This design comes from an exercise in tuning for small area on the open sky130 flow, not from production work. RTL that was checked went through simulation tests only; none was proved equivalent to the original. Some runs may be left out. An edit can pass the tests and still lose a function that they never use. Only the layout flow was run in runs 2 to 4; the RTL was not checked for function there. No activity file was given, so power comes from the tool's default toggle rates.

run_1/power_grid.png
Pins as bars on the die edge. Tap cells in grey.
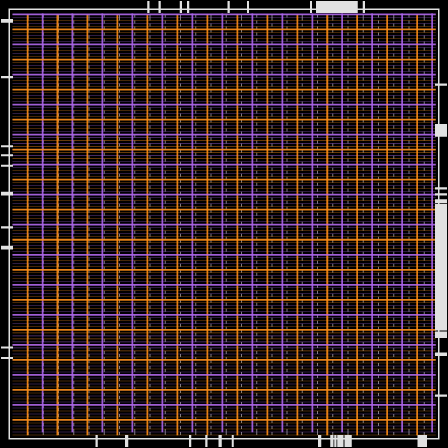
run_1/placement_by_type.png
The bar under the picture is 100 um long.
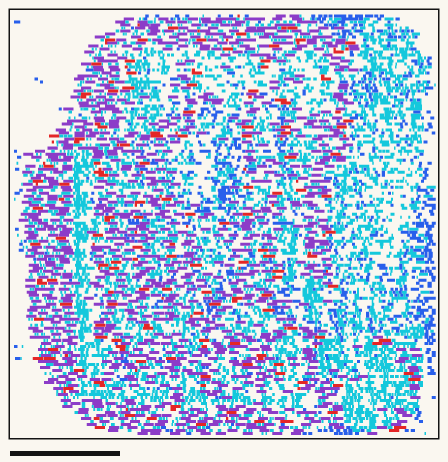
run_1/clk_routes.png
The bar under the picture is 100 um long.
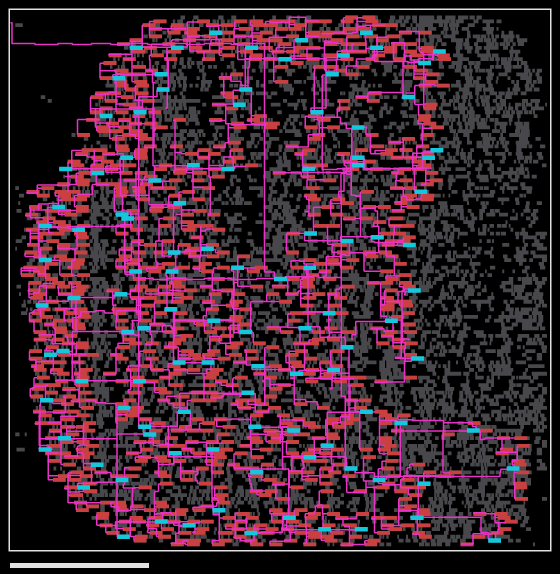
### flow/run.sh
#!/bin/bash
# synth_recipe.tcl (not shown) runs the flow's synth.tcl, then flattens the netlist and writes it again
# the make line also repeats each setting of config.mk as NAME=value (left out here)
make -C /OpenROAD-flow-scripts/flow DESIGN_CONFIG=/design/flow/config.mk WORK_HOME=/design/flow/orfs CLKGATE_MAP_FILE= SYNTH_SCRIPT=/design/flow/synth_recipe.tcl finish
### flow/config.mk
export PLATFORM = sky130hd
export DESIGN_NAME = mips
export DESIGN_NICKNAME = mips
export VERILOG_FILES = /design/flow/design.v
export SDC_FILE = /design/flow/constraint.sdc
export NUM_CORES = 4
export LEC_CHECK = 0
export CAP_MARGIN = 20
export CORE_MARGIN = 2
export CORE_UTILIZATION = 40
export SETUP_SLACK_MARGIN = 0.4
export SLEW_MARGIN = 20
### flow/constraint.sdc
create_clock -name core_clock -period 12.0 [get_ports {clk}]
set_input_delay 2.4000 -clock core_clock [delete_from_list [all_inputs] [get_ports {clk}]]
set_output_delay 2.4000 -clock core_clock [all_outputs]
set_load 0.01 [all_outputs]
### flow/design.v
module mips_control(clk, reset, instr, dmem_rdata, PC_val, WD_val, dmem_addr, dmem_wdata, dmem_we, dmem_re);
input clk;
input reset;
input [31:0] instr;
input [31:0] dmem_rdata;
output [31:0] PC_val;
output [31:0] WD_val;
output [31:0] dmem_addr;
output [31:0] dmem_wdata;
output dmem_we;
output dmem_re;
wire [31:0] PC, readData1, readData2, alu_data2, alu_result, readData, instr_imm, writeData, newpc;
wire regWrite, zero, regDst, aluSrc, branch, memWrite, memRead, jump;
wire [1:0] aluop;
wire [3:0] alucontrol;
wire [4:0] writeReg;
assign PC_val = PC;
assign WD_val = writeData;
assign dmem_addr = alu_result;
assign dmem_wdata = readData2;
assign dmem_we = memWrite;
assign dmem_re = memRead;
assign readData = (memRead == 1'b1) ? dmem_rdata : 32'b0;
registers		rm(reset, clk, regWrite, instr[25:21], instr[20:16], writeReg, writeData, readData1, readData2);
alu_control		ac(instr[5:0], aluop, alucontrol);
alu_mips		am(readData1, alu_data2, instr[10:6], alucontrol, alu_result, zero);
main_control	ct(instr[31:26], regWrite, regDst, aluSrc, branch, memWrite, memRead, jump, aluop);
sign_ex			se(instr[15:0], instr_imm);
pc_adder		pa(PC, instr[25:0], instr_imm, branch, zero, jump, newpc);
pc				pu(reset, clk, newpc, PC);
mux_5b			m1(instr[20:16],instr[15:11],regDst, writeReg);
mux_32b			m2(readData2, instr_imm, aluSrc, alu_data2);
mux_32b			m3(alu_result, readData, memRead, writeData);
endmodule
module alu_control(func, aluop, alucontrol);
input [5:0] func;
input [1:0] aluop;
output reg [3:0] alucontrol;
always @(aluop, func)
begin
	case(aluop)
		2'b00: alucontrol <= 4'b0010;   
		2'b01: alucontrol <= 4'b0110;   
		2'b11: alucontrol <= 4'b0001;	 
		2'b10: case(func)           
			6'b100000: alucontrol <= 4'b0010;  
			6'b100010: alucontrol <= 4'b0110;  
			6'b100100: alucontrol <= 4'b0000;  
			6'b100101: alucontrol <= 4'b0001;  
			6'b000000: alucontrol <= 4'b1010;  
			default:   alucontrol <= 4'bxxxx;  
		endcase
	endcase
end
endmodule
module alu_mips(a, b, shamt, control, outalu, zero);
input [31:0] a, b;
input [4:0] shamt;
input [3:0]	control;
output reg [31:0] outalu;
output zero;
assign zero = (outalu==0?1:0);
always@(*)
begin
	case(control)
		4'b0010: outalu = a + b;
		4'b0110: outalu = a - b;
		4'b0000: outalu = a & b;
		4'b0001: outalu = a | b;
		4'b1001: outalu = a ^ b;
		4'b1010: outalu = b << shamt;
		4'b1100: outalu = b >> shamt;
		default : outalu = 0;
	endcase
end
endmodule
module main_control(op, regwrite, regdst, alusrc, branch, memWrite, memRead, jump, aluop);
input [5:0] op;
output regwrite, regdst, alusrc, branch, memWrite, memRead, jump;
output [1:0] aluop;
reg [8:0] controls;
assign {regwrite, regdst, alusrc, branch, memWrite, memRead, jump, aluop} = controls;
always@(*)
begin
	case(op)
		6'b000000 : controls = 9'b110000010;	 
		6'b100011 : controls = 9'b101001000;	 
		6'b101011 : controls = 9'b001010000;	 
		6'b000100 : controls = 9'b000100001;	 
		6'b001000 : controls = 9'b101000000;	 
		6'b001101 : controls = 9'b101000011;	 
		6'b000010 : controls = 9'b0xx0001xx;	 
		default : controls = 9'bxxxxxxxxx;		 
	endcase
end
endmodule
module mux_5b(zero, one, S, out);
input [4:0] zero;
input [4:0] one;
input S;
output reg [4:0] out;
always@(*)
begin
	if(S) out = one;
	else out = zero;
end
endmodule
module mux_32b(zero, one, S, out);
input [31:0] zero;
input [31:0] one;
input S;
output reg [31:0] out;
always@(*)
begin
	if(S) out <= one;
	else out <= zero;
end
endmodule
module pc(rst, clk, newpc, pc);
input rst, clk;
input [31:0] newpc;
output reg [31:0] pc;
always@(negedge rst or posedge clk)
begin
	if(!rst)
		pc <= 0;
	else
		pc <= newpc;
end
endmodule
module pc_adder(pc, instr, instr_address, branch, zero, jump, newpc);
input [31:0] pc;
input [25:0] instr;
input [31:0] instr_address;
input branch, zero, jump;
output [31:0] newpc;
wire [31:0] jump_address;
wire [3:0] dump;
wire [31:0] pc4;
wire [31:0] instr_address4;
wire [31:0] a3;
wire [31:0] m1;
wire bnz;
assign pc4 = pc + 4;
assign jump_address[31:28] = pc4[31:28];
assign a3 = pc4 + instr_address4;
assign bnz = branch & zero;
shift_left_two	sl2_1(instr, jump_address[27:0]);
shift_left_two	sl2_2(instr_address, instr_address4);
mux_32b			mx1(pc4,a3,bnz, m1);
mux_32b			mx2(m1, jump_address, jump, newpc);
endmodule
module registers(rst, clk, regWrite, readReg1, readReg2, writeReg, writeData, readData1, readData2);
	input rst, clk;
	input regWrite;
	input  [4:0]  readReg1, readReg2, writeReg;
	input  [31:0] writeData; 
	output [31:0] readData1, readData2;
	wire [31:0] reg_mem[31:0];
	assign readData1 = (readReg1 != 0) ? reg_mem[readReg1] : 0;
	assign readData2 = (readReg2 != 0) ? reg_mem[readReg2] : 0;
	assign reg_mem[0] = 0;
	genvar gi;
	generate
	for (gi = 1; gi < 32; gi = gi + 1) begin : regs
		reg [31:0] r;
		assign reg_mem[gi] = r;
		always@(negedge rst, posedge clk)
		begin
		if(!rst)
			r <= 0;
		else if (regWrite)if(writeReg == gi)
			r <= writeData;
		end
	end
	endgenerate
endmodule
module shift_left_two(a, b);
	input  [31:0] a;
	output [31:0] b;
	assign b = {a[29:0], 2'b00};
endmodule
module sign_ex(in, out);
input [15:0] in;
output [31:0] out;
assign out = {{16{in[15]}} , in};
endmodule
module mips(clk, reset, instr, dmem_rdata, PC_val, WD_val, dmem_addr, dmem_wdata, dmem_we, dmem_re);
input clk;
input reset;
input [31:0] instr;
input [31:0] dmem_rdata;
output [31:0] PC_val;
output [31:0] WD_val;
output [31:0] dmem_addr;
output [31:0] dmem_wdata;
output dmem_we;
output dmem_re;
mips_control mc(clk, reset, instr, dmem_rdata, PC_val, WD_val, dmem_addr, dmem_wdata, dmem_we, dmem_re);
endmodule
==> notes.md, run 1 <==
----------------------------------------------------
[Routing]
  Final routed wirelength across all metal layers ... 353000 um
  Wl on met1 ... 128000 um

[STA]
  Share of the cycle needed by the critical path after routing ... 0.966
  RSZ-0062 raised after global routing ... yes
  Least-Margin Pin Slew ... 1.46 ns
  Worst rel slew slack ... 0.0230

[Power and ir drop]
  Power drawn by the clock network ... 3.68 mW
  Leakage ... 35.1 nW
  Net switching fraction of the power ... 0.461
  Group with the largest share of power ... combinational cells
  Share of power burned in the clock network ... 0.181

[Finish]
  Final instance area ... 73600 um2
  Fraction of standard cell area in multi-input logic ... 0.435
  Non-clock buffer area fraction after layout ... 0.124

[Logic synthesis]
  Most instantiated flip-flop cell in the synthesis netlist ... dfrtp_1
  Mux cell area share after synthesis ... 0.0380
  Area share of and/or/nand/nor cells after synthesis ... 0.196
  Sequential area share after synthesis ... 0.435

[Clock network]
  H-tree lvl count ... 3
  Clock-pin slew on the worst setup and hold paths ... 0.06 ns

[Min path]
  Min-Delay Path Depth ... 2

[GRT]
  Met1 layer usage reported by global route ... 0.558

[Worst setup path]
  Worst setup slack for register-to-register paths ... 4.55 ns
  Critical Path Fanout Max ... 16
  Type of destination of the critical path ... output port
  Cell with the most instances on the worst path ... buf_4

[Run status]
  Result of the run ... complete, no violations

[Die]
  Well tap count ... ~1.9k

----------------------------------------------------
-- power_grid.png (at the start) --
| colour | net |
|---|---|
| purple | VDD |
| orange | VSS |
met5 straps: 28
tap cells: 1917
rows: 140
signal pins: 196
height of the chip: 388 um
worst vdd ir: 0.284 mV

-- placement_by_type.png (at the start) --
| colour | class | cells | share of their area |
|---|---|---|---|
| blue | other buffers and delay cells | 1026 | 13% |
| red | clock drivers and dummy loads | 198 | 5.4% |
| purple | flops | 1022 | 36% |
| cyan | combinational and other logic | 5076 | 46% |
Placement Rows: 140
proportion of cell area occupied by registers: 0.348

-- clk_routes.png (at the start) --
[magenta] clock wires | length: 14100 um
[cyan] clock drivers | count: 110
[red] flip-flops | count: 1022
routed clock nets: 111
flops lie: all over the die

==> run 1: cell usage in the layout, fill, tap and decap left out, types with 89 or more instances in the layout <==
cell type	count
nand2_1	1041
dfrtp_1	1022
o21ai_0	955
buf_4	757
and3_1	485
a22oi_1	425
nor2_1	177
clkdlybuf4s50_1	170
nand3_1	162
inv_1	151
ha_1	125
a221oi_1	115
clkbuf_16	112
a2111oi_0	102
mux2_2	99
nand4_1	97
a21oi_1	89
==> run 1: state kept, by name, summed over array words and instances (netlist names) <==
name / count
mc.rm.regs.r: 992
mc.pu.pc: 30
==> run 1: stage by stage <==
step	setup slack, ns	power [mW]	util
6_report	0.408	20.3	0.504
5_1_grt	0.145	21.1	0.504
4_1_cts	0.402	19.7	0.499
3_5_place_dp	-0.667	15.9	0.470
3_3_place_gp	-0.850	15.8	0.470
2_1_floorplan	0.704	10.2	-
==> run 1: how the worst max path moves through the flow <==
stage / slack, ns / from / to
floorplan: 0.70 / instr[20] / WD_val[29]
global placement: -0.85 / instr[18] / WD_val[29]
detailed placement: -0.67 / instr[18] / WD_val[29]
CTS: 0.40 / instr[17] / WD_val[25]
global route: 0.14 / instr[17] / WD_val[29]
finish: 0.41 / instr[17] / WD_val[29]
## Run 2: what changed since run 1
==> flow/design.v (replaced) <==
module rf_hold(en, en_n, wd, q, d);
input en, en_n, wd, q;
output d;
assign d = (en & wd) | (en_n & q);
endmodule
module rf_aoi3(s0, d0, s1, d1, s2, d2, y);
input s0, d0, s1, d1, s2, d2;
output y;
assign y = ~((s0 & d0) | (s1 & d1) | (s2 & d2));
endmodule
module mips(clk, reset, instr, dmem_rdata, PC_val, WD_val, dmem_addr, dmem_wdata, dmem_we, dmem_re);
input clk;
input reset;
input [31:0] instr;
input [31:0] dmem_rdata;
output [31:0] PC_val;
output [31:0] WD_val;
output [31:0] dmem_addr;
output [31:0] dmem_wdata;
output dmem_we;
output dmem_re;
wire [5:0] op = instr[31:26];
wire [5:0] funct = instr[5:0];
wire [4:0] rs = instr[25:21];
wire [4:0] rt = instr[20:16];
wire immop  = op[5] | op[3];               
wire is_lw  = op[5] & ~op[3];
wire is_sw  = op[5] & op[3];
wire is_beq = ~op[5] & ~op[3] & op[2];
wire is_j   = ~op[5] & op[1];
wire rtype  = ~op[5] & ~op[3] & ~op[2];
wire reg_write = ~(is_sw | is_beq | is_j);
wire [4:0] wa = immop ? rt : rd_f;
wire [4:0] rd_f = instr[15:11];
wire [31:0] simm = {{16{instr[15]}}, instr[15:0]};
wire [31:0] wd;
wire [31:0] wsel = reg_write ? (32'd1 << wa) : 32'd0;
wire [31:0] vld;
wire [31:0] sel1 = (32'd1 << rs) & vld;
wire [31:0] sel2 = (32'd1 << rt) & vld;
wire [31:0] q [0:31];
assign q[0] = 32'd0;
assign vld[0] = 1'b0;
genvar i, j;
generate
for (i = 1; i < 32; i = i + 1) begin : regs
  reg [31:0] r;
  reg v;
  wire [31:0] d;
  wire en = wsel[i];
  wire en_n = ~wsel[i];
  for (j = 0; j < 32; j = j + 1) begin : b
    rf_hold h(.en(en), .en_n(en_n), .wd(wd[j]), .q(r[j]), .d(d[j]));
  end
  always @(posedge clk)
    r <= d;
  always @(posedge clk or negedge reset)
    if (!reset) v <= 1'b0;
    else if (en) v <= 1'b1;
  assign q[i] = r;
  assign vld[i] = v;
end
endgenerate
wire [31:0] rd1, rd2;
generate
for (j = 0; j < 32; j = j + 1) begin : rdb
  wire [10:0] n1, n2;
  for (i = 0; i < 10; i = i + 1) begin : g
    rf_aoi3 a1(.s0(sel1[3*i+1]), .d0(q[3*i+1][j]), .s1(sel1[3*i+2]), .d1(q[3*i+2][j]),
               .s2(sel1[3*i+3]), .d2(q[3*i+3][j]), .y(n1[i]));
    rf_aoi3 a2(.s0(sel2[3*i+1]), .d0(q[3*i+1][j]), .s1(sel2[3*i+2]), .d1(q[3*i+2][j]),
               .s2(sel2[3*i+3]), .d2(q[3*i+3][j]), .y(n2[i]));
  end
  assign n1[10] = ~(sel1[31] & q[31][j]);
  assign n2[10] = ~(sel2[31] & q[31][j]);
  assign rd1[j] = ~&n1;
  assign rd2[j] = ~&n2;
end
endgenerate
reg [29:0] pc;
wire [31:0] a = is_beq ? {2'b00, pc} : rd1;       
wire [31:0] b = (op[5] | op[3] | op[2]) ? simm : rd2;
wire sub = rtype & funct[1];
wire [31:0] sum = a + (b ^ {32{sub}}) + {31'd0, sub | is_beq};
wire [31:0] shl = b << instr[10:6];
wire do_shift = ~immop & ~funct[5];
wire do_logic = (~immop & funct[2]) | (op[3] & op[2]);
wire [31:0] logic_r = (funct[0] | op[3]) ? (a | b) : (a & b);
wire [31:0] res = do_shift ? shl : do_logic ? logic_r : sum;
wire eq = (rd1 == rd2);
assign wd = is_lw ? dmem_rdata : res;
assign WD_val = wd;
assign dmem_addr = res;
assign dmem_wdata = rd2;
assign dmem_we = is_sw;
assign dmem_re = is_lw;
wire [29:0] pc4 = pc + 30'd1;
wire [29:0] npc = is_j ? {pc4[29:26], instr[25:0]} : (is_beq & eq) ? sum[29:0] : pc4;
always @(posedge clk or negedge reset)
  if (!reset) pc <= 30'd0;
  else pc <= npc;
assign PC_val = {pc, 2'b00};
endmodule
--- a/flow/config.mk
+++ b/flow/config.mk
@@ -12 +12,2 @@
 export SLEW_MARGIN = 20
+export SYNTH_HIERARCHICAL = 1
run_2/power_grid.png
Pins as bars on the die edge. Tap cells in grey.
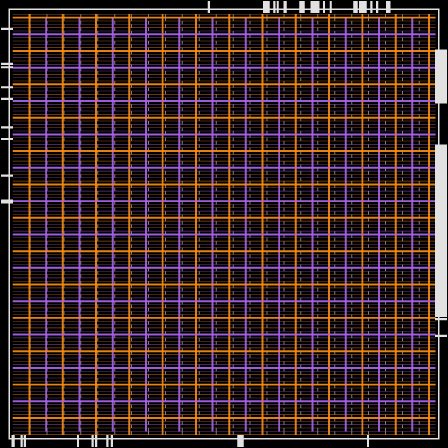
| colour | net |
|---|---|
| purple | VDD |
| orange | VSS |
met4 straps: 25
rows: 126
met1 rails: 127
tap cells: 1536
signal pins: 196

run_2/placement_by_type.png
The bar under the picture is 100 um long.
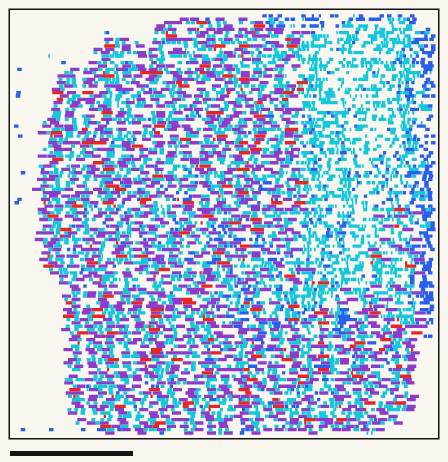
| colour | class | cells | share of their area |
|---|---|---|---|
| red | clock drivers and dummy loads | 203 | 6.6% |
| blue | other buffers and delay cells | 626 | 10% |
| cyan | combinational and other logic | 3278 | 46% |
| purple | flops | 1053 | 38% |
Placement Rows: 126
final standard cell utilization of the core: 0.499
standard cell core area: 118000 um2

==> run 2 against run 1 <==
Still clean on timing, DRC and antenna. Synthesized area is 19% lower. Global-route usage down 4.2 points. Clock power fell by 3%. Clock-buffer cell count up 11. Die area shrank 19%. Register-to-register slack better by 0.78 ns. Sequential share of layout area grew 1.5 points. Synthesized cell count down 34%. Cell count decreased by 28%. Sequential cell count rose by 31. First-iteration DRC count grew 13%. Critical endpoint unchanged. Highest routed layer unchanged.
==> notes.md, run 2 <==
----------------------------------------------------
[Run status]
  Result of the run ... complete, no violations

[Finish]
  Max reg flops ... between 900 and 1k
  Leading cell types in the layout, fill and taps excluded ... a22o_1, dfxtp_1, a222oi_1
  Most common cell after layout, fill and taps aside ... a22o_1
  Final instance area ... 59000 um2

[Power and ir drop]
  Leakage ... ~24 nW
  Share of power burned in the clock network ... 0.287
  Overall power after layout ... approximately 12 mW
  Group with the largest share of power ... registers
  Power drawn by the clock network ... 3.57 mW

[Worst setup path]
  Cell with the most instances on the worst path ... buf_4
  Worst setup slack for register-to-register paths ... roughly 5.3 ns
  Launching element of the worst setup path ... instr[17]
  Type of destination of the critical path ... output port
  Critical Path Fanout Max ... 13

[STA]
  Final worst-path setup slack ... 0.521 ns
  Share of the cycle needed by the critical path after routing ... 0.957
  RSZ-0062 raised after global routing ... no
  Least-Margin Pin Slew ... 1.25 ns
  Worst rel slew slack ... 0.165

[Logic synthesis]
  Sequential area share after synthesis ... 0.449
  Most instantiated flip-flop cell in the synthesis netlist ... dfxtp_1
  Area share of and/or/nand/nor cells after synthesis ... 0.0917

[Clock network]
  H-tree lvl count ... 3

[Placed design]
  Setup slack at placement ... 0.0939 ns

[Routing]
  Wl on met1 ... 96600 um

----------------------------------------------------
run_2/congestion.png
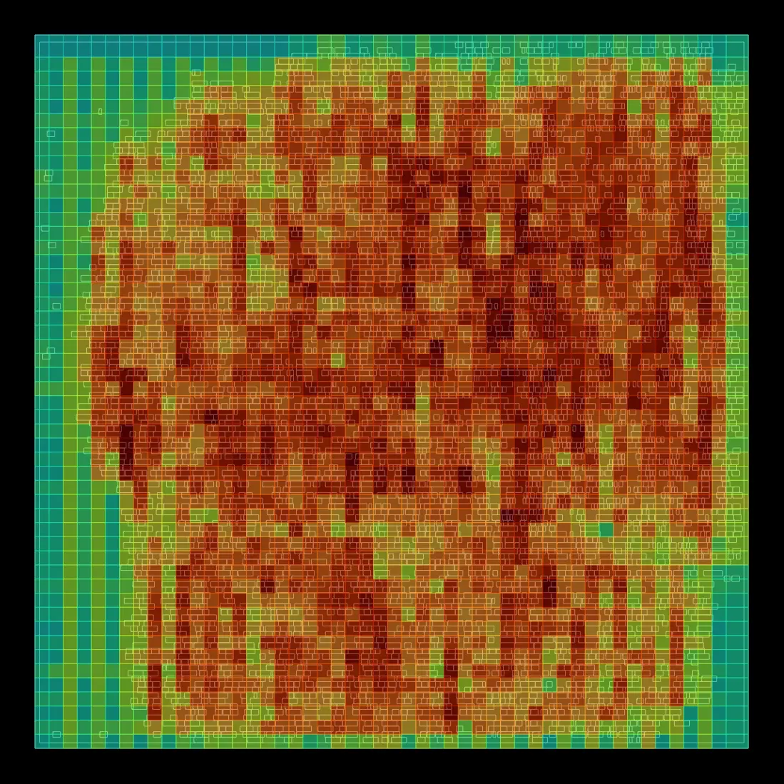
met1 layer usage reported by global route: 0.526
global-route met2 utilization: 0.592
total routing resource utilization after global routing: 0.414

run_2/wires.png
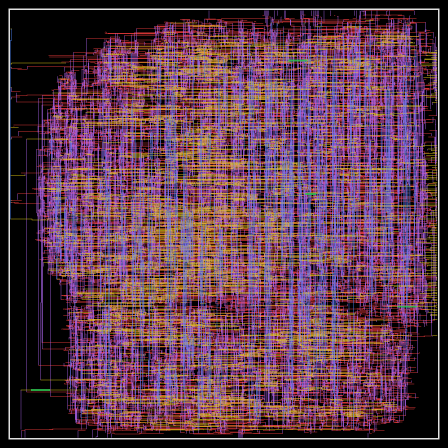
| colour | layer | wire length |
|---|---|---|
| purple | metal 2 | 107 mm |
| green | metal 5 | 48.8 um |
| yellow | metal 3 | 38.2 mm |
| blue | metal 4 | 22.5 mm |
| red | metal 1 | 96.6 mm |
vias after detailed routing: 51.1k
final routed wirelength across all metal layers: 264000 um
routed len/inst: 39.3 um

[run 2: cell count changes in the layout (fill, tap and decap cells not counted), moves of 108 or more]
| cell | delta |
|---|---|
| nand2_1 | -848 |
| o21ai_0 | -864 |
| a22o_1 | +928 |
| inv_1 | -108 |
| and3_1 | -433 |
| a22oi_1 | -414 |
| buf_4 | -361 |
| a221oi_1 | -112 |
| dfxtp_1 | +992 |
| dfrtp_1 | -961 |
| a222oi_1 | +601 |
[run 2: routing by layer]
layer | global-route usage | vias to the layer above
met1 | 0.526 | 25000
met2 | 0.592 | 4572
met5 | 0 | -
met3 | 0.133 | 878
li1 | - | 20700
met4 | 0.287 | 8
[run 2: timing repair]
item                       4_1_cts  5_1_grt
setup endpoints to repair       15       31
buffers inserted                 0        2
pin swaps                        3       15
resized for setup               14       31
[run 2: layout make-up]
type | instances | area share
flip-flops and latches | 1053 | 0.363
inverters | 55 | 0.00350
clock inverters | 43 | 0.00923
clock buffers | 160 | 0.0543
repair buffers | 626 | 0.0964
multi-input cells | 3223 | 0.441
well taps | 1536 | 0.0326
diodes | 16 | 0.000679
==> run 3: a larger rewrite; changed files in full <==
==> flow/design.v <==
module rf_cell(en, en_n, w, q, d);
input en, en_n, w, q;
output d;
assign d = ~((q | en) & (w | en_n));
endmodule
module rf_aoi3(s0, d0, s1, d1, s2, d2, y);
input s0, d0, s1, d1, s2, d2;
output y;
assign y = ~((s0 & d0) | (s1 & d1) | (s2 & d2));
endmodule
module rf_or11(n, x, y);
input [10:0] n;
input x;
output y;
assign y = (~&n) ^ x;
endmodule
module rf_dec(we, wa, ra1, ra2, vld, wsel, sel1, sel2, any1, any2);
input we;
input [4:0] wa, ra1, ra2;
input [31:0] vld;
output [31:0] wsel, sel1, sel2;
output any1, any2;
wire [3:0] wl, l1, l2;
wire [7:0] wh, h1, h2;
predec2 pw(.a(wa[1:0]), .e(we), .y(wl));
predec2 p1(.a(ra1[1:0]), .e(1'b1), .y(l1));
predec2 p2(.a(ra2[1:0]), .e(1'b1), .y(l2));
predec3 qw(.a(wa[4:2]), .y(wh));
predec3 q1(.a(ra1[4:2]), .y(h1));
predec3 q2(.a(ra2[4:2]), .y(h2));
genvar i;
generate
for (i = 0; i < 32; i = i + 1) begin : w
  assign wsel[i] = wl[i % 4] & wh[i / 4];
  assign sel1[i] = l1[i % 4] & h1[i / 4] & vld[i];
  assign sel2[i] = l2[i % 4] & h2[i / 4] & vld[i];
end
endgenerate
assign any1 = |sel1;
assign any2 = |sel2;
endmodule
module predec2(a, e, y);
input [1:0] a;
input e;
output [3:0] y;
assign y = e ? (4'd1 << a) : 4'd0;
endmodule
module predec3(a, y);
input [2:0] a;
output [7:0] y;
assign y = 8'd1 << a;
endmodule
module alu(op, funct, shamt, simm, pc, rd1, rd2, res, sum, eq);
input [5:0] op, funct;
input [4:0] shamt;
input [15:0] simm;
input [29:0] pc;
input [31:0] rd1, rd2;
output [31:0] res, sum;
output eq;
wire immop  = op[5] | op[3];
wire is_beq = ~op[5] & ~op[3] & op[2];
wire rtype  = ~op[5] & ~op[3] & ~op[2];
wire [31:0] a = is_beq ? {2'b00, pc} : rd1;
wire [31:0] b = (op[5] | op[3] | op[2]) ? {{16{simm[15]}}, simm} : rd2;
wire sub = rtype & funct[1];
assign sum = a + (b ^ {32{sub}}) + {31'd0, sub | is_beq};
wire [31:0] shl = b << shamt;
wire do_shift = ~immop & ~funct[5];
wire do_logic = (~immop & funct[2]) | (op[3] & op[2]);
wire [31:0] logic_r = (funct[0] | op[3]) ? (a | b) : (a & b);
assign res = do_shift ? shl : do_logic ? logic_r : sum;
assign eq = (rd1 == rd2);
endmodule
module pcnext(pc, target, jt, is_j, taken, npc);
input [29:0] pc, target;
input [25:0] jt;
input is_j, taken;
output [29:0] npc;
wire [29:0] pc4 = pc + 30'd1;
assign npc = is_j ? {pc4[29:26], jt} : taken ? target : pc4;
endmodule
module mips(clk, reset, instr, dmem_rdata, PC_val, WD_val, dmem_addr, dmem_wdata, dmem_we, dmem_re);
input clk;
input reset;
input [31:0] instr;
input [31:0] dmem_rdata;
output [31:0] PC_val;
output [31:0] WD_val;
output [31:0] dmem_addr;
output [31:0] dmem_wdata;
output dmem_we;
output dmem_re;
wire [5:0] op = instr[31:26];
wire [5:0] funct = instr[5:0];
wire [4:0] rs = instr[25:21];
wire [4:0] rt = instr[20:16];
wire [4:0] rd_f = instr[15:11];
wire immop  = op[5] | op[3];               
wire is_lw  = op[5] & ~op[3];
wire is_sw  = op[5] & op[3];
wire is_beq = ~op[5] & ~op[3] & op[2];
wire is_j   = ~op[5] & op[1];
wire reg_write = ~(is_sw | is_beq | is_j);
wire [4:0] wa = immop ? rt : rd_f;
wire [31:0] wd;
reg ph;
always @(posedge clk)
  ph <= ~ph;
wire [31:0] wsel, sel1, sel2;
wire [31:0] vld;
wire any1, any2;
rf_dec dec(.we(reg_write), .wa(wa), .ra1(rs), .ra2(rt), .vld(vld),
           .wsel(wsel), .sel1(sel1), .sel2(sel2), .any1(any1), .any2(any2));
wire [31:0] wx = wd ^ {32{ph}};
wire [31:0] q [0:31];
assign q[0] = 32'd0;
assign vld[0] = 1'b0;
genvar i, j;
generate
for (i = 1; i < 32; i = i + 1) begin : regs
  reg [31:0] r;
  reg v;
  wire [31:0] d;
  wire en = wsel[i];
  wire en_n = ~wsel[i];
  for (j = 0; j < 32; j = j + 1) begin : b
    rf_cell c(.en(en), .en_n(en_n), .w(wx[j]), .q(r[j]), .d(d[j]));
  end
  always @(posedge clk)
    r <= d;
  always @(posedge clk or negedge reset)
    if (!reset) v <= 1'b0;
    else if (en) v <= 1'b1;
  assign q[i] = r;
  assign vld[i] = v;
end
endgenerate
wire [31:0] rx1, rx2;
generate
for (j = 0; j < 32; j = j + 1) begin : rdb
  wire [10:0] n1, n2;
  for (i = 0; i < 10; i = i + 1) begin : g
    rf_aoi3 a1(.s0(sel1[3*i+1]), .d0(q[3*i+1][j]), .s1(sel1[3*i+2]), .d1(q[3*i+2][j]),
               .s2(sel1[3*i+3]), .d2(q[3*i+3][j]), .y(n1[i]));
    rf_aoi3 a2(.s0(sel2[3*i+1]), .d0(q[3*i+1][j]), .s1(sel2[3*i+2]), .d1(q[3*i+2][j]),
               .s2(sel2[3*i+3]), .d2(q[3*i+3][j]), .y(n2[i]));
  end
  assign n1[10] = ~(sel1[31] & q[31][j]);
  assign n2[10] = ~(sel2[31] & q[31][j]);
  rf_or11 o1(.n(n1), .x(ph & any1), .y(rx1[j]));
  rf_or11 o2(.n(n2), .x(ph & any2), .y(rx2[j]));
end
endgenerate
wire [31:0] rd1 = rx1;
wire [31:0] rd2 = rx2;
reg [29:0] pc;
wire [31:0] res, sum;
wire eq;
alu u(.op(op), .funct(funct), .shamt(instr[10:6]), .simm(instr[15:0]), .pc(pc),
      .rd1(rd1), .rd2(rd2), .res(res), .sum(sum), .eq(eq));
assign wd = is_lw ? dmem_rdata : res;
assign WD_val = wd;
assign dmem_addr = res;
assign dmem_wdata = rd2;
assign dmem_we = is_sw;
assign dmem_re = is_lw;
wire [29:0] npc;
pcnext pn(.pc(pc), .target(sum[29:0]), .jt(instr[25:0]), .is_j(is_j), .taken(is_beq & eq), .npc(npc));
always @(posedge clk or negedge reset)
  if (!reset) pc <= 30'd0;
  else pc <= npc;
assign PC_val = {pc, 2'b00};
endmodule
==> flow/config.mk <==
export PLATFORM = sky130hd
export DESIGN_NAME = mips
export DESIGN_NICKNAME = mips
export VERILOG_FILES = /design/flow/design.v
export SDC_FILE = /design/flow/constraint.sdc
export NUM_CORES = 4
export LEC_CHECK = 0
export CAP_MARGIN = 20
export CORE_MARGIN = 2
export CORE_UTILIZATION = 40
export CTS_BUF_LIST = sky130_fd_sc_hd__clkbuf_4 sky130_fd_sc_hd__clkbuf_8
export GPL_TIMING_DRIVEN = 0
export SETUP_SLACK_MARGIN = 0
export SLEW_MARGIN = 20
export SYNTH_HIERARCHICAL = 1
run_3/clk_routes.png
The bar under the picture is 100 um long.
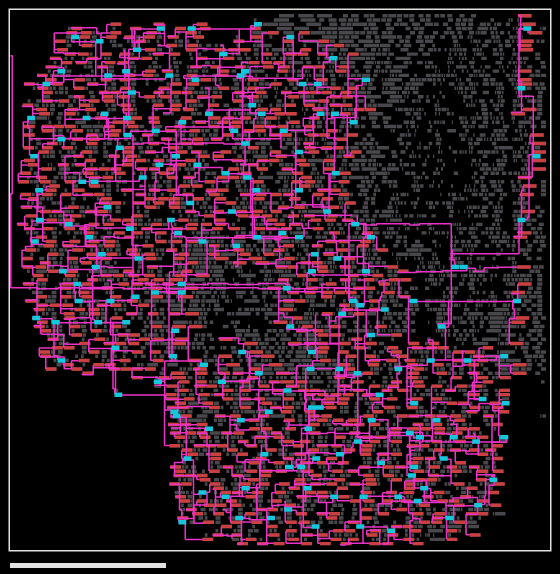
[red] flip-flops | count: 1054
[cyan] clock drivers | count: 174
[magenta] clock wires | length: 14100 um
routed clock nets: 175
flops lie: all over the die
share of power burned in the clock network: 0.256
maximum clock skew at final layout: 0.0766 ns
power drawn by the clock network: 3.47 mW

run_3/placement_by_type.png
The bar under the picture is 100 um long.
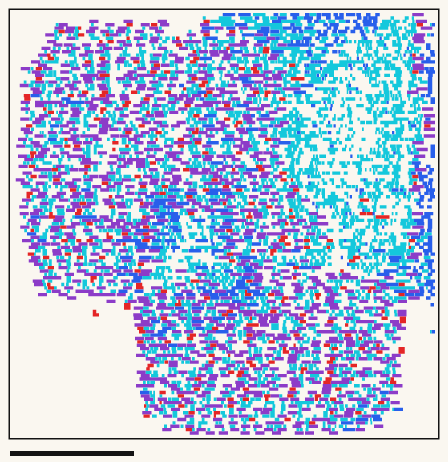
| colour | class | cells | share of their area |
|---|---|---|---|
| blue | other buffers and delay cells | 463 | 11% |
| purple | flops | 1054 | 38% |
| cyan | combinational and other logic | 3298 | 45% |
| red | clock drivers and dummy loads | 309 | 6.7% |

==> run 3 against run 2 <==
The layout now fails its checks (setup timing). Cell area shrank 0.44%. Clock-buffer cell count grew 118. Synthesized area shrank 2.2%. Critical endpoint is now WD_val[18]. Largest cell class unchanged.
==> notes.md, run 3 <==
----------------------------------------------------
[Run status]
  Result of the run ... complete, but fails checks
  Failed layout checks ..... setup timing

[Finish]
  Count of buffers not belonging to the clock network in the layout ... around 460
  Antenna diode count ... 3
  Non-clock buffer area fraction after layout ... 0.105
  Largest contributor to cell area by class ... multi-input combinational cells
  Most common cell after layout, fill and taps aside ... o22ai_1
  Non-clock inverter instance count of the final layout ... 48
  Leading cell types in the layout, fill and taps excluded ... o22ai_1, dfxtp_1, a222oi_1
  Regs by FF count ... regs.r x992, regs.v x31, pc x30
  Number of multi-input combinational cells ... 3250
  Proportion of cell area occupied by registers ... 0.365
  Number of flip-flops and latches ... 1054

[STA]
  Worst rel slew slack ... 0.151
  Least-Margin Pin Slew ... 1.26 ns
  Final worst-path setup slack ... -0.0647 ns
  Count of final setup violators ... 3

[Worst setup path]
  Worst setup slack for register-to-register paths ... approximately 4.3 ns
  Termination of the worst setup path ... WD_val[18]
  Critical Path Fanout Max ... 21
  Type of destination of the critical path ... output port

[GRT]
  Total routing resource utilization after global routing ... 0.385

[Placed design]
  Setup slack at placement ... -1.38 ns

[Die]
  Placement Rows ... 125
  Height of the chip ... roughly 350 um

[Min path]
  Min-Delay Path Depth ... 1

[Routing]
  Wl on met1 ... 87000 um
  Vias after detailed routing ... 50.4k

[Clock network]
  H-tree lvl count ... 4

[Power and ir drop]
  Worst vdd ir ... ~0.12 mV

----------------------------------------------------
run_3/wires.png
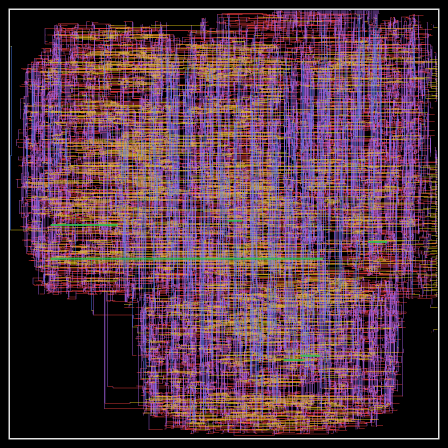
| colour | layer | wire length |
|---|---|---|
| purple | metal 2 | 102 mm |
| green | metal 5 | 323 um |
| blue | metal 4 | 19100 um |
| red | metal 1 | 87.0 mm |
| yellow | metal 3 | 36.0 mm |

run_3/power_grid.png
Pins as bars on the die edge. Tap cells in grey.
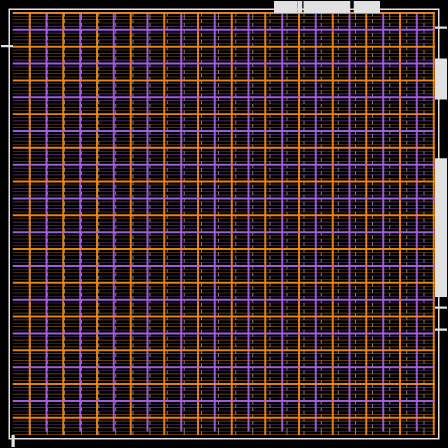
| colour | net |
|---|---|
| purple | VDD |
| orange | VSS |
tap cells: 1524
signal pins: 196

-- run 3: repair_timing --
| item | in CTS | in global routing |
|---|---|---|
| resized for setup | 61 | 49 |
| setup buffers | 0 | 11 |
| cloned | 0 | 4 |
| endpoints found under the setup margin | 53 | 27 |
| pin swaps | 4 | 21 |
-- run 3: metrics by stage --
stage	utilization	instance area (um2)
finish	0.507	58700
global route	0.507	58700
CTS	0.505	58500
detailed placement	0.471	54500
global placement	0.435	50400
floorplan	-	46600
-- run 3: power groups by stage --
stage	registers, mW	logic [mW]	clock network, mW
3_5_place_dp	6.17	3.69	0
6_report	6.21	3.87	3.47
3_3_place_gp	6.10	3.27	0
4_1_cts	6.12	3.71	3.47
5_1_grt	6.36	4.03	3.63
2_1_floorplan	5.90	2.14	0
-- run 3: per-layer routing --
layer	vias to the layer above	track usage
li1	20600	-
met1	24500	0.470
met2	4314	0.562
met3	920	0.138
met4	12	0.271
met5	-	0.0168
## Run 4: what changed since run 3
==> flow/flow/run.sh (new file) <==
#!/bin/bash
# Standard layout, with small port buffers and no CTS dummy loads.
set -euo pipefail
cat >> config.mk <<'EOC'
export BUFFER_PORTS_ARGS = -buffer_cell sky130_fd_sc_hd__buf_2
export CTS_ARGS = -sink_clustering_enable -repair_clock_nets -dont_use_dummy_load -buf_list {sky130_fd_sc_hd__clkbuf_4 sky130_fd_sc_hd__clkbuf_8}
EOC
bash standard.sh > standard.log 2>&1
==> flow/standard.sh (new file) <==
#!/bin/bash
# synth_recipe.tcl (not shown) runs the flow's synth.tcl, then flattens the netlist and writes it again
# the make line also repeats each setting of config.mk as NAME=value (left out here)
make -C /OpenROAD-flow-scripts/flow DESIGN_CONFIG=/design/flow/config.mk WORK_HOME=/design/flow/orfs CLKGATE_MAP_FILE= SYNTH_SCRIPT=/design/flow/synth_recipe.tcl "${@:-finish}"
--- a/flow/config.mk
+++ b/flow/config.mk
@@ -15 +15,3 @@
 export SYNTH_HIERARCHICAL = 1
+export BUFFER_PORTS_ARGS = -buffer_cell sky130_fd_sc_hd__buf_2
+export CTS_ARGS = -sink_clustering_enable -repair_clock_nets -dont_use_dummy_load -buf_list {sky130_fd_sc_hd__clkbuf_4 sky130_fd_sc_hd__clkbuf_8}
removed: flow/run.sh
run_4/placement_by_type.png
The bar under the picture is 100 um long.
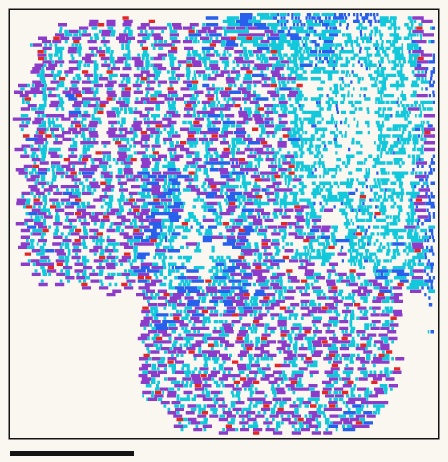
| colour | class | cells | share of their area |
|---|---|---|---|
| blue | other buffers and delay cells | 449 | 9.4% |
| red | clock drivers | 173 | 4.4% |
| purple | flops | 1054 | 40% |
| cyan | combinational and other logic | 3294 | 47% |
proportion of cell area occupied by registers: 0.382
final standard cell utilization of the core: 0.484
Placement Rows: 125
final instance area: 56100 um2

run_4/wires.png
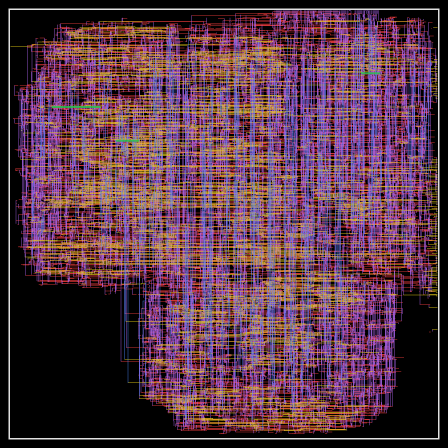
| colour | layer | wire length |
|---|---|---|
| green | metal 5 | 69.0 um |
| red | metal 1 | 86.1 mm |
| purple | metal 2 | 101 mm |
| blue | metal 4 | 19100 um |
| yellow | metal 3 | 35.7 mm |

==> run 4 against run 3 <==
Setup slack better by 0.045 ns. Combinational power shrank 4%. Global-route usage barely moved. Critical endpoint is now WD_val[27]. Still fails the layout checks on setup timing. Utilization shrank 2.3 points.
==> notes.md, run 4 <==
----------------------------------------------------
[Die]
  Height of the chip ... 345 um
  Standard cell core area ... approximately 120000 um2

[Finish]
  Max reg flops ... 992
  Regs by FF count ... regs.r x992, regs.v x31, pc x30
  Leading cell types in the layout, fill and taps excluded ... o22ai_1, dfxtp_1, a222oi_1
  Largest register by flop count ... regs.r
  Most common cell after layout, fill and taps aside ... o22ai_1

[Worst setup path]
  Worst setup slack for register-to-register paths ... 4.31 ns
  Critical Path Fanout Max ... 19
  Launching element of the worst setup path ... instr[17]
  Termination of the worst setup path ... WD_val[27]
  Type of destination of the critical path ... output port

[Placed design]
  Setup slack at placement ... -0.306 ns
  Cell Area, Placed ... 53500 um2

[Routing]
  Final routed wirelength across all metal layers ... 242000 um
  Routed len/inst ... 37.3 um
  Vias after detailed routing ... about 50k

[STA]
  Final worst-path setup slack ... -0.0193 ns
  RSZ-0062 raised after global routing ... no
  Least-Margin Pin Slew ... 1.22 ns
  Count of final setup violators ... 2
  Maximum clock skew at final layout ... 0.147 ns
  Worst rel slew slack ... 0.181

[GRT]
  Total routing resource utilization after global routing ... 0.385

[Run status]
  Failed layout checks ..... setup timing
  Result of the run ... complete, but fails checks

[Clock network]
  Clock-pin slew on the worst setup and hold paths ... 0.06 ns
  H-tree lvl count ... 4

[Power and ir drop]
  Leakage ... between 20 and 25 nW
  Overall power after layout ... 12.5 mW
  Net switching fraction of the power ... 0.368
  Worst vdd ir ... between 0.1 and 0.15 mV

----------------------------------------------------
run_4/clk_routes.png
The bar under the picture is 100 um long.
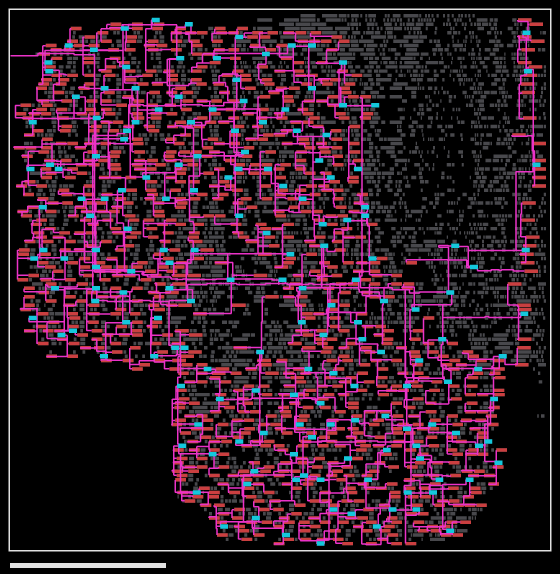
[cyan] clock drivers | count: 173
[magenta] clock wires | length: 13400 um
[red] flip-flops | count: 1054
routed clock nets: 174

run_4/congestion.png
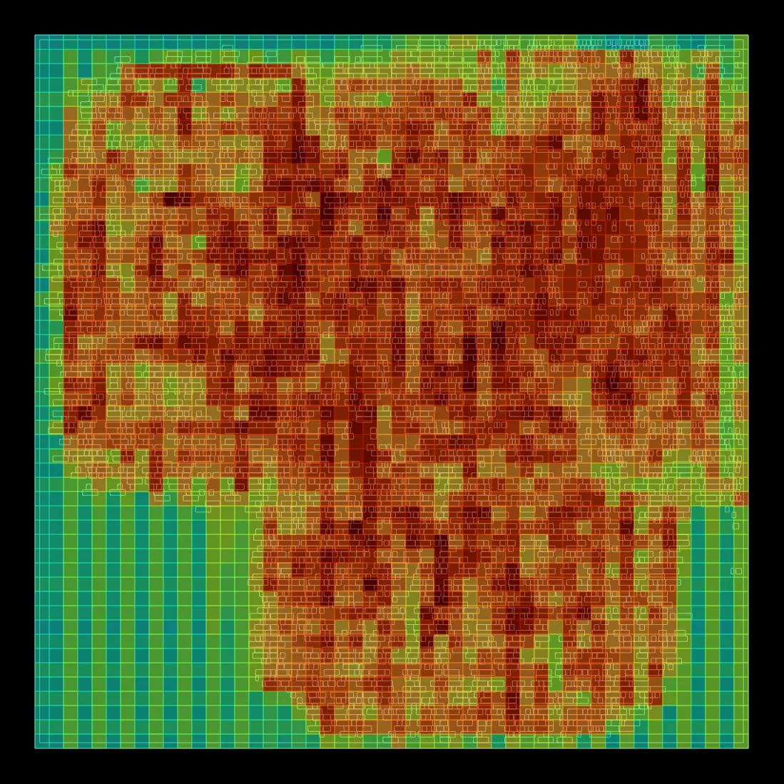
GR Util met3: 0.130
met1 layer usage reported by global route: 0.474
global-route met2 utilization: 0.559

run 4: power by group through the flow:
| stage | Sequential, mW | Clock [mW] | Combinational (mW) |
|---|---|---|---|
| floorplan | 5.90 | 0 | 2.14 |
| global placement | 6.11 | 0 | 3.13 |
| detailed placement | 6.18 | 0 | 3.57 |
| CTS | 6.12 | 2.61 | 3.58 |
| global route | 6.35 | 2.75 | 3.87 |
| finish | 6.20 | 2.61 | 3.73 |
run 4: cell type report:
cell class | count | area [um2]
Inverter | 48 | 180
Sequential cell | 1054 | 21400
Tap cell | 1524 | 1910
Fill cell | 10800 | 59700
Clock buffer | 173 | 2380
Buffer | 105 | 538
Timing Repair Buffer | 344 | 4570
Multi-Input combinational cell | 3246 | 25100
Antenna cell | 2 | 5.00
run 4: metal layers:
layer | routed length (um) | part of all wire
met5 | 69 | 0.00028
met4 | 19100 | 0.079
met3 | 35700 | 0.15
met2 | 101000 | 0.42
met1 | 86100 | 0.36
run 4: what timing repair did:
action / in CTS / in global routing
endpoints found under the setup margin: 7 / 13
gates cloned: 0 / 0
resized for setup: 8 / 20
--- run 5 (changed files replaced; the others as in run 4) ---
==> flow/design.v <==
module rf_cell(en, en_n, w, q, d);
input en, en_n, w, q;
output d;
assign d = ~((q | en) & (w | en_n));
endmodule
module rf_aoi3(s0, d0, s1, d1, s2, d2, y);
input s0, d0, s1, d1, s2, d2;
output y;
assign y = ~((s0 & d0) | (s1 & d1) | (s2 & d2));
endmodule
module rf_or11(n, x, y);
input [10:0] n;
input x;
output y;
wire t0, t1, t2, o;
g_nand4 a(.a(n[0]), .b(n[1]), .c(n[2]), .d(n[3]), .y(t0));
g_nand4 b(.a(n[4]), .b(n[5]), .c(n[6]), .d(n[7]), .y(t1));
g_nand3 c(.a(n[8]), .b(n[9]), .c(n[10]), .y(t2));
g_or3 d(.a(t0), .b(t1), .c(t2), .y(o));
rf_xor e(.a(o), .b(x), .y(y));
endmodule
module g_nand4(a, b, c, d, y);
input a, b, c, d;
output y;
assign y = ~(a & b & c & d);
endmodule
module g_nand3(a, b, c, y);
input a, b, c;
output y;
assign y = ~(a & b & c);
endmodule
module g_or3(a, b, c, y);
input a, b, c;
output y;
assign y = a | b | c;
endmodule
module rf_dec(we, wa, ra1, ra2, vld, ph, inv2, pwl, pwh, sel1a, sel1b, sel2a, sel2b, m1, m2);
input we, ph, inv2;
input [4:0] wa, ra1, ra2;
input [31:0] vld;
output [3:0] pwl;
output [7:0] pwh;
output [31:0] sel1a, sel1b, sel2a, sel2b;
output [1:0] m1, m2;
wire [3:0] l1, l2;
wire [7:0] h1, h2;
predec2 pw(.a(wa[1:0]), .e(we), .y(pwl));
predec2 p1(.a(ra1[1:0]), .e(1'b1), .y(l1));
predec2 p2(.a(ra2[1:0]), .e(1'b1), .y(l2));
predec3 qw(.a(wa[4:2]), .y(pwh));
predec3 q1(.a(ra1[4:2]), .y(h1));
predec3 q2(.a(ra2[4:2]), .y(h2));
genvar i;
generate
for (i = 0; i < 32; i = i + 1) begin : w
  rf_and3 s1a(.a(l1[i % 4]), .b(h1[i / 4]), .c(vld[i]), .y(sel1a[i]));
  rf_and3 s1b(.a(l1[i % 4]), .b(h1[i / 4]), .c(vld[i]), .y(sel1b[i]));
  rf_and3 s2a(.a(l2[i % 4]), .b(h2[i / 4]), .c(vld[i]), .y(sel2a[i]));
  rf_and3 s2b(.a(l2[i % 4]), .b(h2[i / 4]), .c(vld[i]), .y(sel2b[i]));
end
endgenerate
wire any1 = |(sel1a);
wire any2 = |(sel2a);
rf_and2 ma0(.a(ph), .b(any1), .y(m1[0]));
rf_and2 ma1(.a(ph), .b(any1), .y(m1[1]));
rf_andxor mb0(.a(ph), .b(any2), .c(inv2), .y(m2[0]));
rf_andxor mb1(.a(ph), .b(any2), .c(inv2), .y(m2[1]));
endmodule
module rf_and3(a, b, c, y);
input a, b, c;
output y;
assign y = a & b & c;
endmodule
module rf_andxor(a, b, c, y);
input a, b, c;
output y;
assign y = (a & b) ^ c;
endmodule
module rf_and2(a, b, y);
input a, b;
output y;
assign y = a & b;
endmodule
module rf_xor(a, b, y);
input a, b;
output y;
assign y = a ^ b;
endmodule
module rf_wen(l, h, en, en_n);
input l, h;
output en, en_n;
assign en = l & h;
assign en_n = ~(l & h);
endmodule
module predec2(a, e, y);
input [1:0] a;
input e;
output [3:0] y;
assign y = e ? (4'd1 << a) : 4'd0;
endmodule
module predec3(a, y);
input [2:0] a;
output [7:0] y;
assign y = 8'd1 << a;
endmodule
module alu(op, funct, shamt, simm, pc, rd1, rd2, res, sum, eq);
input [5:0] op, funct;
input [4:0] shamt;
input [15:0] simm;
input [29:0] pc;
input [31:0] rd1, rd2;
output [31:0] res, sum;
output eq;
wire immop  = op[5] | op[3];
wire is_beq = ~op[5] & ~op[3] & op[2];
wire rtype  = ~op[5] & ~op[3] & ~op[2];
wire bimm = op[5] | op[3] | op[2];
wire is_beq_n = ~is_beq;
wire bimm_n = ~bimm;
wire [31:0] a, b;
wire [31:0] sx = {{16{simm[15]}}, simm};
genvar i;
generate
for (i = 0; i < 32; i = i + 1) begin : m
  if (i < 30) begin : a30
    g_ao22 am(.s(is_beq), .s_n(is_beq_n), .a(pc[i]), .b(rd1[i]), .y(a[i]));
  end else begin : a2
    assign a[i] = is_beq_n & rd1[i];
  end
  g_ao22 bm(.s(bimm), .s_n(bimm_n), .a(sx[i]), .b(rd2[i]), .y(b[i]));
end
endgenerate
wire sub = rtype & funct[1];
add32 ad(.a(a), .b(b), .cin(sub | is_beq), .s(sum));
wire [31:0] shl;
shl32 sh(.x(rd2), .n(shamt), .y(shl));
wire do_shift = ~immop & ~funct[5];
wire do_logic = (~immop & funct[2]) | (op[3] & op[2]);
alu_res rs(.a(a), .b(b), .sum(sum), .shl(shl), .do_shift(do_shift), .do_logic(do_logic),
           .do_or(funct[0] | op[3]), .res(res));
eq32 ec(.a(rd1), .b(rd2), .eq(eq));
endmodule
module add32(a, b, cin, s);
input [31:0] a, b;
input cin;
output [31:0] s;
wire [32:0] g0, p0;
assign g0 = {a & b, cin};
assign p0 = {a ^ b, 1'b0};
reg [32:0] G, P;
integer i, d;
always @(*) begin
  G = g0; P = p0;
  for (d = 1; d < 33; d = d * 2)
    for (i = 2*d - 1; i < 33; i = i + 2*d) begin
      G[i] = G[i] | (P[i] & G[i-d]);
      P[i] = P[i] & P[i-d];
    end
  for (d = 16; d >= 1; d = d / 2)
    for (i = 3*d - 1; i < 33; i = i + 2*d) begin
      G[i] = G[i] | (P[i] & G[i-d]);
      P[i] = P[i] & P[i-d];
    end
end
assign s = p0[32:1] ^ G[31:0];
endmodule
module shl32(x, n, y);
input [31:0] x;
input [4:0] n;
output [31:0] y;
reg d3;
reg [2:0] e, f, g;
always @(*)
  case (n)
    5'd0: {d3, g, f, e} = 10'b0_001_001_001;
    5'd1: {d3, g, f, e} = 10'b0_001_001_010;
    5'd2: {d3, g, f, e} = 10'b0_001_001_100;
    5'd3: {d3, g, f, e} = 10'b0_001_010_001;
    5'd4: {d3, g, f, e} = 10'b0_001_010_010;
    5'd5: {d3, g, f, e} = 10'b0_001_010_100;
    5'd6: {d3, g, f, e} = 10'b0_001_100_001;
    5'd7: {d3, g, f, e} = 10'b0_001_100_010;
    5'd8: {d3, g, f, e} = 10'b0_001_100_100;
    5'd9: {d3, g, f, e} = 10'b0_010_001_001;
    5'd10: {d3, g, f, e} = 10'b0_010_001_010;
    5'd11: {d3, g, f, e} = 10'b0_010_001_100;
    5'd12: {d3, g, f, e} = 10'b0_010_010_001;
    5'd13: {d3, g, f, e} = 10'b0_010_010_010;
    5'd14: {d3, g, f, e} = 10'b0_010_010_100;
    5'd15: {d3, g, f, e} = 10'b0_010_100_001;
    5'd16: {d3, g, f, e} = 10'b0_010_100_010;
    5'd17: {d3, g, f, e} = 10'b0_010_100_100;
    5'd18: {d3, g, f, e} = 10'b0_100_001_001;
    5'd19: {d3, g, f, e} = 10'b0_100_001_010;
    5'd20: {d3, g, f, e} = 10'b0_100_001_100;
    5'd21: {d3, g, f, e} = 10'b0_100_010_001;
    5'd22: {d3, g, f, e} = 10'b0_100_010_010;
    5'd23: {d3, g, f, e} = 10'b0_100_010_100;
    5'd24: {d3, g, f, e} = 10'b0_100_100_001;
    5'd25: {d3, g, f, e} = 10'b0_100_100_010;
    5'd26: {d3, g, f, e} = 10'b0_100_100_100;
    5'd27: {d3, g, f, e} = 10'b1_001_001_001;
    5'd28: {d3, g, f, e} = 10'b1_001_001_010;
    5'd29: {d3, g, f, e} = 10'b1_001_001_100;
    5'd30: {d3, g, f, e} = 10'b1_001_010_001;
    5'd31: {d3, g, f, e} = 10'b1_001_010_010;
    default: {d3, g, f, e} = 10'b0_001_001_001;
  endcase
wire [31:0] y1n, y2, y3n;
genvar i;
generate
for (i = 0; i < 32; i = i + 1) begin : s
  if (i >= 2)      begin : a rf_aoi3 c(.s0(e[0]), .d0(x[i]), .s1(e[1]), .d1(x[i-1]), .s2(e[2]), .d2(x[i-2]), .y(y1n[i])); end
  else if (i == 1) begin : a g_aoi22 c(.a1(e[0]), .a2(x[i]), .b1(e[1]), .b2(x[i-1]), .y(y1n[i])); end
  else             begin : a g_nand2 c(.a(e[0]), .b(x[i]), .y(y1n[i])); end
  if (i >= 6)      begin : b rf_aoi3 c(.s0(f[0]), .d0(y1n[i]), .s1(f[1]), .d1(y1n[i-3]), .s2(f[2]), .d2(y1n[i-6]), .y(y2[i])); end
  else if (i >= 3) begin : b g_aoi221 c(.a1(f[0]), .a2(y1n[i]), .b1(f[1]), .b2(y1n[i-3]), .c(f[2]), .y(y2[i])); end
  else             begin : b g_aoi211 c(.a1(f[0]), .a2(y1n[i]), .b(f[1]), .c(f[2]), .y(y2[i])); end
  if (i >= 18)     begin : c rf_aoi3 c(.s0(g[0]), .d0(y2[i]), .s1(g[1]), .d1(y2[i-9]), .s2(g[2]), .d2(y2[i-18]), .y(y3n[i])); end
  else if (i >= 9) begin : c g_aoi22 c(.a1(g[0]), .a2(y2[i]), .b1(g[1]), .b2(y2[i-9]), .y(y3n[i])); end
  else             begin : c g_nand2 c(.a(g[0]), .b(y2[i]), .y(y3n[i])); end
  if (i >= 27)     begin : d g_aoi22 c(.a1(~d3), .a2(y3n[i]), .b1(d3), .b2(y3n[i-27]), .y(y[i])); end
  else             begin : d g_nor2 c(.a(y3n[i]), .b(d3), .y(y[i])); end
end
endgenerate
endmodule
module g_nand2(a, b, y);
input a, b;
output y;
assign y = ~(a & b);
endmodule
module g_nor2(a, b, y);
input a, b;
output y;
assign y = ~(a | b);
endmodule
module g_aoi22(a1, a2, b1, b2, y);
input a1, a2, b1, b2;
output y;
assign y = ~((a1 & a2) | (b1 & b2));
endmodule
module g_aoi221(a1, a2, b1, b2, c, y);
input a1, a2, b1, b2, c;
output y;
assign y = ~((a1 & a2) | (b1 & b2) | c);
endmodule
module g_aoi211(a1, a2, b, c, y);
input a1, a2, b, c;
output y;
assign y = ~((a1 & a2) | b | c);
endmodule
module alu_res(a, b, sum, shl, do_shift, do_logic, do_or, res);
input [31:0] a, b, sum, shl;
input do_shift, do_logic, do_or;
output [31:0] res;
wire ssum = ~do_shift & ~do_logic;
wire slog = ~do_shift & do_logic;
wire [31:0] lr, rn;
genvar i;
generate
for (i = 0; i < 32; i = i + 1) begin : rb
  g_maj3 m(.a(a[i]), .b(b[i]), .c(do_or), .y(lr[i]));
  rf_aoi3 s(.s0(do_shift), .d0(shl[i]), .s1(slog), .d1(lr[i]), .s2(ssum), .d2(sum[i]), .y(rn[i]));
end
endgenerate
assign res = ~rn;
endmodule
module g_maj3(a, b, c, y);
input a, b, c;
output y;
assign y = (a & b) | (c & (a | b));
endmodule
module eq32(a, b, eq);
input [31:0] a, b;
output eq;
assign eq = (a == b);
endmodule
module pcnext(pc, target, jt, is_j, taken, npc);
input [29:0] pc, target;
input [25:0] jt;
input is_j, taken;
output [29:0] npc;
wire [29:0] pc4 = pc + 30'd1;
wire sj = is_j;
wire st = taken & ~is_j;
wire sp = ~taken & ~is_j;
wire [29:0] nn;
genvar i;
generate
for (i = 0; i < 30; i = i + 1) begin : b
  if (i < 26) begin : l
    rf_aoi3 a(.s0(sj), .d0(jt[i]), .s1(st), .d1(target[i]), .s2(sp), .d2(pc4[i]), .y(nn[i]));
  end else begin : h
    assign nn[i] = ~(taken ? target[i] : pc4[i]);
  end
end
endgenerate
assign npc = ~nn;
endmodule
module g_ao22(s, s_n, a, b, y);
input s, s_n, a, b;
output y;
assign y = (s & a) | (s_n & b);
endmodule
module mips(clk, reset, instr, dmem_rdata, PC_val, WD_val, dmem_addr, dmem_wdata, dmem_we, dmem_re);
input clk;
input reset;
input [31:0] instr;
input [31:0] dmem_rdata;
output [31:0] PC_val;
output [31:0] WD_val;
output [31:0] dmem_addr;
output [31:0] dmem_wdata;
output dmem_we;
output dmem_re;
wire [5:0] op = instr[31:26];
wire [5:0] funct = instr[5:0];
wire [4:0] rs = instr[25:21];
wire [4:0] rt = instr[20:16];
wire [4:0] rd_f = instr[15:11];
wire immop  = op[5] | op[3];               
wire is_lw  = op[5] & ~op[3];
wire is_sw  = op[5] & op[3];
wire is_beq = ~op[5] & ~op[3] & op[2];
wire is_j   = ~op[5] & op[1];
wire reg_write = ~(is_sw | is_beq | is_j);
wire [4:0] wa = immop ? rt : rd_f;
wire [31:0] wd;
reg ph;
always @(posedge clk or negedge reset)
  if (!reset) ph <= 1'b0;
  else ph <= ~ph;
wire [3:0] pwl;
wire [7:0] pwh;
wire [31:0] wl, wh;
wire [31:0] sel1a, sel1b, sel2a, sel2b;
wire [31:0] vld;
wire [1:0] m1, m2;
wire inv2 = ~op[5] & ~op[3] & ~op[2] & funct[1];
rf_dec dec(.we(reg_write), .wa(wa), .ra1(rs), .ra2(rt), .vld(vld), .ph(ph), .inv2(inv2),
           .pwl(pwl), .pwh(pwh), .sel1a(sel1a), .sel1b(sel1b), .sel2a(sel2a), .sel2b(sel2b),
           .m1(m1), .m2(m2));
wire [31:0] wxa, wxb;
genvar k;
generate for (k = 0; k < 32; k = k + 1) begin : wdec
  assign wl[k] = pwl[k % 4];
  assign wh[k] = pwh[k / 4];
end endgenerate
wire [31:0] q [0:31];
assign q[0] = 32'd0;
assign vld[0] = 1'b0;
genvar i, j;
generate
for (j = 0; j < 32; j = j + 1) begin : wx
  rf_xor xa(.a(wd[j]), .b(ph), .y(wxa[j]));
  rf_xor xb(.a(wd[j]), .b(ph), .y(wxb[j]));
end
for (i = 1; i < 32; i = i + 1) begin : regs
  reg [31:0] r;
  reg v;
  wire [31:0] d;
  wire ena, ena_n, enb, enb_n;
  rf_wen wa(.l(wl[i]), .h(wh[i]), .en(ena), .en_n(ena_n));
  rf_wen wb(.l(wl[i]), .h(wh[i]), .en(enb), .en_n(enb_n));
  for (j = 0; j < 32; j = j + 1) begin : b
    if (j < 16) begin : lo
      rf_cell c(.en(ena), .en_n(ena_n), .w(i < 16 ? wxa[j] : wxb[j]), .q(r[j]), .d(d[j]));
    end else begin : hi
      rf_cell c(.en(enb), .en_n(enb_n), .w(i < 16 ? wxa[j] : wxb[j]), .q(r[j]), .d(d[j]));
    end
  end
  always @(posedge clk)
    r <= d;
  always @(posedge clk or negedge reset)
    if (!reset) v <= 1'b0;
    else if (wl[i] & wh[i]) v <= 1'b1;
  assign q[i] = r;
  assign vld[i] = v;
end
endgenerate
wire [31:0] rx1, rx2;
generate
for (j = 0; j < 32; j = j + 1) begin : rdb
  wire [31:0] s1 = (j < 16) ? sel1a : sel1b;
  wire [31:0] s2 = (j < 16) ? sel2a : sel2b;
  wire [10:0] n1, n2;
  for (i = 0; i < 10; i = i + 1) begin : g
    rf_aoi3 a1(.s0(s1[3*i+1]), .d0(q[3*i+1][j]), .s1(s1[3*i+2]), .d1(q[3*i+2][j]),
               .s2(s1[3*i+3]), .d2(q[3*i+3][j]), .y(n1[i]));
    rf_aoi3 a2(.s0(s2[3*i+1]), .d0(q[3*i+1][j]), .s1(s2[3*i+2]), .d1(q[3*i+2][j]),
               .s2(s2[3*i+3]), .d2(q[3*i+3][j]), .y(n2[i]));
  end
  assign n1[10] = ~(s1[31] & q[31][j]);
  assign n2[10] = ~(s2[31] & q[31][j]);
  rf_or11 o1(.n(n1), .x(j < 16 ? m1[0] : m1[1]), .y(rx1[j]));
  rf_or11 o2(.n(n2), .x(j < 16 ? m2[0] : m2[1]), .y(rx2[j]));
end
endgenerate
wire [31:0] rd1 = rx1;
wire [31:0] rd2 = rx2;
reg [29:0] pc;
wire [31:0] res, sum;
wire eq;
alu u(.op(op), .funct(funct), .shamt(instr[10:6]), .simm(instr[15:0]), .pc(pc),
      .rd1(rd1), .rd2(rd2), .res(res), .sum(sum), .eq(eq));
wire is_lw_n = ~is_lw;
generate for (k = 0; k < 32; k = k + 1) begin : wdm
  g_ao22 w(.s(is_lw), .s_n(is_lw_n), .a(dmem_rdata[k]), .b(res[k]), .y(wd[k]));
end endgenerate
assign WD_val = wd;
assign dmem_addr = res;
assign dmem_wdata = rd2;
assign dmem_we = is_sw;
assign dmem_re = is_lw;
wire [29:0] npc;
pcnext pn(.pc(pc), .target(sum[29:0]), .jt(instr[25:0]), .is_j(is_j), .taken(is_beq & eq), .npc(npc));
always @(posedge clk or negedge reset)
  if (!reset) pc <= 30'd0;
  else pc <= npc;
assign PC_val = {pc, 2'b00};
endmodule
==> flow/flow/run.sh <==
#!/bin/bash
# Standard layout (standard.sh), with small port buffers and clock-tree sink
# clusters of at most 14 flip-flops, without dummy loads. make's output goes
# to standard.log; each ORFS step keeps its own log under orfs/logs.
set -euo pipefail
cat >> config.mk <<'EOC'
export BUFFER_PORTS_ARGS = -buffer_cell sky130_fd_sc_hd__buf_1
export CTS_ARGS = -sink_clustering_enable -repair_clock_nets -dont_use_dummy_load -buf_list {sky130_fd_sc_hd__clkbuf_4 sky130_fd_sc_hd__clkbuf_8} -sink_clustering_size 14 -sink_clustering_max_diameter 60
EOC
bash standard.sh > standard.log 2>&1
==> flow/config.mk <==
export PLATFORM = sky130hd
export DESIGN_NAME = mips
export DESIGN_NICKNAME = mips
export VERILOG_FILES = /design/flow/design.v
export SDC_FILE = /design/flow/constraint.sdc
export NUM_CORES = 4
export LEC_CHECK = 0
export CAP_MARGIN = 10
export CORE_MARGIN = 2
export CORE_UTILIZATION = 55
export GPL_TIMING_DRIVEN = 0
export SETUP_SLACK_MARGIN = 0.3
export SLEW_MARGIN = 10
export SYNTH_HIERARCHICAL = 1
export BUFFER_PORTS_ARGS = -buffer_cell sky130_fd_sc_hd__buf_1
export CTS_ARGS = -sink_clustering_enable -repair_clock_nets -dont_use_dummy_load -buf_list {sky130_fd_sc_hd__clkbuf_4 sky130_fd_sc_hd__clkbuf_8} -sink_clustering_size 14 -sink_clustering_max_diameter 60
run_5/wires.png
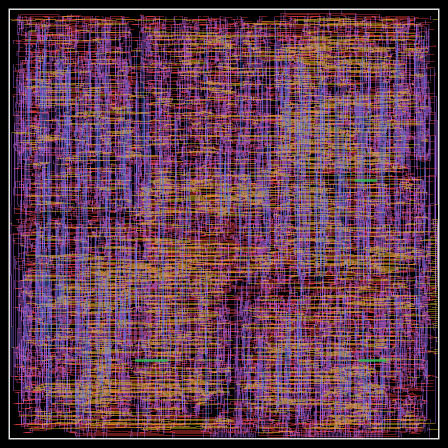
| colour | layer | wire length |
|---|---|---|
| purple | metal 2 | 89.3 mm |
| red | metal 1 | 75.3 mm |
| green | metal 5 | 51.5 um |
| blue | metal 4 | 17700 um |
| yellow | metal 3 | 30.5 mm |
routed len/inst: 37.2 um
vias after detailed routing: 48.6k
total routing resource utilization after global routing: 0.476
final routed wirelength across all metal layers: 213000 um

run_5/power_grid.png
Pins as bars on the die edge. Tap cells in grey.
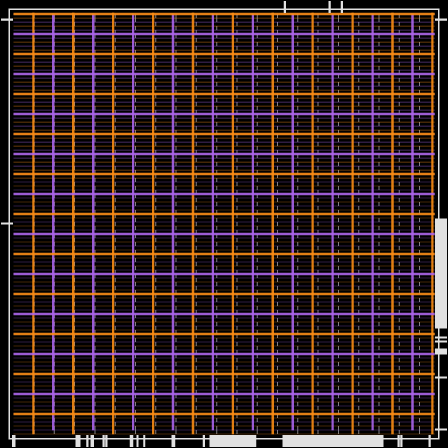
| colour | net |
|---|---|
| purple | VDD |
| orange | VSS |
tap cells: 1070
met4 straps: 21
rows: 105
signal pins: 196

==> run 5 against run 4 <==
Now clean on timing, DRC and antenna. Maximum frequency up 2.6%. Combinational power up 15%. Via count down 2.5%. Global-route usage up 9.1 points. Die area down 29%. Critical path type unchanged. Critical endpoint is now WD_val[30].
==> notes.md, run 5 <==
----------------------------------------------------
[Run status]
  Result of the run ... complete, no violations

[Finish]
  Non-clock inverter instance count of the final layout ... 107
  ClkCell Share ... 0.0251
  Regs by FF count ... regs.r x992, regs.v x31, pc x30
  Max reg flops ... between 900 and 1k
  Number of flip-flops and latches ... 1054
  Count of buffers not belonging to the clock network in the layout ... 283
  Number of filler cells placed in the layout ... a little over 7k
  Largest contributor to cell area by class ... multi-input combinational cells
  Multi-input combinational cell area ... 24800 um2
  Combined flip-flop and latch cell area ... 21400 um2
  Number of clock buffers in the layout ... 93
  Leading cell types in the layout, fill and taps excluded ... o22ai_1, dfxtp_1, a222oi_1
  Largest register by flop count ... regs.r
  Antenna diode count ... 6
  Fraction of standard cell area in multi-input logic ... 0.486

[Worst setup path]
  Termination of the worst setup path ... WD_val[30]
  Launching element of the worst setup path ... instr[22]
  Worst setup slack for register-to-register paths ... between 4 and 5 ns

[STA]
  Least-Margin Pin Slew ... roughly 1.4 ns
  Final worst-path setup slack ... 0.282 ns
  Share of the cycle needed by the critical path after routing ... 0.976
  RSZ-0062 raised after global routing ... no
  Maximum clock skew at final layout ... 0.135 ns
  Count of final setup violators ... 0
  Worst rel slew slack ... 0.0959

[Power and ir drop]
  Worst vdd ir ... 0.142 mV
  Overall power after layout ... ~12 mW
  Leakage ... 18.9 nW

[Clock network]
  H-tree lvl count ... 3
  Cts bufs inserted ... 93
  Clock-pin slew on the worst setup and hold paths ... 0.09 ns

[Min path]
  Min-Delay Path Depth ... 1

[Die]
  Height of the chip ... 291 um
  # IOs ... 196
  Well tap count ... 1070

[Placed design]
  Setup slack at placement ... -1.39 ns

----------------------------------------------------
run_5/congestion.png
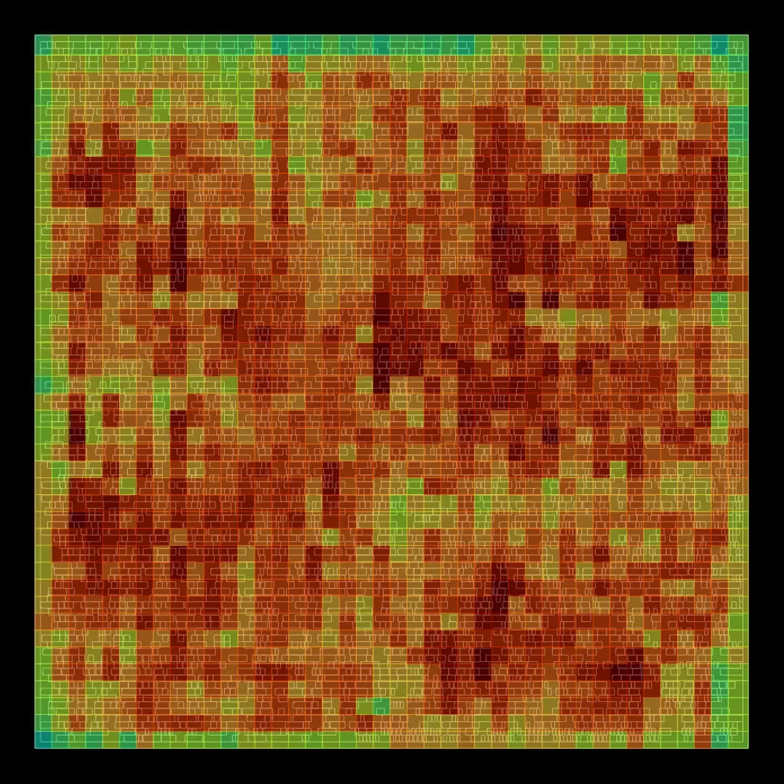
GR Util met3: 0.133
most heavily used metal layer in global routing: met2
met1 layer usage reported by global route: 0.612
final standard cell utilization of the core: 0.624

run_5/placement_by_type.png
The bar under the picture is 100 um long.
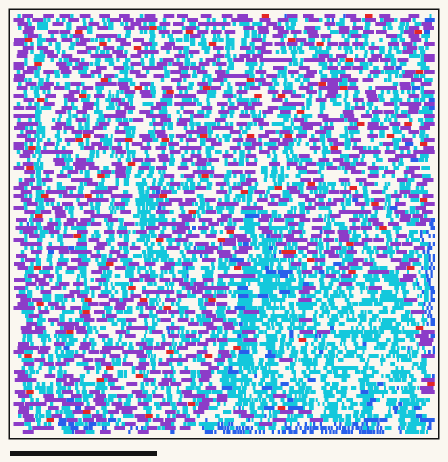
| colour | class | cells | share of their area |
|---|---|---|---|
| cyan | combinational and other logic | 3212 | 51% |
| blue | other buffers and delay cells | 283 | 3.7% |
| red | clock drivers | 93 | 2.6% |
| purple | flops | 1054 | 43% |
final instance area: 51100 um2
Placement Rows: 105
standard cell core area: 81800 um2
proportion of cell area occupied by registers: 0.419

==> run 5: cell types whose count changed in the layout (fill, tap and decap cells not counted), moves of 81 or more <==
cell and change:
buf_2 -185, buf_1 +172, a222oi_1 +123, inv_1 +91, xnor2_1 -85, a21oi_1 -81
a22o_1 +81
==> run 5: repair_timing <==
action	in CTS	in global routing
gates resized for setup	101	89
endpoints found under the setup margin	54	24
cloned	0	0
setup buffers	3	15
endpoints found under the hold margin	0	0
pin swaps	6	31
==> run 5: worst register-to-register path: cells and delay by family, from the launching register on <==
kind / cells / cell delay [ns]
xor+xnor: 3 / 1.35
fa+ha+maj: 2 / 0.68
buf+inv: 1 / 0.16
flops: 1 / 0.45
simple gates: 5 / 1.91
compound gates: 9 / 2.98
==> run 5: metal layers <==
layer	share of wire	global-route usage	up-vias
met5	0.00024	0.00908	-
met4	0.083	0.301	6
met3	0.14	0.133	876
met2	0.42	0.706	4291
met1	0.35	0.612	23700
li1	-	-	19800
==> run 5: power breakdown <==
group	total (mW)	switching, mW	internal [mW]
Combinational	4.28	2.64	1.64
Clock	1.88	1.19	0.689
Sequential	6.24	1.22	5.02
## Run 6: what changed since run 5
--- a/flow/design.v
+++ b/flow/design.v
@@ -91,4 +91,4 @@
 output en, en_n;
-assign en = l & h;
-assign en_n = ~(l & h);
+g_nand2 a(.a(l), .b(h), .y(en_n));
+g_inv b(.a(en_n), .y(en));
 endmodule
@@ -304,2 +304,7 @@
 endmodule
+module g_inv(a, y);
+input a;
+output y;
+assign y = ~a;
+endmodule
 module mips(clk, reset, instr, dmem_rdata, PC_val, WD_val, dmem_addr, dmem_wdata, dmem_we, dmem_re);
--- a/flow/config.mk
+++ b/flow/config.mk
@@ -11,3 +11,3 @@
 export GPL_TIMING_DRIVEN = 0
-export SETUP_SLACK_MARGIN = 0.3
+export SETUP_SLACK_MARGIN = 0.4
 export SLEW_MARGIN = 10
run_6/power_grid.png
Pins as bars on the die edge. Tap cells in grey.
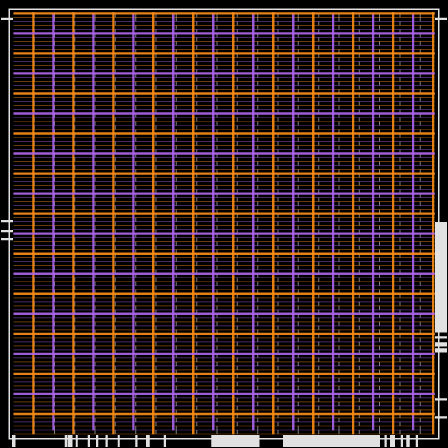
| colour | net |
|---|---|
| purple | VDD |
| orange | VSS |
met5 straps: 21
signal pins: 196
met1 rails: 106
rows: 105
height of the chip: 291 um
standard cell core area: 81700 um2

run_6/placement_by_type.png
The bar under the picture is 100 um long.
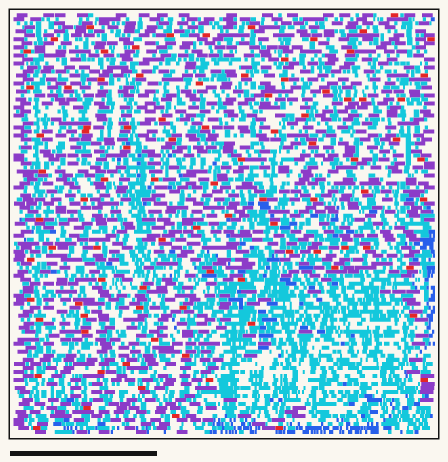
| colour | class | cells | share of their area |
|---|---|---|---|
| purple | flops | 1054 | 43% |
| red | clock drivers | 90 | 2.5% |
| blue | other buffers and delay cells | 286 | 3.7% |
| cyan | combinational and other logic | 3215 | 51% |

==> run 6 against run 5 <==
Largest cell class unchanged. Hold slack got worse by 0.0036 ns. Via count about the same. Utilization about the same. Still clean. Sequential power about the same. Largest power group unchanged. Die area decreased by 0.34%. Cell area decreased by 0.19%.
==> notes.md, run 6 <==
----------------------------------------------------
[Routing]
  Wl on met1 ... 75800 um
  Detail Route met3 WL ... 30700 um
  Wire length on met2 ... 89600 um
  Top routing layer used ... met5

[GRT]
  Vias in the first global route ... about 44k
  Global-route met2 utilization ... 0.698
  GR Util met3 ... 0.141
  Met1 layer usage reported by global route ... 0.611
  Most heavily used metal layer in global routing ... met2

[Placed design]
  Setup slack at placement ... -1.47 ns

[STA]
  RSZ-0062 raised after global routing ... yes
  Highest Clock Rate ... 85.2 MHz
  Least-Margin Pin Slew ... roughly 1.4 ns
  Final worst-path setup slack ... 0.268 ns
  Share of the cycle needed by the critical path after routing ... 0.978
  Worst rel slew slack ... 0.0486

[Power and ir drop]
  Seq. pwr ... 6.24 mW
  Share of power burned in the clock network ... 0.149
  Combinational-cell power consumption ... between 4 and 5 mW
  Power Internal ... 7.32 mW
  Switching power of the nets ... slightly above 5 mW
  Group with the largest share of power ... registers
  Leakage ... 19.3 nW
  Overall power after layout ... 12.4 mW
  Relative contribution of combinational cells to total power ... 0.349

[Finish]
  Multi-input combinational cell area ... 24500 um2
  Leading cell types in the layout, fill and taps excluded ... o22ai_1, dfxtp_1, a222oi_1
  Final standard cell utilization of the core ... 0.624
  Largest register by flop count ... regs.r
  Final instance area ... 51000 um2
  Regs by FF count ... regs.r x992, regs.v x31, pc x30
  Number of filler cells placed in the layout ... 7033
  Max reg flops ... just under 1k

[Clock network]
  H-tree lvl count ... 3
  Cts bufs inserted ... 90
  Clock-pin slew on the worst setup and hold paths ... approximately 0.07 ns
  Setup bufs post-CTS ... 6

[Worst setup path]
  Signal arrival time at the worst endpoint ... 9.33 ns
  Type of destination of the critical path ... output port

[Die]
  Placement Rows ... around 110
  # IOs ... 196

[Run status]
  Result of the run ... complete, no violations

----------------------------------------------------
run_6/wires.png
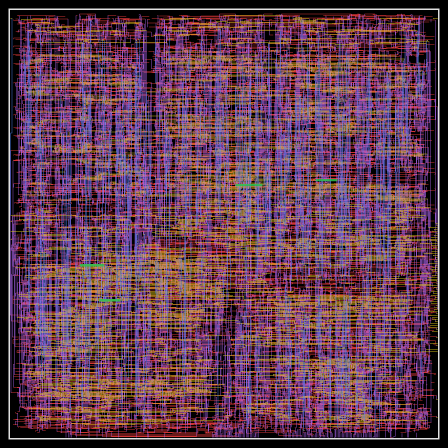
| colour | layer | wire length |
|---|---|---|
| purple | metal 2 | 89.6 mm |
| yellow | metal 3 | 30.7 mm |
| blue | metal 4 | 20.7 mm |
| red | metal 1 | 75.8 mm |
| green | metal 5 | 57.0 um |
final routed wirelength across all metal layers: 217000 um
total routing resource utilization after global routing: 0.483
routed len/inst: 37.9 um
vias after detailed routing: 48.6k

run_6/clk_routes.png
The bar under the picture is 100 um long.
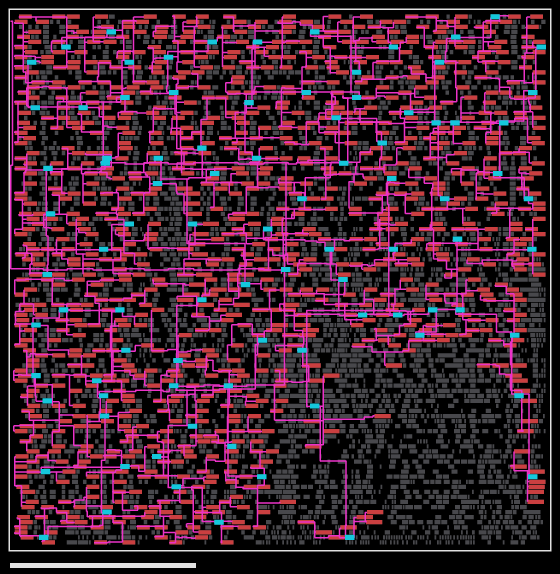
[magenta] clock wires | length: 11800 um
[red] flip-flops | count: 1054
[cyan] clock drivers | count: 90
flops lie: all over the die
maximum clock skew at final layout: 0.107 ns
power drawn by the clock network: 1.86 mW

-- run 6: cell count changes in the layout (fill, tap and decap cells not counted), sizes merged --
cell and change:
and2 -62, and3b +2, buf -3, clkbuf +3
clkinv +1, diode -1, inv +61, nor3b +1
-- run 6: area by class of cell --
| cell class | count | area share |
|---|---|---|
| plain buffers | 21 | 0.00233 |
| repair buffers | 265 | 0.0335 |
| flip-flops and latches | 1054 | 0.420 |
| clock buffers | 90 | 0.0243 |
| inverters | 169 | 0.0124 |
| multi-input cells | 3046 | 0.481 |
| well taps | 1070 | 0.0263 |
| diodes | 5 | 0.000245 |
-- run 6: final timing paths --
path                                        startpoint                endpoint  slack [ns]  cells past startpoint
min in group asynchronous                        reset         pc[4]$_DFF_PN0_        1.73                      1
max in group asynchronous                        reset   regs[8].v$_DFFE_PN0P_        9.55                      2
worst max register to register   regs[2].v$_DFFE_PN0P_  regs[28].r[21]$_DFF_P_        4.03                     19
worst min register to register  regs[14].r[18]$_DFF_P_  regs[14].r[18]$_DFF_P_        0.47                      1
worst min-delay path            regs[14].r[18]$_DFF_P_  regs[14].r[18]$_DFF_P_        0.47                      1
worst max-delay path                         instr[17]              WD_val[21]        0.27                     20
## Run 7: what changed since run 6
--- a/flow/config.mk
+++ b/flow/config.mk
@@ -9,4 +9,5 @@
 export CORE_MARGIN = 2
-export CORE_UTILIZATION = 55
+export CORE_UTILIZATION = 65
 export GPL_TIMING_DRIVEN = 0
+export PLACE_DENSITY = 0.72
 export SETUP_SLACK_MARGIN = 0.4
run_7/congestion.png
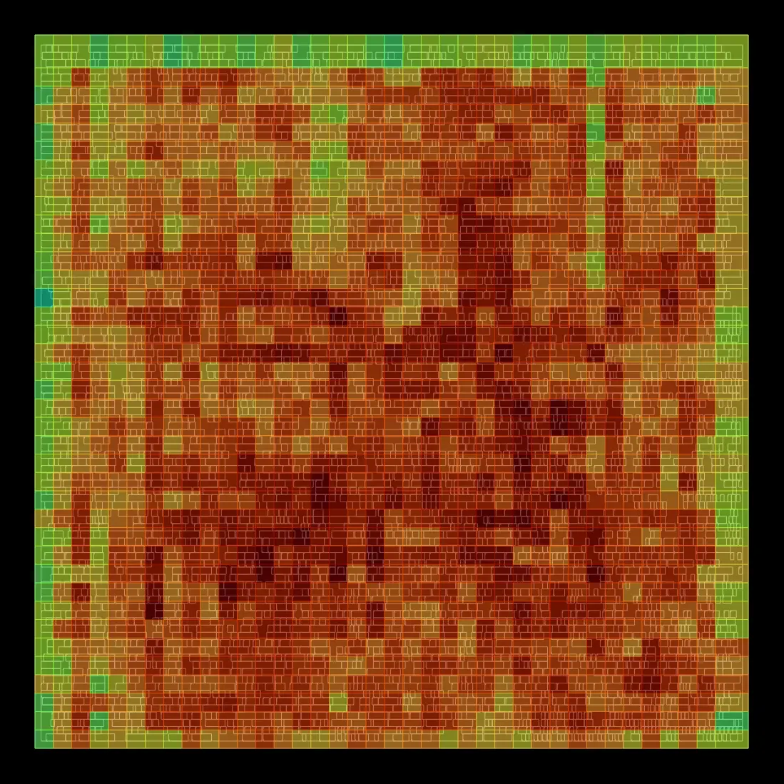
final standard cell utilization of the core: 0.730
total routing resource utilization after global routing: 0.527

run_7/wires.png
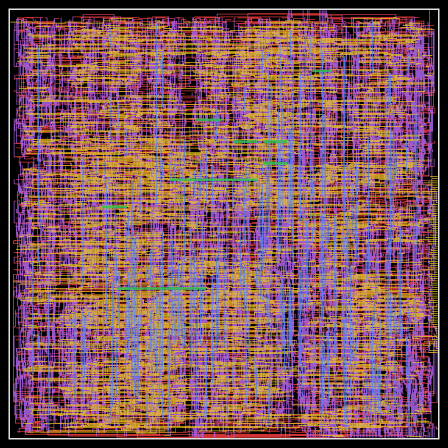
| colour | layer | wire length |
|---|---|---|
| red | metal 1 | 68.6 mm |
| green | metal 5 | 185 um |
| blue | metal 4 | 13100 um |
| purple | metal 2 | 78.1 mm |
| yellow | metal 3 | 39.6 mm |
vias after detailed routing: 48.9k
final routed wirelength across all metal layers: 200000 um
routed len/inst: 35.9 um

==> run 7 against run 6 <==
The layout now fails its checks (capacitance limit, slew limit). Hold slack better by 0.0033 ns. Non-clock buffer count down 17. Clock-buffer cell count decreased by 1. Clock skew rose by 0.017 ns. Setup slack got worse by 0.12 ns. Register-to-register slack better by 0.03 ns. Total power decreased by 1.1%. Utilization is 11 points higher. Largest power group unchanged.
==> notes.md, run 7 <==
----------------------------------------------------
[Worst setup path]
  Termination of the worst setup path ... WD_val[22]
  Worst setup slack for register-to-register paths ... 4.06 ns
  Signal arrival time at the worst endpoint ... around 9.5 ns
  End of the worst register-to-register path ... regs[13].r[24]$_DFF_P_
  Worst-case reg-to-reg path depth ... 19
  Critical Path Fanout Max ... 17

[STA]
  RSZ-0062 raised after global routing ... yes
  Final worst-path setup slack ... 0.152 ns
  Share of the cycle needed by the critical path after routing ... 0.987
  Least-Margin Pin Slew ... 1.50 ns
  Number of pins with negative max-slew slack in the final report ... 6
  Worst rel slew slack ... -0.0112
  Count of final setup violators ... 0
  Maximum clock skew at final layout ... 0.124 ns

[Clock network]
  H-tree lvl count ... 3
  Clock-pin slew on the worst setup and hold paths ... 0.07 ns

[Finish]
  Number of flip-flops and latches ... around 1.1k
  Non-clock inverter instance count of the final layout ... roughly 170
  Count of buffers not belonging to the clock network in the layout ... 269
  Number of clock buffers in the layout ... 89
  Proportion of cell area occupied by registers ... 0.427
  Number of multi-input combinational cells ... ~3.0k
  Non-clock buffer area fraction after layout ... 0.0320
  Multi-input combinational cell area ... 24100 um2
  Largest contributor to cell area by class ... multi-input combinational cells
  Antenna diode count ... 6
  Regs by FF count ... regs.r x992, regs.v x31, pc x30
  Combined flip-flop and latch cell area ... around 21000 um2
  ClkCell Share ... 0.0244
  Fraction of standard cell area in multi-input logic ... 0.481
  Leading cell types in the layout, fill and taps excluded ... o22ai_1, dfxtp_1, a222oi_1
  Number of filler cells placed in the layout ... 5220

[Power and ir drop]
  Overall power after layout ... 12.3 mW
  Group with the largest share of power ... registers
  Combinational-cell power consumption ... 4.23 mW
  Net switching fraction of the power ... 0.408
  Share of power burned in the clock network ... 0.148
  Switching power of the nets ... about 5.0 mW
  Power Internal ... just over 7 mW
  Power drawn by the clock network ... 1.81 mW
  Relative contribution of combinational cells to total power ... 0.345
  Leakage ... 19.2 nW

[Flow run]
  Max-cap violations ... 1

[Die]
  # IOs ... 196
  Well tap count ... 931

[Routing]
  DR pass1 iterations ... 22

[GRT]
  Vias in the first global route ... 43.1k

[Run status]
  Failed layout checks ..... capacitance limit, slew limit
  Result of the run ... complete, but fails checks

[Min path]
  Endpoint of the worst hold path ... regs[14].r[9]$_DFF_P_
  Min-Delay Path Depth ... 1
  Origin of the worst min-delay path ... regs[14].r[9]$_DFF_P_

----------------------------------------------------
run_7/placement_by_type.png
The bar under the picture is 100 um long.
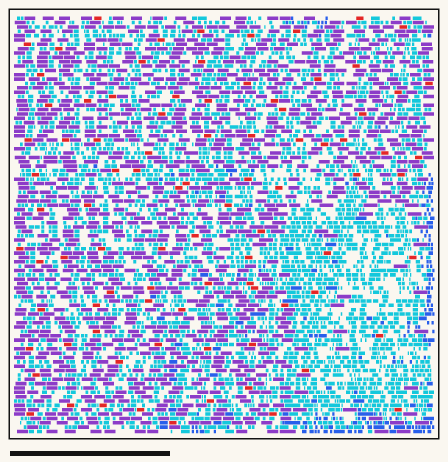
| colour | class | cells | share of their area |
|---|---|---|---|
| purple | flops | 1054 | 44% |
| cyan | combinational and other logic | 3212 | 51% |
| blue | other buffers and delay cells | 269 | 3.3% |
| red | clock drivers | 89 | 2.5% |

run_7/power_grid.png
Pins as bars on the die edge. Tap cells in grey.
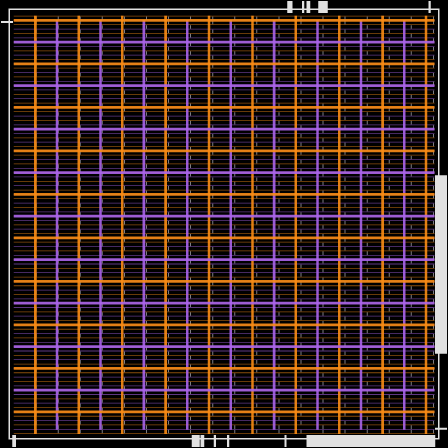
| colour | net |
|---|---|
| purple | VDD |
| orange | VSS |
signal pins: 196
tap cells: 931
die extent in x: 268 um
worst vdd ir: 0.161 mV
standard cell core area: 68700 um2

[run 7: what timing repair did]
action,4_1_cts,5_1_grt
setup endpoints to repair,52,27
resized for setup,81,64
pin swaps,3,17
buffers inserted,7,7
hold buffers,0,0
[run 7: critical path, cell delays in order]
cell	delay, ns
buf_1	0.28
and3b_2	0.43
and3_2	0.42
a222oi_1	0.78
nand4_1	0.55
or3_1	0.64
xor2_2	0.23
a22o_1	0.24
ha_1	0.35
a21oi_2	0.29
o21ai_1	0.14
a21oi_1	0.25
o31ai_4	0.14
a21oi_1	0.34
o21ai_1	0.13
fa_1	0.39
xor2_1	0.30
a222oi_1	0.17
inv_1	0.13
a22o_1	0.59
buf_1	0.21
[run 7: per-stage QoR]
| stage | area (um2) | util |
|---|---|---|
| global route | 50200 | 0.730 |
| floorplan | 45200 | - |
| CTS | 49600 | 0.721 |
| detailed placement | 48100 | 0.700 |
| global placement | 47100 | 0.685 |
| finish | 50200 | 0.730 |
[run 7: routing by layer]
metal	vias up	part of all wire	routed length, um	GRT usage
met4	16	0.066	13100	0.255
met5	-	0.00092	184	0.00693
met2	4973	0.39	78100	0.717
li1	19600	-	-	-
met3	942	0.20	39600	0.265
met1	23400	0.34	68600	0.688
## Run 8: what changed since run 7
--- a/flow/config.mk
+++ b/flow/config.mk
@@ -7,3 +7,3 @@
 export LEC_CHECK = 0
-export CAP_MARGIN = 10
+export CAP_MARGIN = 20
 export CORE_MARGIN = 2
@@ -13,3 +13,3 @@
 export SETUP_SLACK_MARGIN = 0.4
-export SLEW_MARGIN = 10
+export SLEW_MARGIN = 20
 export SYNTH_HIERARCHICAL = 1
run_8/congestion.png
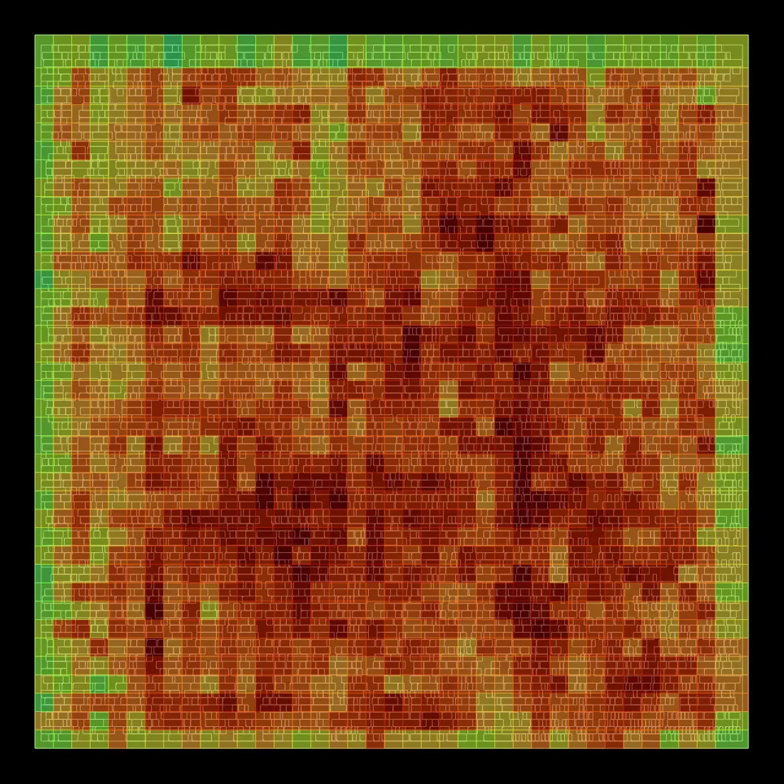
final standard cell utilization of the core: 0.734
routed len/inst: 35.9 um
met1 layer usage reported by global route: 0.690

run_8/placement_by_type.png
The bar under the picture is 100 um long.
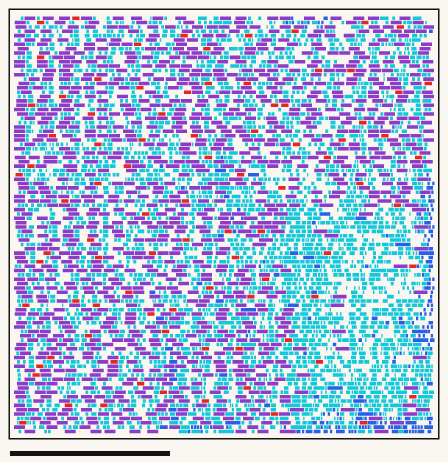
| colour | class | cells | share of their area |
|---|---|---|---|
| blue | other buffers and delay cells | 270 | 3.4% |
| cyan | combinational and other logic | 3212 | 51% |
| purple | flops | 1054 | 44% |
| red | clock drivers | 89 | 2.5% |

==> run 8 against run 7 <==
The run now finishes clean. Register-to-register slack better by 0.32 ns. Wire length about the same. Critical path type unchanged. Clock power barely moved. First-iteration DRC count rose by 0.83%. Sequential power about the same. Utilization increased by 0.33 points. Die area unchanged. Hold slack better by 0.0022 ns. Clock-buffer cell count unchanged. Highest routed layer unchanged. Non-clock buffer count grew 1. Critical path depth fell by 1. Total power about the same.
==> notes.md, run 8 <==
----------------------------------------------------
[GRT]
  Global-route met2 utilization ... 0.713
  Most heavily used metal layer in global routing ... met2
  Global-route wire length before repair ... around 280000 um
  GR Util met3 ... 0.266

[Placed design]
  Setup slack at placement ... -0.948 ns
  Cell Area, Placed ... 48400 um2

[Finish]
  Number of filler cells placed in the layout ... ~5.2k
  Final instance area ... 50400 um2
  Largest register by flop count ... regs.r
  Regs by FF count ... regs.r x992, regs.v x31, pc x30
  Leading cell types in the layout, fill and taps excluded ... o22ai_1, dfxtp_1, a222oi_1
  Final std cells w/o fill ... 5563
  Combined flip-flop and latch cell area ... 21400 um2
  Multi-input combinational cell area ... 24300 um2
  Max reg flops ... around 1000

[Clock network]
  Worst skew pair latency ... 0.78 ns
  CTS hold repair buffers ... 0
  H-tree lvl count ... 3
  Clock-pin slew on the worst setup and hold paths ... 0.08 ns

[Die]
  Die extent in x ... 268 um
  Height of the chip ... 268 um
  Standard cell core area ... 68700 um2
  Placement Rows ... 96

[Worst setup path]
  Number of buffer and inverter instances along the worst setup path ... 3
  Cell breakdown of the critical path ... buf_1 > and3b_2 > and3_2 > a222oi_1 > nand4_1 > or3_1 > xor2_1 > a22o_1 > ha_1 > nand4_1 > a2111oi_2 > o211ai_1 > and2_1 > a21o_1 > o21ai_1 > fa_1 > a222oi_1 > inv_1 > a22o_2 > buf_1
  Signal arrival time at the worst endpoint ... 9.32 ns
  Largest incremental delay on the critical path ... 0.86 ns
  Critical path's top delay family ... compound AO/OA/AOI/OAI gates
  Type of destination of the critical path ... output port

[Power and ir drop]
  Leakage ... 19.2 nW
  Worst vdd ir ... between 0.15 and 0.2 mV
  Overall power after layout ... ~12 mW

[STA]
  Final worst-path setup slack ... 0.278 ns
  Least-Margin Pin Slew ... 1.24 ns
  Count of final setup violators ... 0
  Highest Clock Rate ... 85.3 MHz
  Maximum clock skew at final layout ... around 0.13 ns
  Number of pins with negative max-slew slack in the final report ... 0
  RSZ-0062 raised after global routing ... no
  Share of the cycle needed by the critical path after routing ... 0.977
  Worst rel slew slack ... 0.171

[Routing]
  Top routing layer used ... met5
  Wl on met1 ... 69400 um
  Wire length on met2 ... slightly below 80000 um
  DR pass1 iterations ... 20
  Detail Route met3 WL ... 39100 um

[Flow run]
  Max-cap violations ... 0

[Run status]
  Result of the run ... complete, no violations

----------------------------------------------------
run_8/wires.png
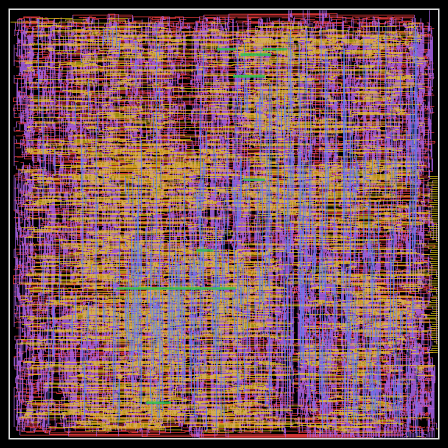
| colour | layer | wire length |
|---|---|---|
| yellow | metal 3 | 39.1 mm |
| green | metal 5 | 167 um |
| red | metal 1 | 69.4 mm |
| blue | metal 4 | 12900 um |
| purple | metal 2 | 78.0 mm |
vias after detailed routing: 49.0k
total routing resource utilization after global routing: 0.527
final routed wirelength across all metal layers: 200000 um

run_8/clk_routes.png
The bar under the picture is 100 um long.
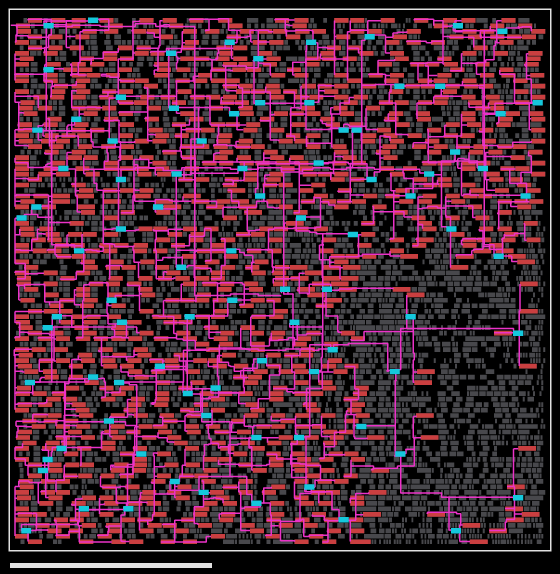
[cyan] clock drivers | count: 89
[magenta] clock wires | length: 11000 um
[red] flip-flops | count: 1054
flops lie: all over the die

[run 8: power breakdown]
group	internal [mW]	switching (mW)
combinational	1.59	2.64
sequential	5.02	1.22
clock	0.661	1.16
total	7.27	5.02
[run 8: final cells by class]
type,count,share of cell area
inverter,169,0.0126
antenna,7,0.000348
buffer,21,0.00236
clock buffer,89,0.0243
timing repair buffer,249,0.0308
sequential,1054,0.425
tap,931,0.0231
multi-input combinational,3043,0.482
[run 8: worst paths after layout]
check                                           start                     end  slack [ns]  depth (start not counted)
worst max-delay path                        instr[21]              WD_val[29]        0.28                         20
worst min-delay path            regs[14].r[8]$_DFF_P_   regs[14].r[8]$_DFF_P_        0.47                          1
worst max register to register  regs[7].v$_DFFE_PN0P_  regs[25].r[25]$_DFF_P_        4.38                         19
worst min register to register  regs[14].r[8]$_DFF_P_   regs[14].r[8]$_DFF_P_        0.47                          1
max in group asynchronous                       reset  regs[18].v$_DFFE_PN0P_        9.62                          3
min in group asynchronous                       reset        pc[20]$_DFF_PN0_        1.59                          1
[run 8: repair_timing]
action / in CTS / in global routing
buffers inserted: 6 / 6
pin swaps: 3 / 17
resized for setup: 82 / 80
setup endpoints to repair: 53 / 30
cloned: 0 / 0
## Run 9: what changed since run 8
==> flow/flow/run.sh (replaced) <==
#!/bin/bash
# Standard layout (standard.sh), with small port buffers and clock-tree sink
# clusters of at most 16 flip-flops, without dummy loads. make's output goes
# to standard.log; each ORFS step keeps its own log under orfs/logs.
set -euo pipefail
cat >> config.mk <<'EOC'
export BUFFER_PORTS_ARGS = -buffer_cell sky130_fd_sc_hd__buf_1
export CTS_ARGS = -sink_clustering_enable -repair_clock_nets -dont_use_dummy_load -buf_list {sky130_fd_sc_hd__clkbuf_4 sky130_fd_sc_hd__clkbuf_8} -sink_clustering_size 16 -sink_clustering_max_diameter 60
EOC
bash standard.sh > standard.log 2>&1
==> flow/config.mk (replaced) <==
export PLATFORM = sky130hd
export DESIGN_NAME = mips
export DESIGN_NICKNAME = mips
export VERILOG_FILES = /design/flow/design.v
export SDC_FILE = /design/flow/constraint.sdc
export NUM_CORES = 4
export LEC_CHECK = 0
export CAP_MARGIN = 10
export CORE_MARGIN = 2
export CORE_UTILIZATION = 55
export GPL_TIMING_DRIVEN = 0
export SETUP_SLACK_MARGIN = 0.3
export SLEW_MARGIN = 10
export SYNTH_HIERARCHICAL = 1
export BUFFER_PORTS_ARGS = -buffer_cell sky130_fd_sc_hd__buf_1
export CTS_ARGS = -sink_clustering_enable -repair_clock_nets -dont_use_dummy_load -buf_list {sky130_fd_sc_hd__clkbuf_4 sky130_fd_sc_hd__clkbuf_8} -sink_clustering_size 16 -sink_clustering_max_diameter 60
run_9/clk_routes.png
The bar under the picture is 100 um long.
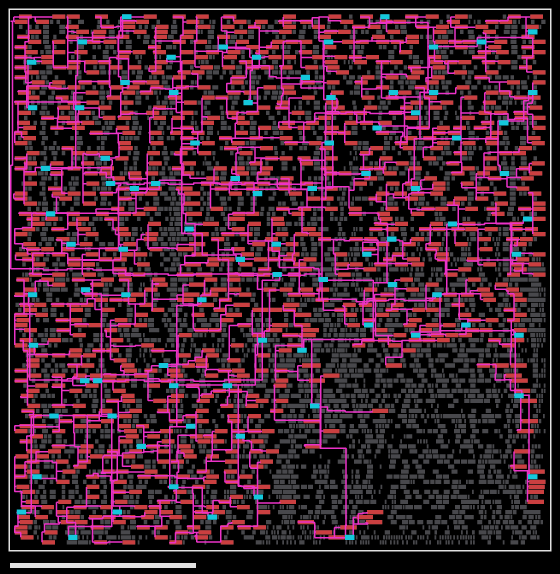
[red] flip-flops | count: 1054
[magenta] clock wires | length: 11700 um
[cyan] clock drivers | count: 85
routed clock nets: 86

run_9/placement_by_type.png
The bar under the picture is 100 um long.
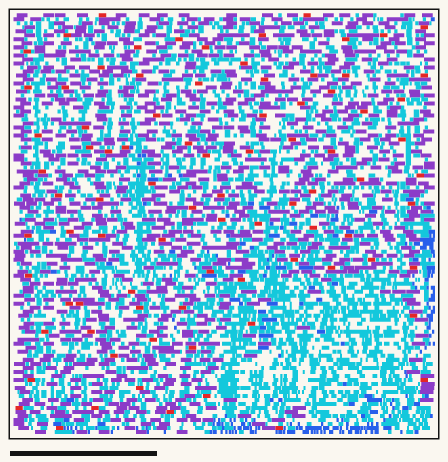
| colour | class | cells | share of their area |
|---|---|---|---|
| blue | other buffers and delay cells | 278 | 3.5% |
| purple | flops | 1054 | 43% |
| red | clock drivers | 85 | 2.4% |
| cyan | combinational and other logic | 3214 | 51% |
proportion of cell area occupied by registers: 0.423
standard cell core area: 81700 um2
final standard cell utilization of the core: 0.620
final instance area: 50700 um2

==> run 9 against run 8 <==
Synthesized cell count unchanged. Setup slack got worse by 0.085 ns. Non-clock buffer count increased by 8. Global-route usage decreased by 4.4 points. Total power increased by 0.51%. Utilization decreased by 11 points. Largest cell class unchanged. Wire length increased by 8.2%. Via count decreased by 1.4%.
==> notes.md, run 9 <==
----------------------------------------------------
[STA]
  Final worst-path setup slack ... between 0.15 and 0.2 ns
  Worst rel slew slack ... 0.0344
  RSZ-0062 raised after global routing ... yes
  Highest Clock Rate ... 84.7 MHz

[Routing]
  DR pass1 iterations ... 17
  Wire length on met2 ... ~89000 um
  Top routing layer used ... met5
  Vias after detailed routing ... between 40k and 50k

[Finish]
  Number of filler cells placed in the layout ... 7070
  Max reg flops ... approximately 990
  Combined flip-flop and latch cell area ... 21400 um2

[Worst setup path]
  Worst-case reg-to-reg path depth ... 19
  Cell breakdown of the critical path ... buf_2 > nor3b_4 > buf_12 > buf_4 > and3_1 > a222oi_1 > nand4_1 > or3_1 > xor2_1 > a22o_1 > ha_1 > nand4_1 > nor2_2 > a2111oi_4 > o21ai_1 > fa_1 > xor2_1 > a222oi_1 > inv_1 > a22o_1 > buf_1
  End of the worst register-to-register path ... regs[31].r[21]$_DFF_P_
  Worst setup slack for register-to-register paths ... 3.95 ns
  Type of destination of the critical path ... output port
  CP max-delay cell ... a222oi_1

[GRT]
  Global-route wire length before repair ... 305000 um

[Clock network]
  CTS hold repair buffers ... 0
  H-tree lvl count ... 3
  Setup bufs post-CTS ... 5

[Run status]
  Result of the run ... complete, no violations

[Power and ir drop]
  Relative contribution of combinational cells to total power ... 0.349
  Seq. pwr ... about 6.2 mW
  Leakage ... 19.2 nW
  Worst vdd ir ... 0.148 mV
  Net switching fraction of the power ... 0.412
  Switching power of the nets ... between 5 and 6 mW
  Sequential share of power ... 0.505
  Group with the largest share of power ... registers

[Flow run]
  Max-cap violations ... 0

[Min path]
  Endpoint of the worst hold path ... regs[5].r[14]$_DFF_P_
  Origin of the worst min-delay path ... regs[5].r[14]$_DFF_P_

[Placed design]
  Setup slack at placement ... -1.47 ns

[Die]
  # IOs ... slightly below 200
  Die extent in x ... about 290 um

----------------------------------------------------
run_9/wires.png
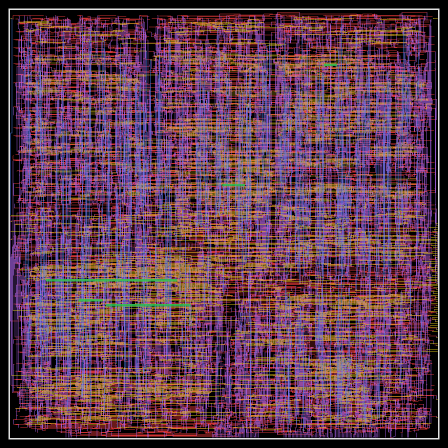
| colour | layer | wire length |
|---|---|---|
| red | metal 1 | 75.3 mm |
| yellow | metal 3 | 30.9 mm |
| green | metal 5 | 179 um |
| blue | metal 4 | 20.2 mm |
| purple | metal 2 | 89.3 mm |

run_9/congestion.png
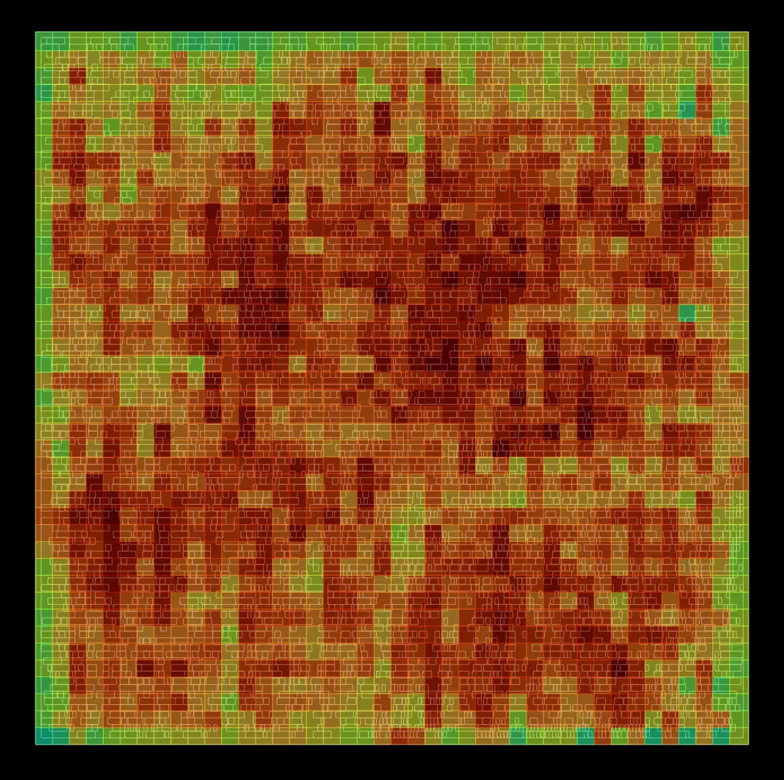
global-route met2 utilization: 0.704
met1 layer usage reported by global route: 0.610

[run 9: worst max-delay path by stage]
| stage | startpoint | endpoint | slack, ns | cells past startpoint |
|---|---|---|---|---|
| 2_1_floorplan | instr[16] | WD_val[21] | 1.26 | 21 |
| 3_3_place_gp | instr[31] | WD_val[15] | -3.10 | 16 |
| 3_5_place_dp | instr[20] | WD_val[15] | -1.47 | 24 |
| 4_1_cts | instr[18] | WD_val[21] | 0.31 | 24 |
| 5_1_grt | instr[22] | WD_val[21] | 0.28 | 21 |
| 6_report | instr[17] | WD_val[30] | 0.19 | 21 |
[run 9: area by class of cell]
type                            instances  share of cell area
Antenna cell                            4            0.000198
Buffer                                 21             0.00235
Clock buffer                           85              0.0231
Inverter                              169              0.0125
Multi-Input combinational cell       3045               0.481
Sequential cell                      1054               0.423
Tap cell                             1070              0.0264
Timing Repair Buffer                  257              0.0317
[run 9: routing by layer]
layer / vias to the layer above / GRT usage
met5: - / 0.00454
met4: 10 / 0.349
met3: 924 / 0.139
met2: 4196 / 0.704
met1: 23500 / 0.610
li1: 19700 / -
## Run 10: what changed since run 9
--- a/flow/config.mk
+++ b/flow/config.mk
@@ -9,3 +9,3 @@
 export CORE_MARGIN = 2
-export CORE_UTILIZATION = 55
+export CORE_UTILIZATION = 60
 export GPL_TIMING_DRIVEN = 0
run_10/wires.png
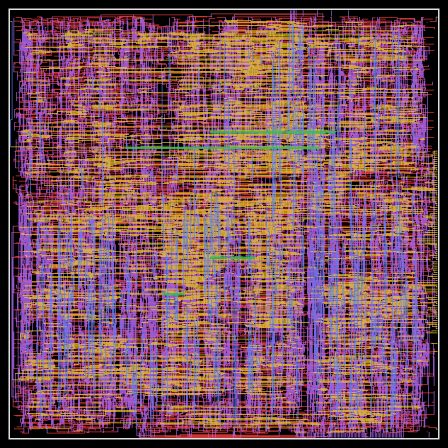
| colour | layer | wire length |
|---|---|---|
| purple | metal 2 | 80.7 mm |
| yellow | metal 3 | 35.3 mm |
| red | metal 1 | 70.6 mm |
| blue | metal 4 | 12300 um |
| green | metal 5 | 241 um |

run_10/congestion.png
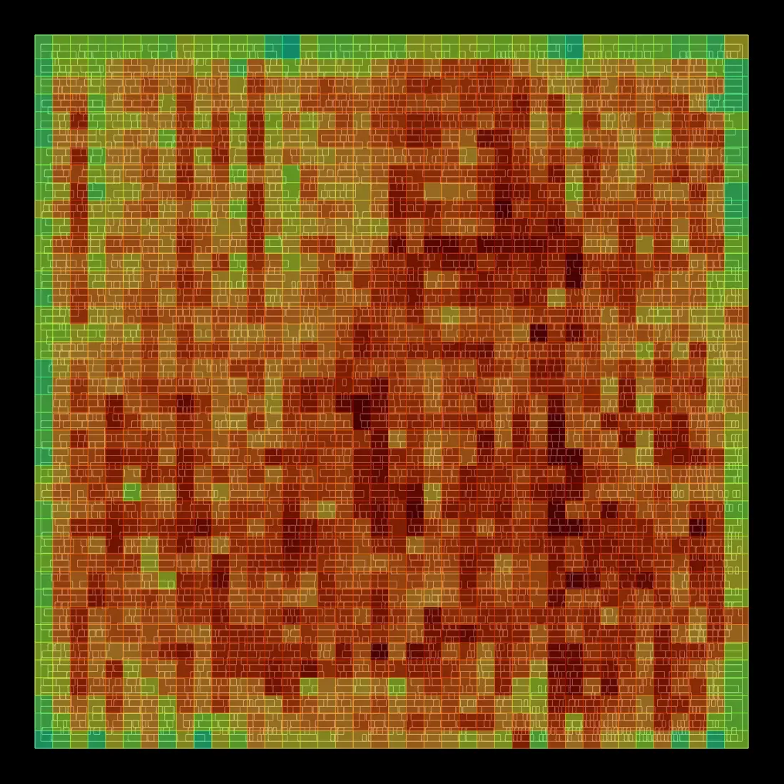
global-route met2 utilization: 0.695
routed len/inst: 35.7 um
GR Util met3: 0.193
final standard cell utilization of the core: 0.673

==> run 10 against run 9 <==
Cell count is 2.1% lower. Critical path type unchanged. Still clean. Non-clock buffer count is 13 lower. Sequential cell count stayed put. Maximum frequency is 0.44% lower. Die area is 8.2% lower. Utilization is 5.3 points higher.
==> notes.md, run 10 <==
----------------------------------------------------
[Run status]
  Result of the run ... complete, no violations

[Routing]
  Wl on met1 ... 70600 um
  Detail Route met3 WL ... 35300 um
  Top routing layer used ... met5
  Wire length on met2 ... a little over 80000 um

[Worst setup path]
  Critical path's top delay family ... compound AO/OA/AOI/OAI gates
  Cell depth of the worst setup path ... 21
  Launching element of the worst setup path ... instr[16]
  Worst setup slack for register-to-register paths ... 4.05 ns
  End of the worst register-to-register path ... regs[5].r[30]$_DFF_P_
  Worst-case reg-to-reg path depth ... 20
  Signal arrival time at the worst endpoint ... 9.46 ns

[STA]
  Final worst-path setup slack ... 0.141 ns
  Share of the cycle needed by the critical path after routing ... 0.988
  Worst rel slew slack ... 0.0401
  Maximum clock skew at final layout ... 0.121 ns

[Finish]
  Final instance area ... 50100 um2
  Final std cells w/o fill ... between 5k and 6k
  Max reg flops ... 992
  Number of filler cells placed in the layout ... 6109
  Largest register by flop count ... regs.r

[Clock network]
  CTS hold repair buffers ... 0
  Clock-pin slew on the worst setup and hold paths ... 0.05 ns
  Worst skew pair latency ... 0.76 ns

[Die]
  Die extent in x ... 278 um
  Standard cell core area ... 74400 um2
  Placement Rows ... 100
  # IOs ... about 200

[GRT]
  Most heavily used metal layer in global routing ... met2
  Total routing resource utilization after global routing ... 0.485

[Power and ir drop]
  Overall power after layout ... between 10 and 15 mW

[Placed design]
  Cell Area, Placed ... 48000 um2
  Setup slack at placement ... -1.13 ns

[Min path]
  Min-Delay Path Depth ... 1

[Flow run]
  Max-cap violations ... 0

----------------------------------------------------
run_10/power_grid.png
Pins as bars on the die edge. Tap cells in grey.
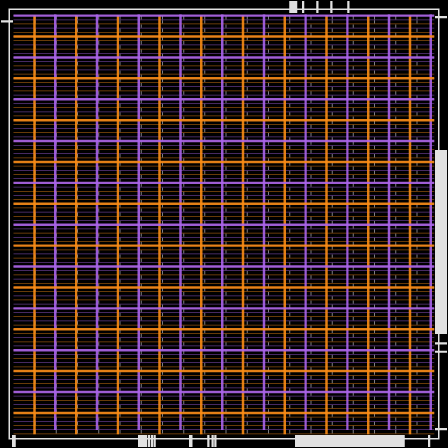
| colour | net |
|---|---|
| orange | VSS |
| purple | VDD |
signal pins: 196
met4 straps: 20
met1 rails: 101
tap cells: 969

run_10/clk_routes.png
The bar under the picture is 100 um long.
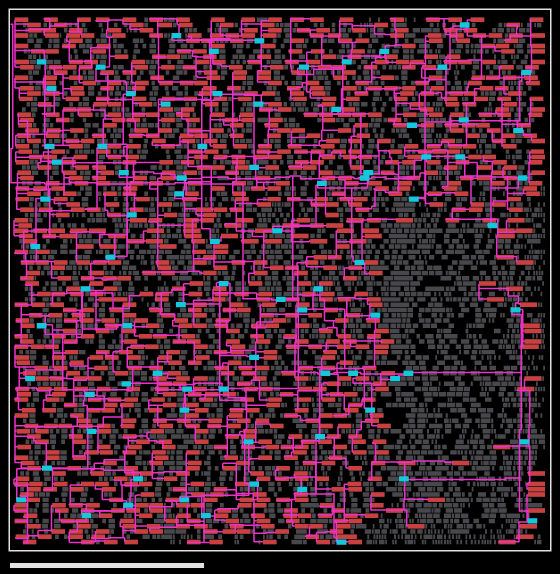
[magenta] clock wires | length: 11100 um
[red] flip-flops | count: 1054
[cyan] clock drivers | count: 82
routed clock nets: 83

==> run 10: changes by cell type in the layout (fill, tap and decap cells not counted), moves of 3 or more <==
cell | previous run | this run
and3_2 | 25 | 43
and3_4 | 43 | 27
buf_6 | 19 | 15
buf_8 | 14 | 9
clkbuf_4 | 3 | 0
clkbuf_8 | 85 | 82
diode_2 | 4 | 1
or3_1 | 64 | 61
or3_4 | 2 | 5
xor2_1 | 91 | 95
==> run 10: layout make-up <==
cell class | count | area, um2 | share of cell area
Multi-Input combinational cell | 3043 | 24200 | 0.483
Sequential cell | 1054 | 21400 | 0.427
Timing Repair Buffer | 244 | 1380 | 0.0275
Inverter | 169 | 634 | 0.0127
Antenna cell | 1 | 2.50 | 0.0000499
Clock buffer | 82 | 1130 | 0.0225
Buffer | 21 | 119 | 0.00237
Tap cell | 969 | 1210 | 0.0242
==> run 10: timing repair <==
item / in CTS / in global routing
resized for setup: 115 / 59
pin swaps: 5 / 27
buffers inserted: 4 / 10
setup endpoints to repair: 50 / 23
==> run 10: power breakdown <==
part / internal, mW / switching [mW]
logic: 1.58 / 2.59
clock network: 0.612 / 1.15
registers: 5.02 / 1.19
## Run 11: what changed since run 10
--- a/flow/config.mk
+++ b/flow/config.mk
@@ -9,4 +9,5 @@
 export CORE_MARGIN = 2
-export CORE_UTILIZATION = 60
+export CORE_UTILIZATION = 62
 export GPL_TIMING_DRIVEN = 0
+export PLACE_DENSITY = 0.66
 export SETUP_SLACK_MARGIN = 0.3
run_11/congestion.png
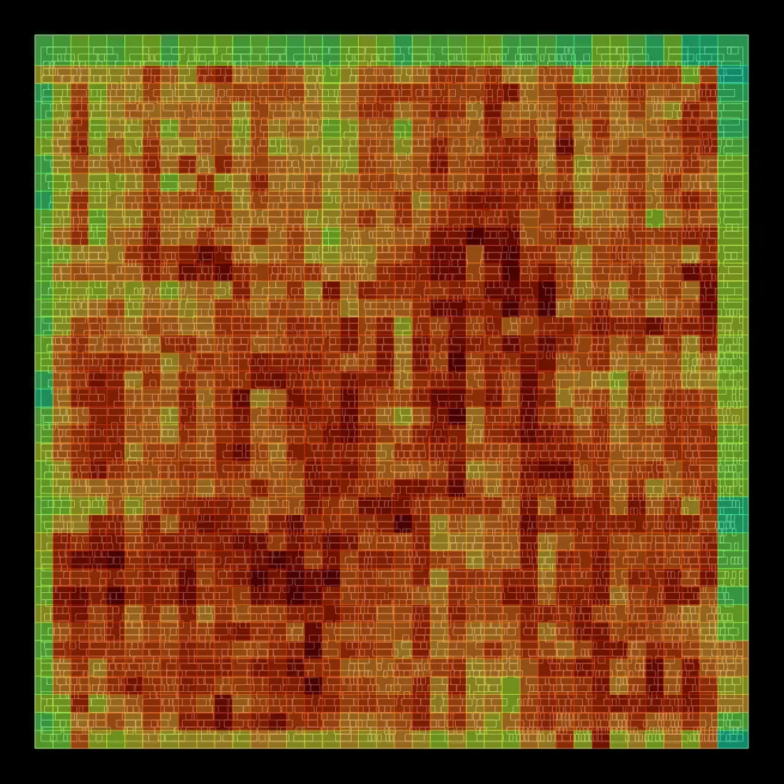
met1 layer usage reported by global route: 0.679
GR Util met3: 0.212

run_11/power_grid.png
Pins as bars on the die edge. Tap cells in grey.
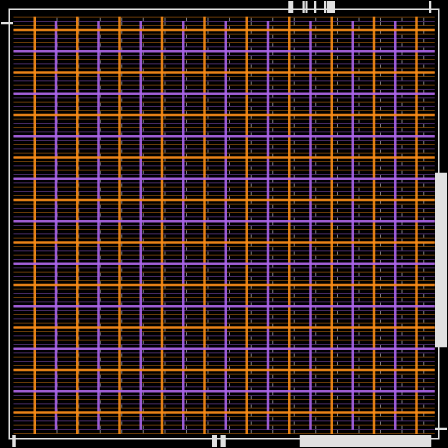
| colour | net |
|---|---|
| purple | VDD |
| orange | VSS |
signal pins: 196
met5 straps: 19
met4 straps: 19

==> run 11 against run 10 <==
Cell count shrank 0.39%. Clock-buffer cell count rose by 1. Total power about the same. Utilization increased by 2.2 points. Still clean on timing, DRC and antenna. Synthesized cell count is the same. Non-clock buffer count down 5. Setup slack better by 0.038 ns.
==> notes.md, run 11 <==
----------------------------------------------------
[Power and ir drop]
  Seq. pwr ... 6.23 mW
  Group with the largest share of power ... registers
  Combinational-cell power consumption ... a little over 4 mW
  Switching power of the nets ... 4.92 mW
  Worst vdd ir ... 0.175 mV
  Power drawn by the clock network ... 1.76 mW
  Share of power burned in the clock network ... 0.145
  Overall power after layout ... between 10 and 15 mW
  Leakage ... 19.1 nW
  Power Internal ... 7.20 mW
  Net switching fraction of the power ... 0.406

[Run status]
  Result of the run ... complete, no violations

[Finish]
  Combined flip-flop and latch cell area ... 21400 um2
  Final standard cell utilization of the core ... 0.695
  Multi-input combinational cell area ... 24100 um2
  Regs by FF count ... regs.r x992, regs.v x31, pc x30
  Max reg flops ... 992
  Final instance area ... about 50000 um2
  Number of filler cells placed in the layout ... 5757

[Worst setup path]
  Worst setup slack for register-to-register paths ... 4.12 ns
  Signal arrival time at the worst endpoint ... approximately 9.4 ns
  Type of destination of the critical path ... output port
  Critical path data required time ... 9.60 ns
  End of the worst register-to-register path ... regs[20].r[26]$_DFF_P_
  Termination of the worst setup path ... WD_val[30]
  Worst-case reg-to-reg path depth ... 20
  Critical Path Fanout Max ... 17

[Die]
  Placement Rows ... 98
  Standard cell core area ... 71900 um2
  Height of the chip ... 274 um
  # IOs ... 196

[STA]
  RSZ-0062 raised after global routing ... yes
  Least-Margin Pin Slew ... 1.31 ns
  Number of pins with negative max-slew slack in the final report ... 0
  Worst rel slew slack ... 0.122
  Share of the cycle needed by the critical path after routing ... 0.985
  Final worst-path setup slack ... 0.179 ns
  Highest Clock Rate ... 84.6 MHz

[Min path]
  Endpoint of the worst hold path ... regs[2].r[1]$_DFF_P_
  Min-Delay Path Depth ... 1
  Origin of the worst min-delay path ... regs[2].r[1]$_DFF_P_

[Placed design]
  Cell Area, Placed ... 48000 um2
  Setup slack at placement ... -1.10 ns

[Clock network]
  Cts bufs inserted ... 83
  Number of gates given a new drive strength after cts ... 81

[Flow run]
  Max-cap violations ... 0

[Routing]
  Vias after detailed routing ... 48.6k
  Final routed wirelength across all metal layers ... about 200000 um
  Routed len/inst ... 36.1 um

[GRT]
  Vias in the first global route ... 43.3k
  Total routing resource utilization after global routing ... 0.505
  Global-route wire length before repair ... 286000 um

----------------------------------------------------
run_11/placement_by_type.png
The bar under the picture is 100 um long.
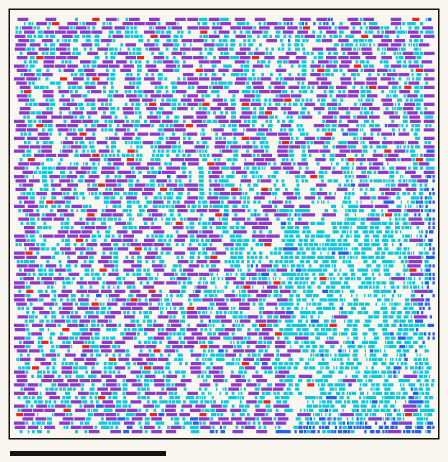
| colour | class | cells | share of their area |
|---|---|---|---|
| red | clock drivers | 83 | 2.3% |
| purple | flops | 1054 | 44% |
| blue | other buffers and delay cells | 260 | 3.0% |
| cyan | combinational and other logic | 3212 | 51% |

run_11/wires.png
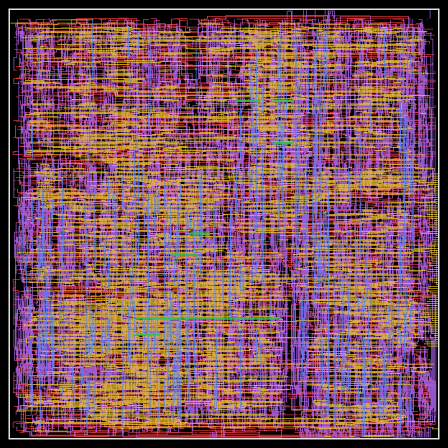
| colour | layer | wire length |
|---|---|---|
| yellow | metal 3 | 38.1 mm |
| blue | metal 4 | 12500 um |
| green | metal 5 | 170 um |
| red | metal 1 | 70.7 mm |
| purple | metal 2 | 79.2 mm |

run 11: worst max-delay path, stage by stage:
cell      delay (ns)
clkbuf_2        0.24
and3b_2         0.46
and3_4          0.36
a222oi_1        0.57
nand4_1         0.34
or3_1           0.62
xor2_1          0.77
a22o_1          0.28
ha_1            0.27
a21oi_1         0.19
nand2_1         0.12
o211ai_1        0.41
and2_1          0.22
a21o_1          0.16
o21ai_1         0.10
fa_1            0.40
xor2_1          0.17
a222oi_1        0.48
inv_1           0.14
a22o_1          0.45
buf_1           0.23
run 11: routing by layer:
layer,share of wire,vias to the layer above,global-route usage,wire length [um]
met5,0.00084,-,0,169
li1,-,19600,-,-
met1,0.35,23300,0.679,70700
met4,0.062,14,0.238,12500
met3,0.19,896,0.212,38100
met2,0.39,4847,0.699,79200
run 11: layout make-up:
| type | count | area share |
|---|---|---|
| repair buffers | 239 | 0.0265 |
| well taps | 950 | 0.0238 |
| inverters | 169 | 0.0127 |
| clock buffers | 83 | 0.0229 |
| diodes | 2 | 0.000100 |
| multi-input cells | 3043 | 0.483 |
| plain buffers | 21 | 0.00238 |
| flip-flops and latches | 1054 | 0.429 |

[separate check: timing with driven ports]
No port has a modelled driver above. Below, the same layouts with a new extraction and two added sets of constraints.
Step 1: set_driving_cell puts a clkbuf_16 on clk and a buf_2 on each other input, an assumption about the parent block.
Step 2, shift: input delay + t, output delay - t, t = (earliest + latest rising clock arrival at the registers) / 2. This alone moves slack from input paths to output paths.
Three values: no drivers, after step 1, after step 2; two values: the first two.
| run | shift t [ns] | setup WS [ns] | clock arrival spread, ns | worst register clock-pin slew, ns | cell pins on the clock port's net |
|---|---|---|---|---|---|
| run 1 | 0.839 | 0.408 / 0.381 / 0.381 | 0.089 / 0.089 | 0.07 / 0.07 | 1 |
| run 2 | 0.792 | 0.521 / 0.470 / 0.470 | 0.064 / 0.064 | 0.07 / 0.07 | 1 |
| run 3 | 0.966 | -0.065 / -0.093 / -0.093 | 0.076 / 0.076 | 0.07 / 0.07 | 1 |
| run 4 | 0.932 | -0.019 / -0.047 / -0.047 | 0.147 / 0.147 | 0.07 / 0.07 | 1 |
| run 5 | 0.816 | 0.282 / 0.256 / 0.256 | 0.135 / 0.135 | 0.10 / 0.10 | 1 |
| run 6 | 0.809 | 0.268 / 0.240 / 0.240 | 0.107 / 0.107 | 0.10 / 0.10 | 1 |
| run 7 | 0.796 | 0.152 / 0.125 / 0.125 | 0.125 / 0.125 | 0.10 / 0.10 | 1 |
| run 8 | 0.790 | 0.278 / 0.251 / 0.251 | 0.127 / 0.127 | 0.10 / 0.10 | 1 |
| run 9 | 0.814 | 0.193 / 0.168 / 0.168 | 0.115 / 0.115 | 0.11 / 0.11 | 1 |
| run 10 | 0.761 | 0.141 / 0.105 / 0.105 | 0.121 / 0.121 | 0.11 / 0.11 | 1 |
| run 11 | 0.774 | 0.179 / 0.144 / 0.144 | 0.117 / 0.117 | 0.11 / 0.11 | 1 |
For run 2, which loses most, drivers alone change the setup slack by -0.051 ns; drivers and shift together by -0.051 ns.
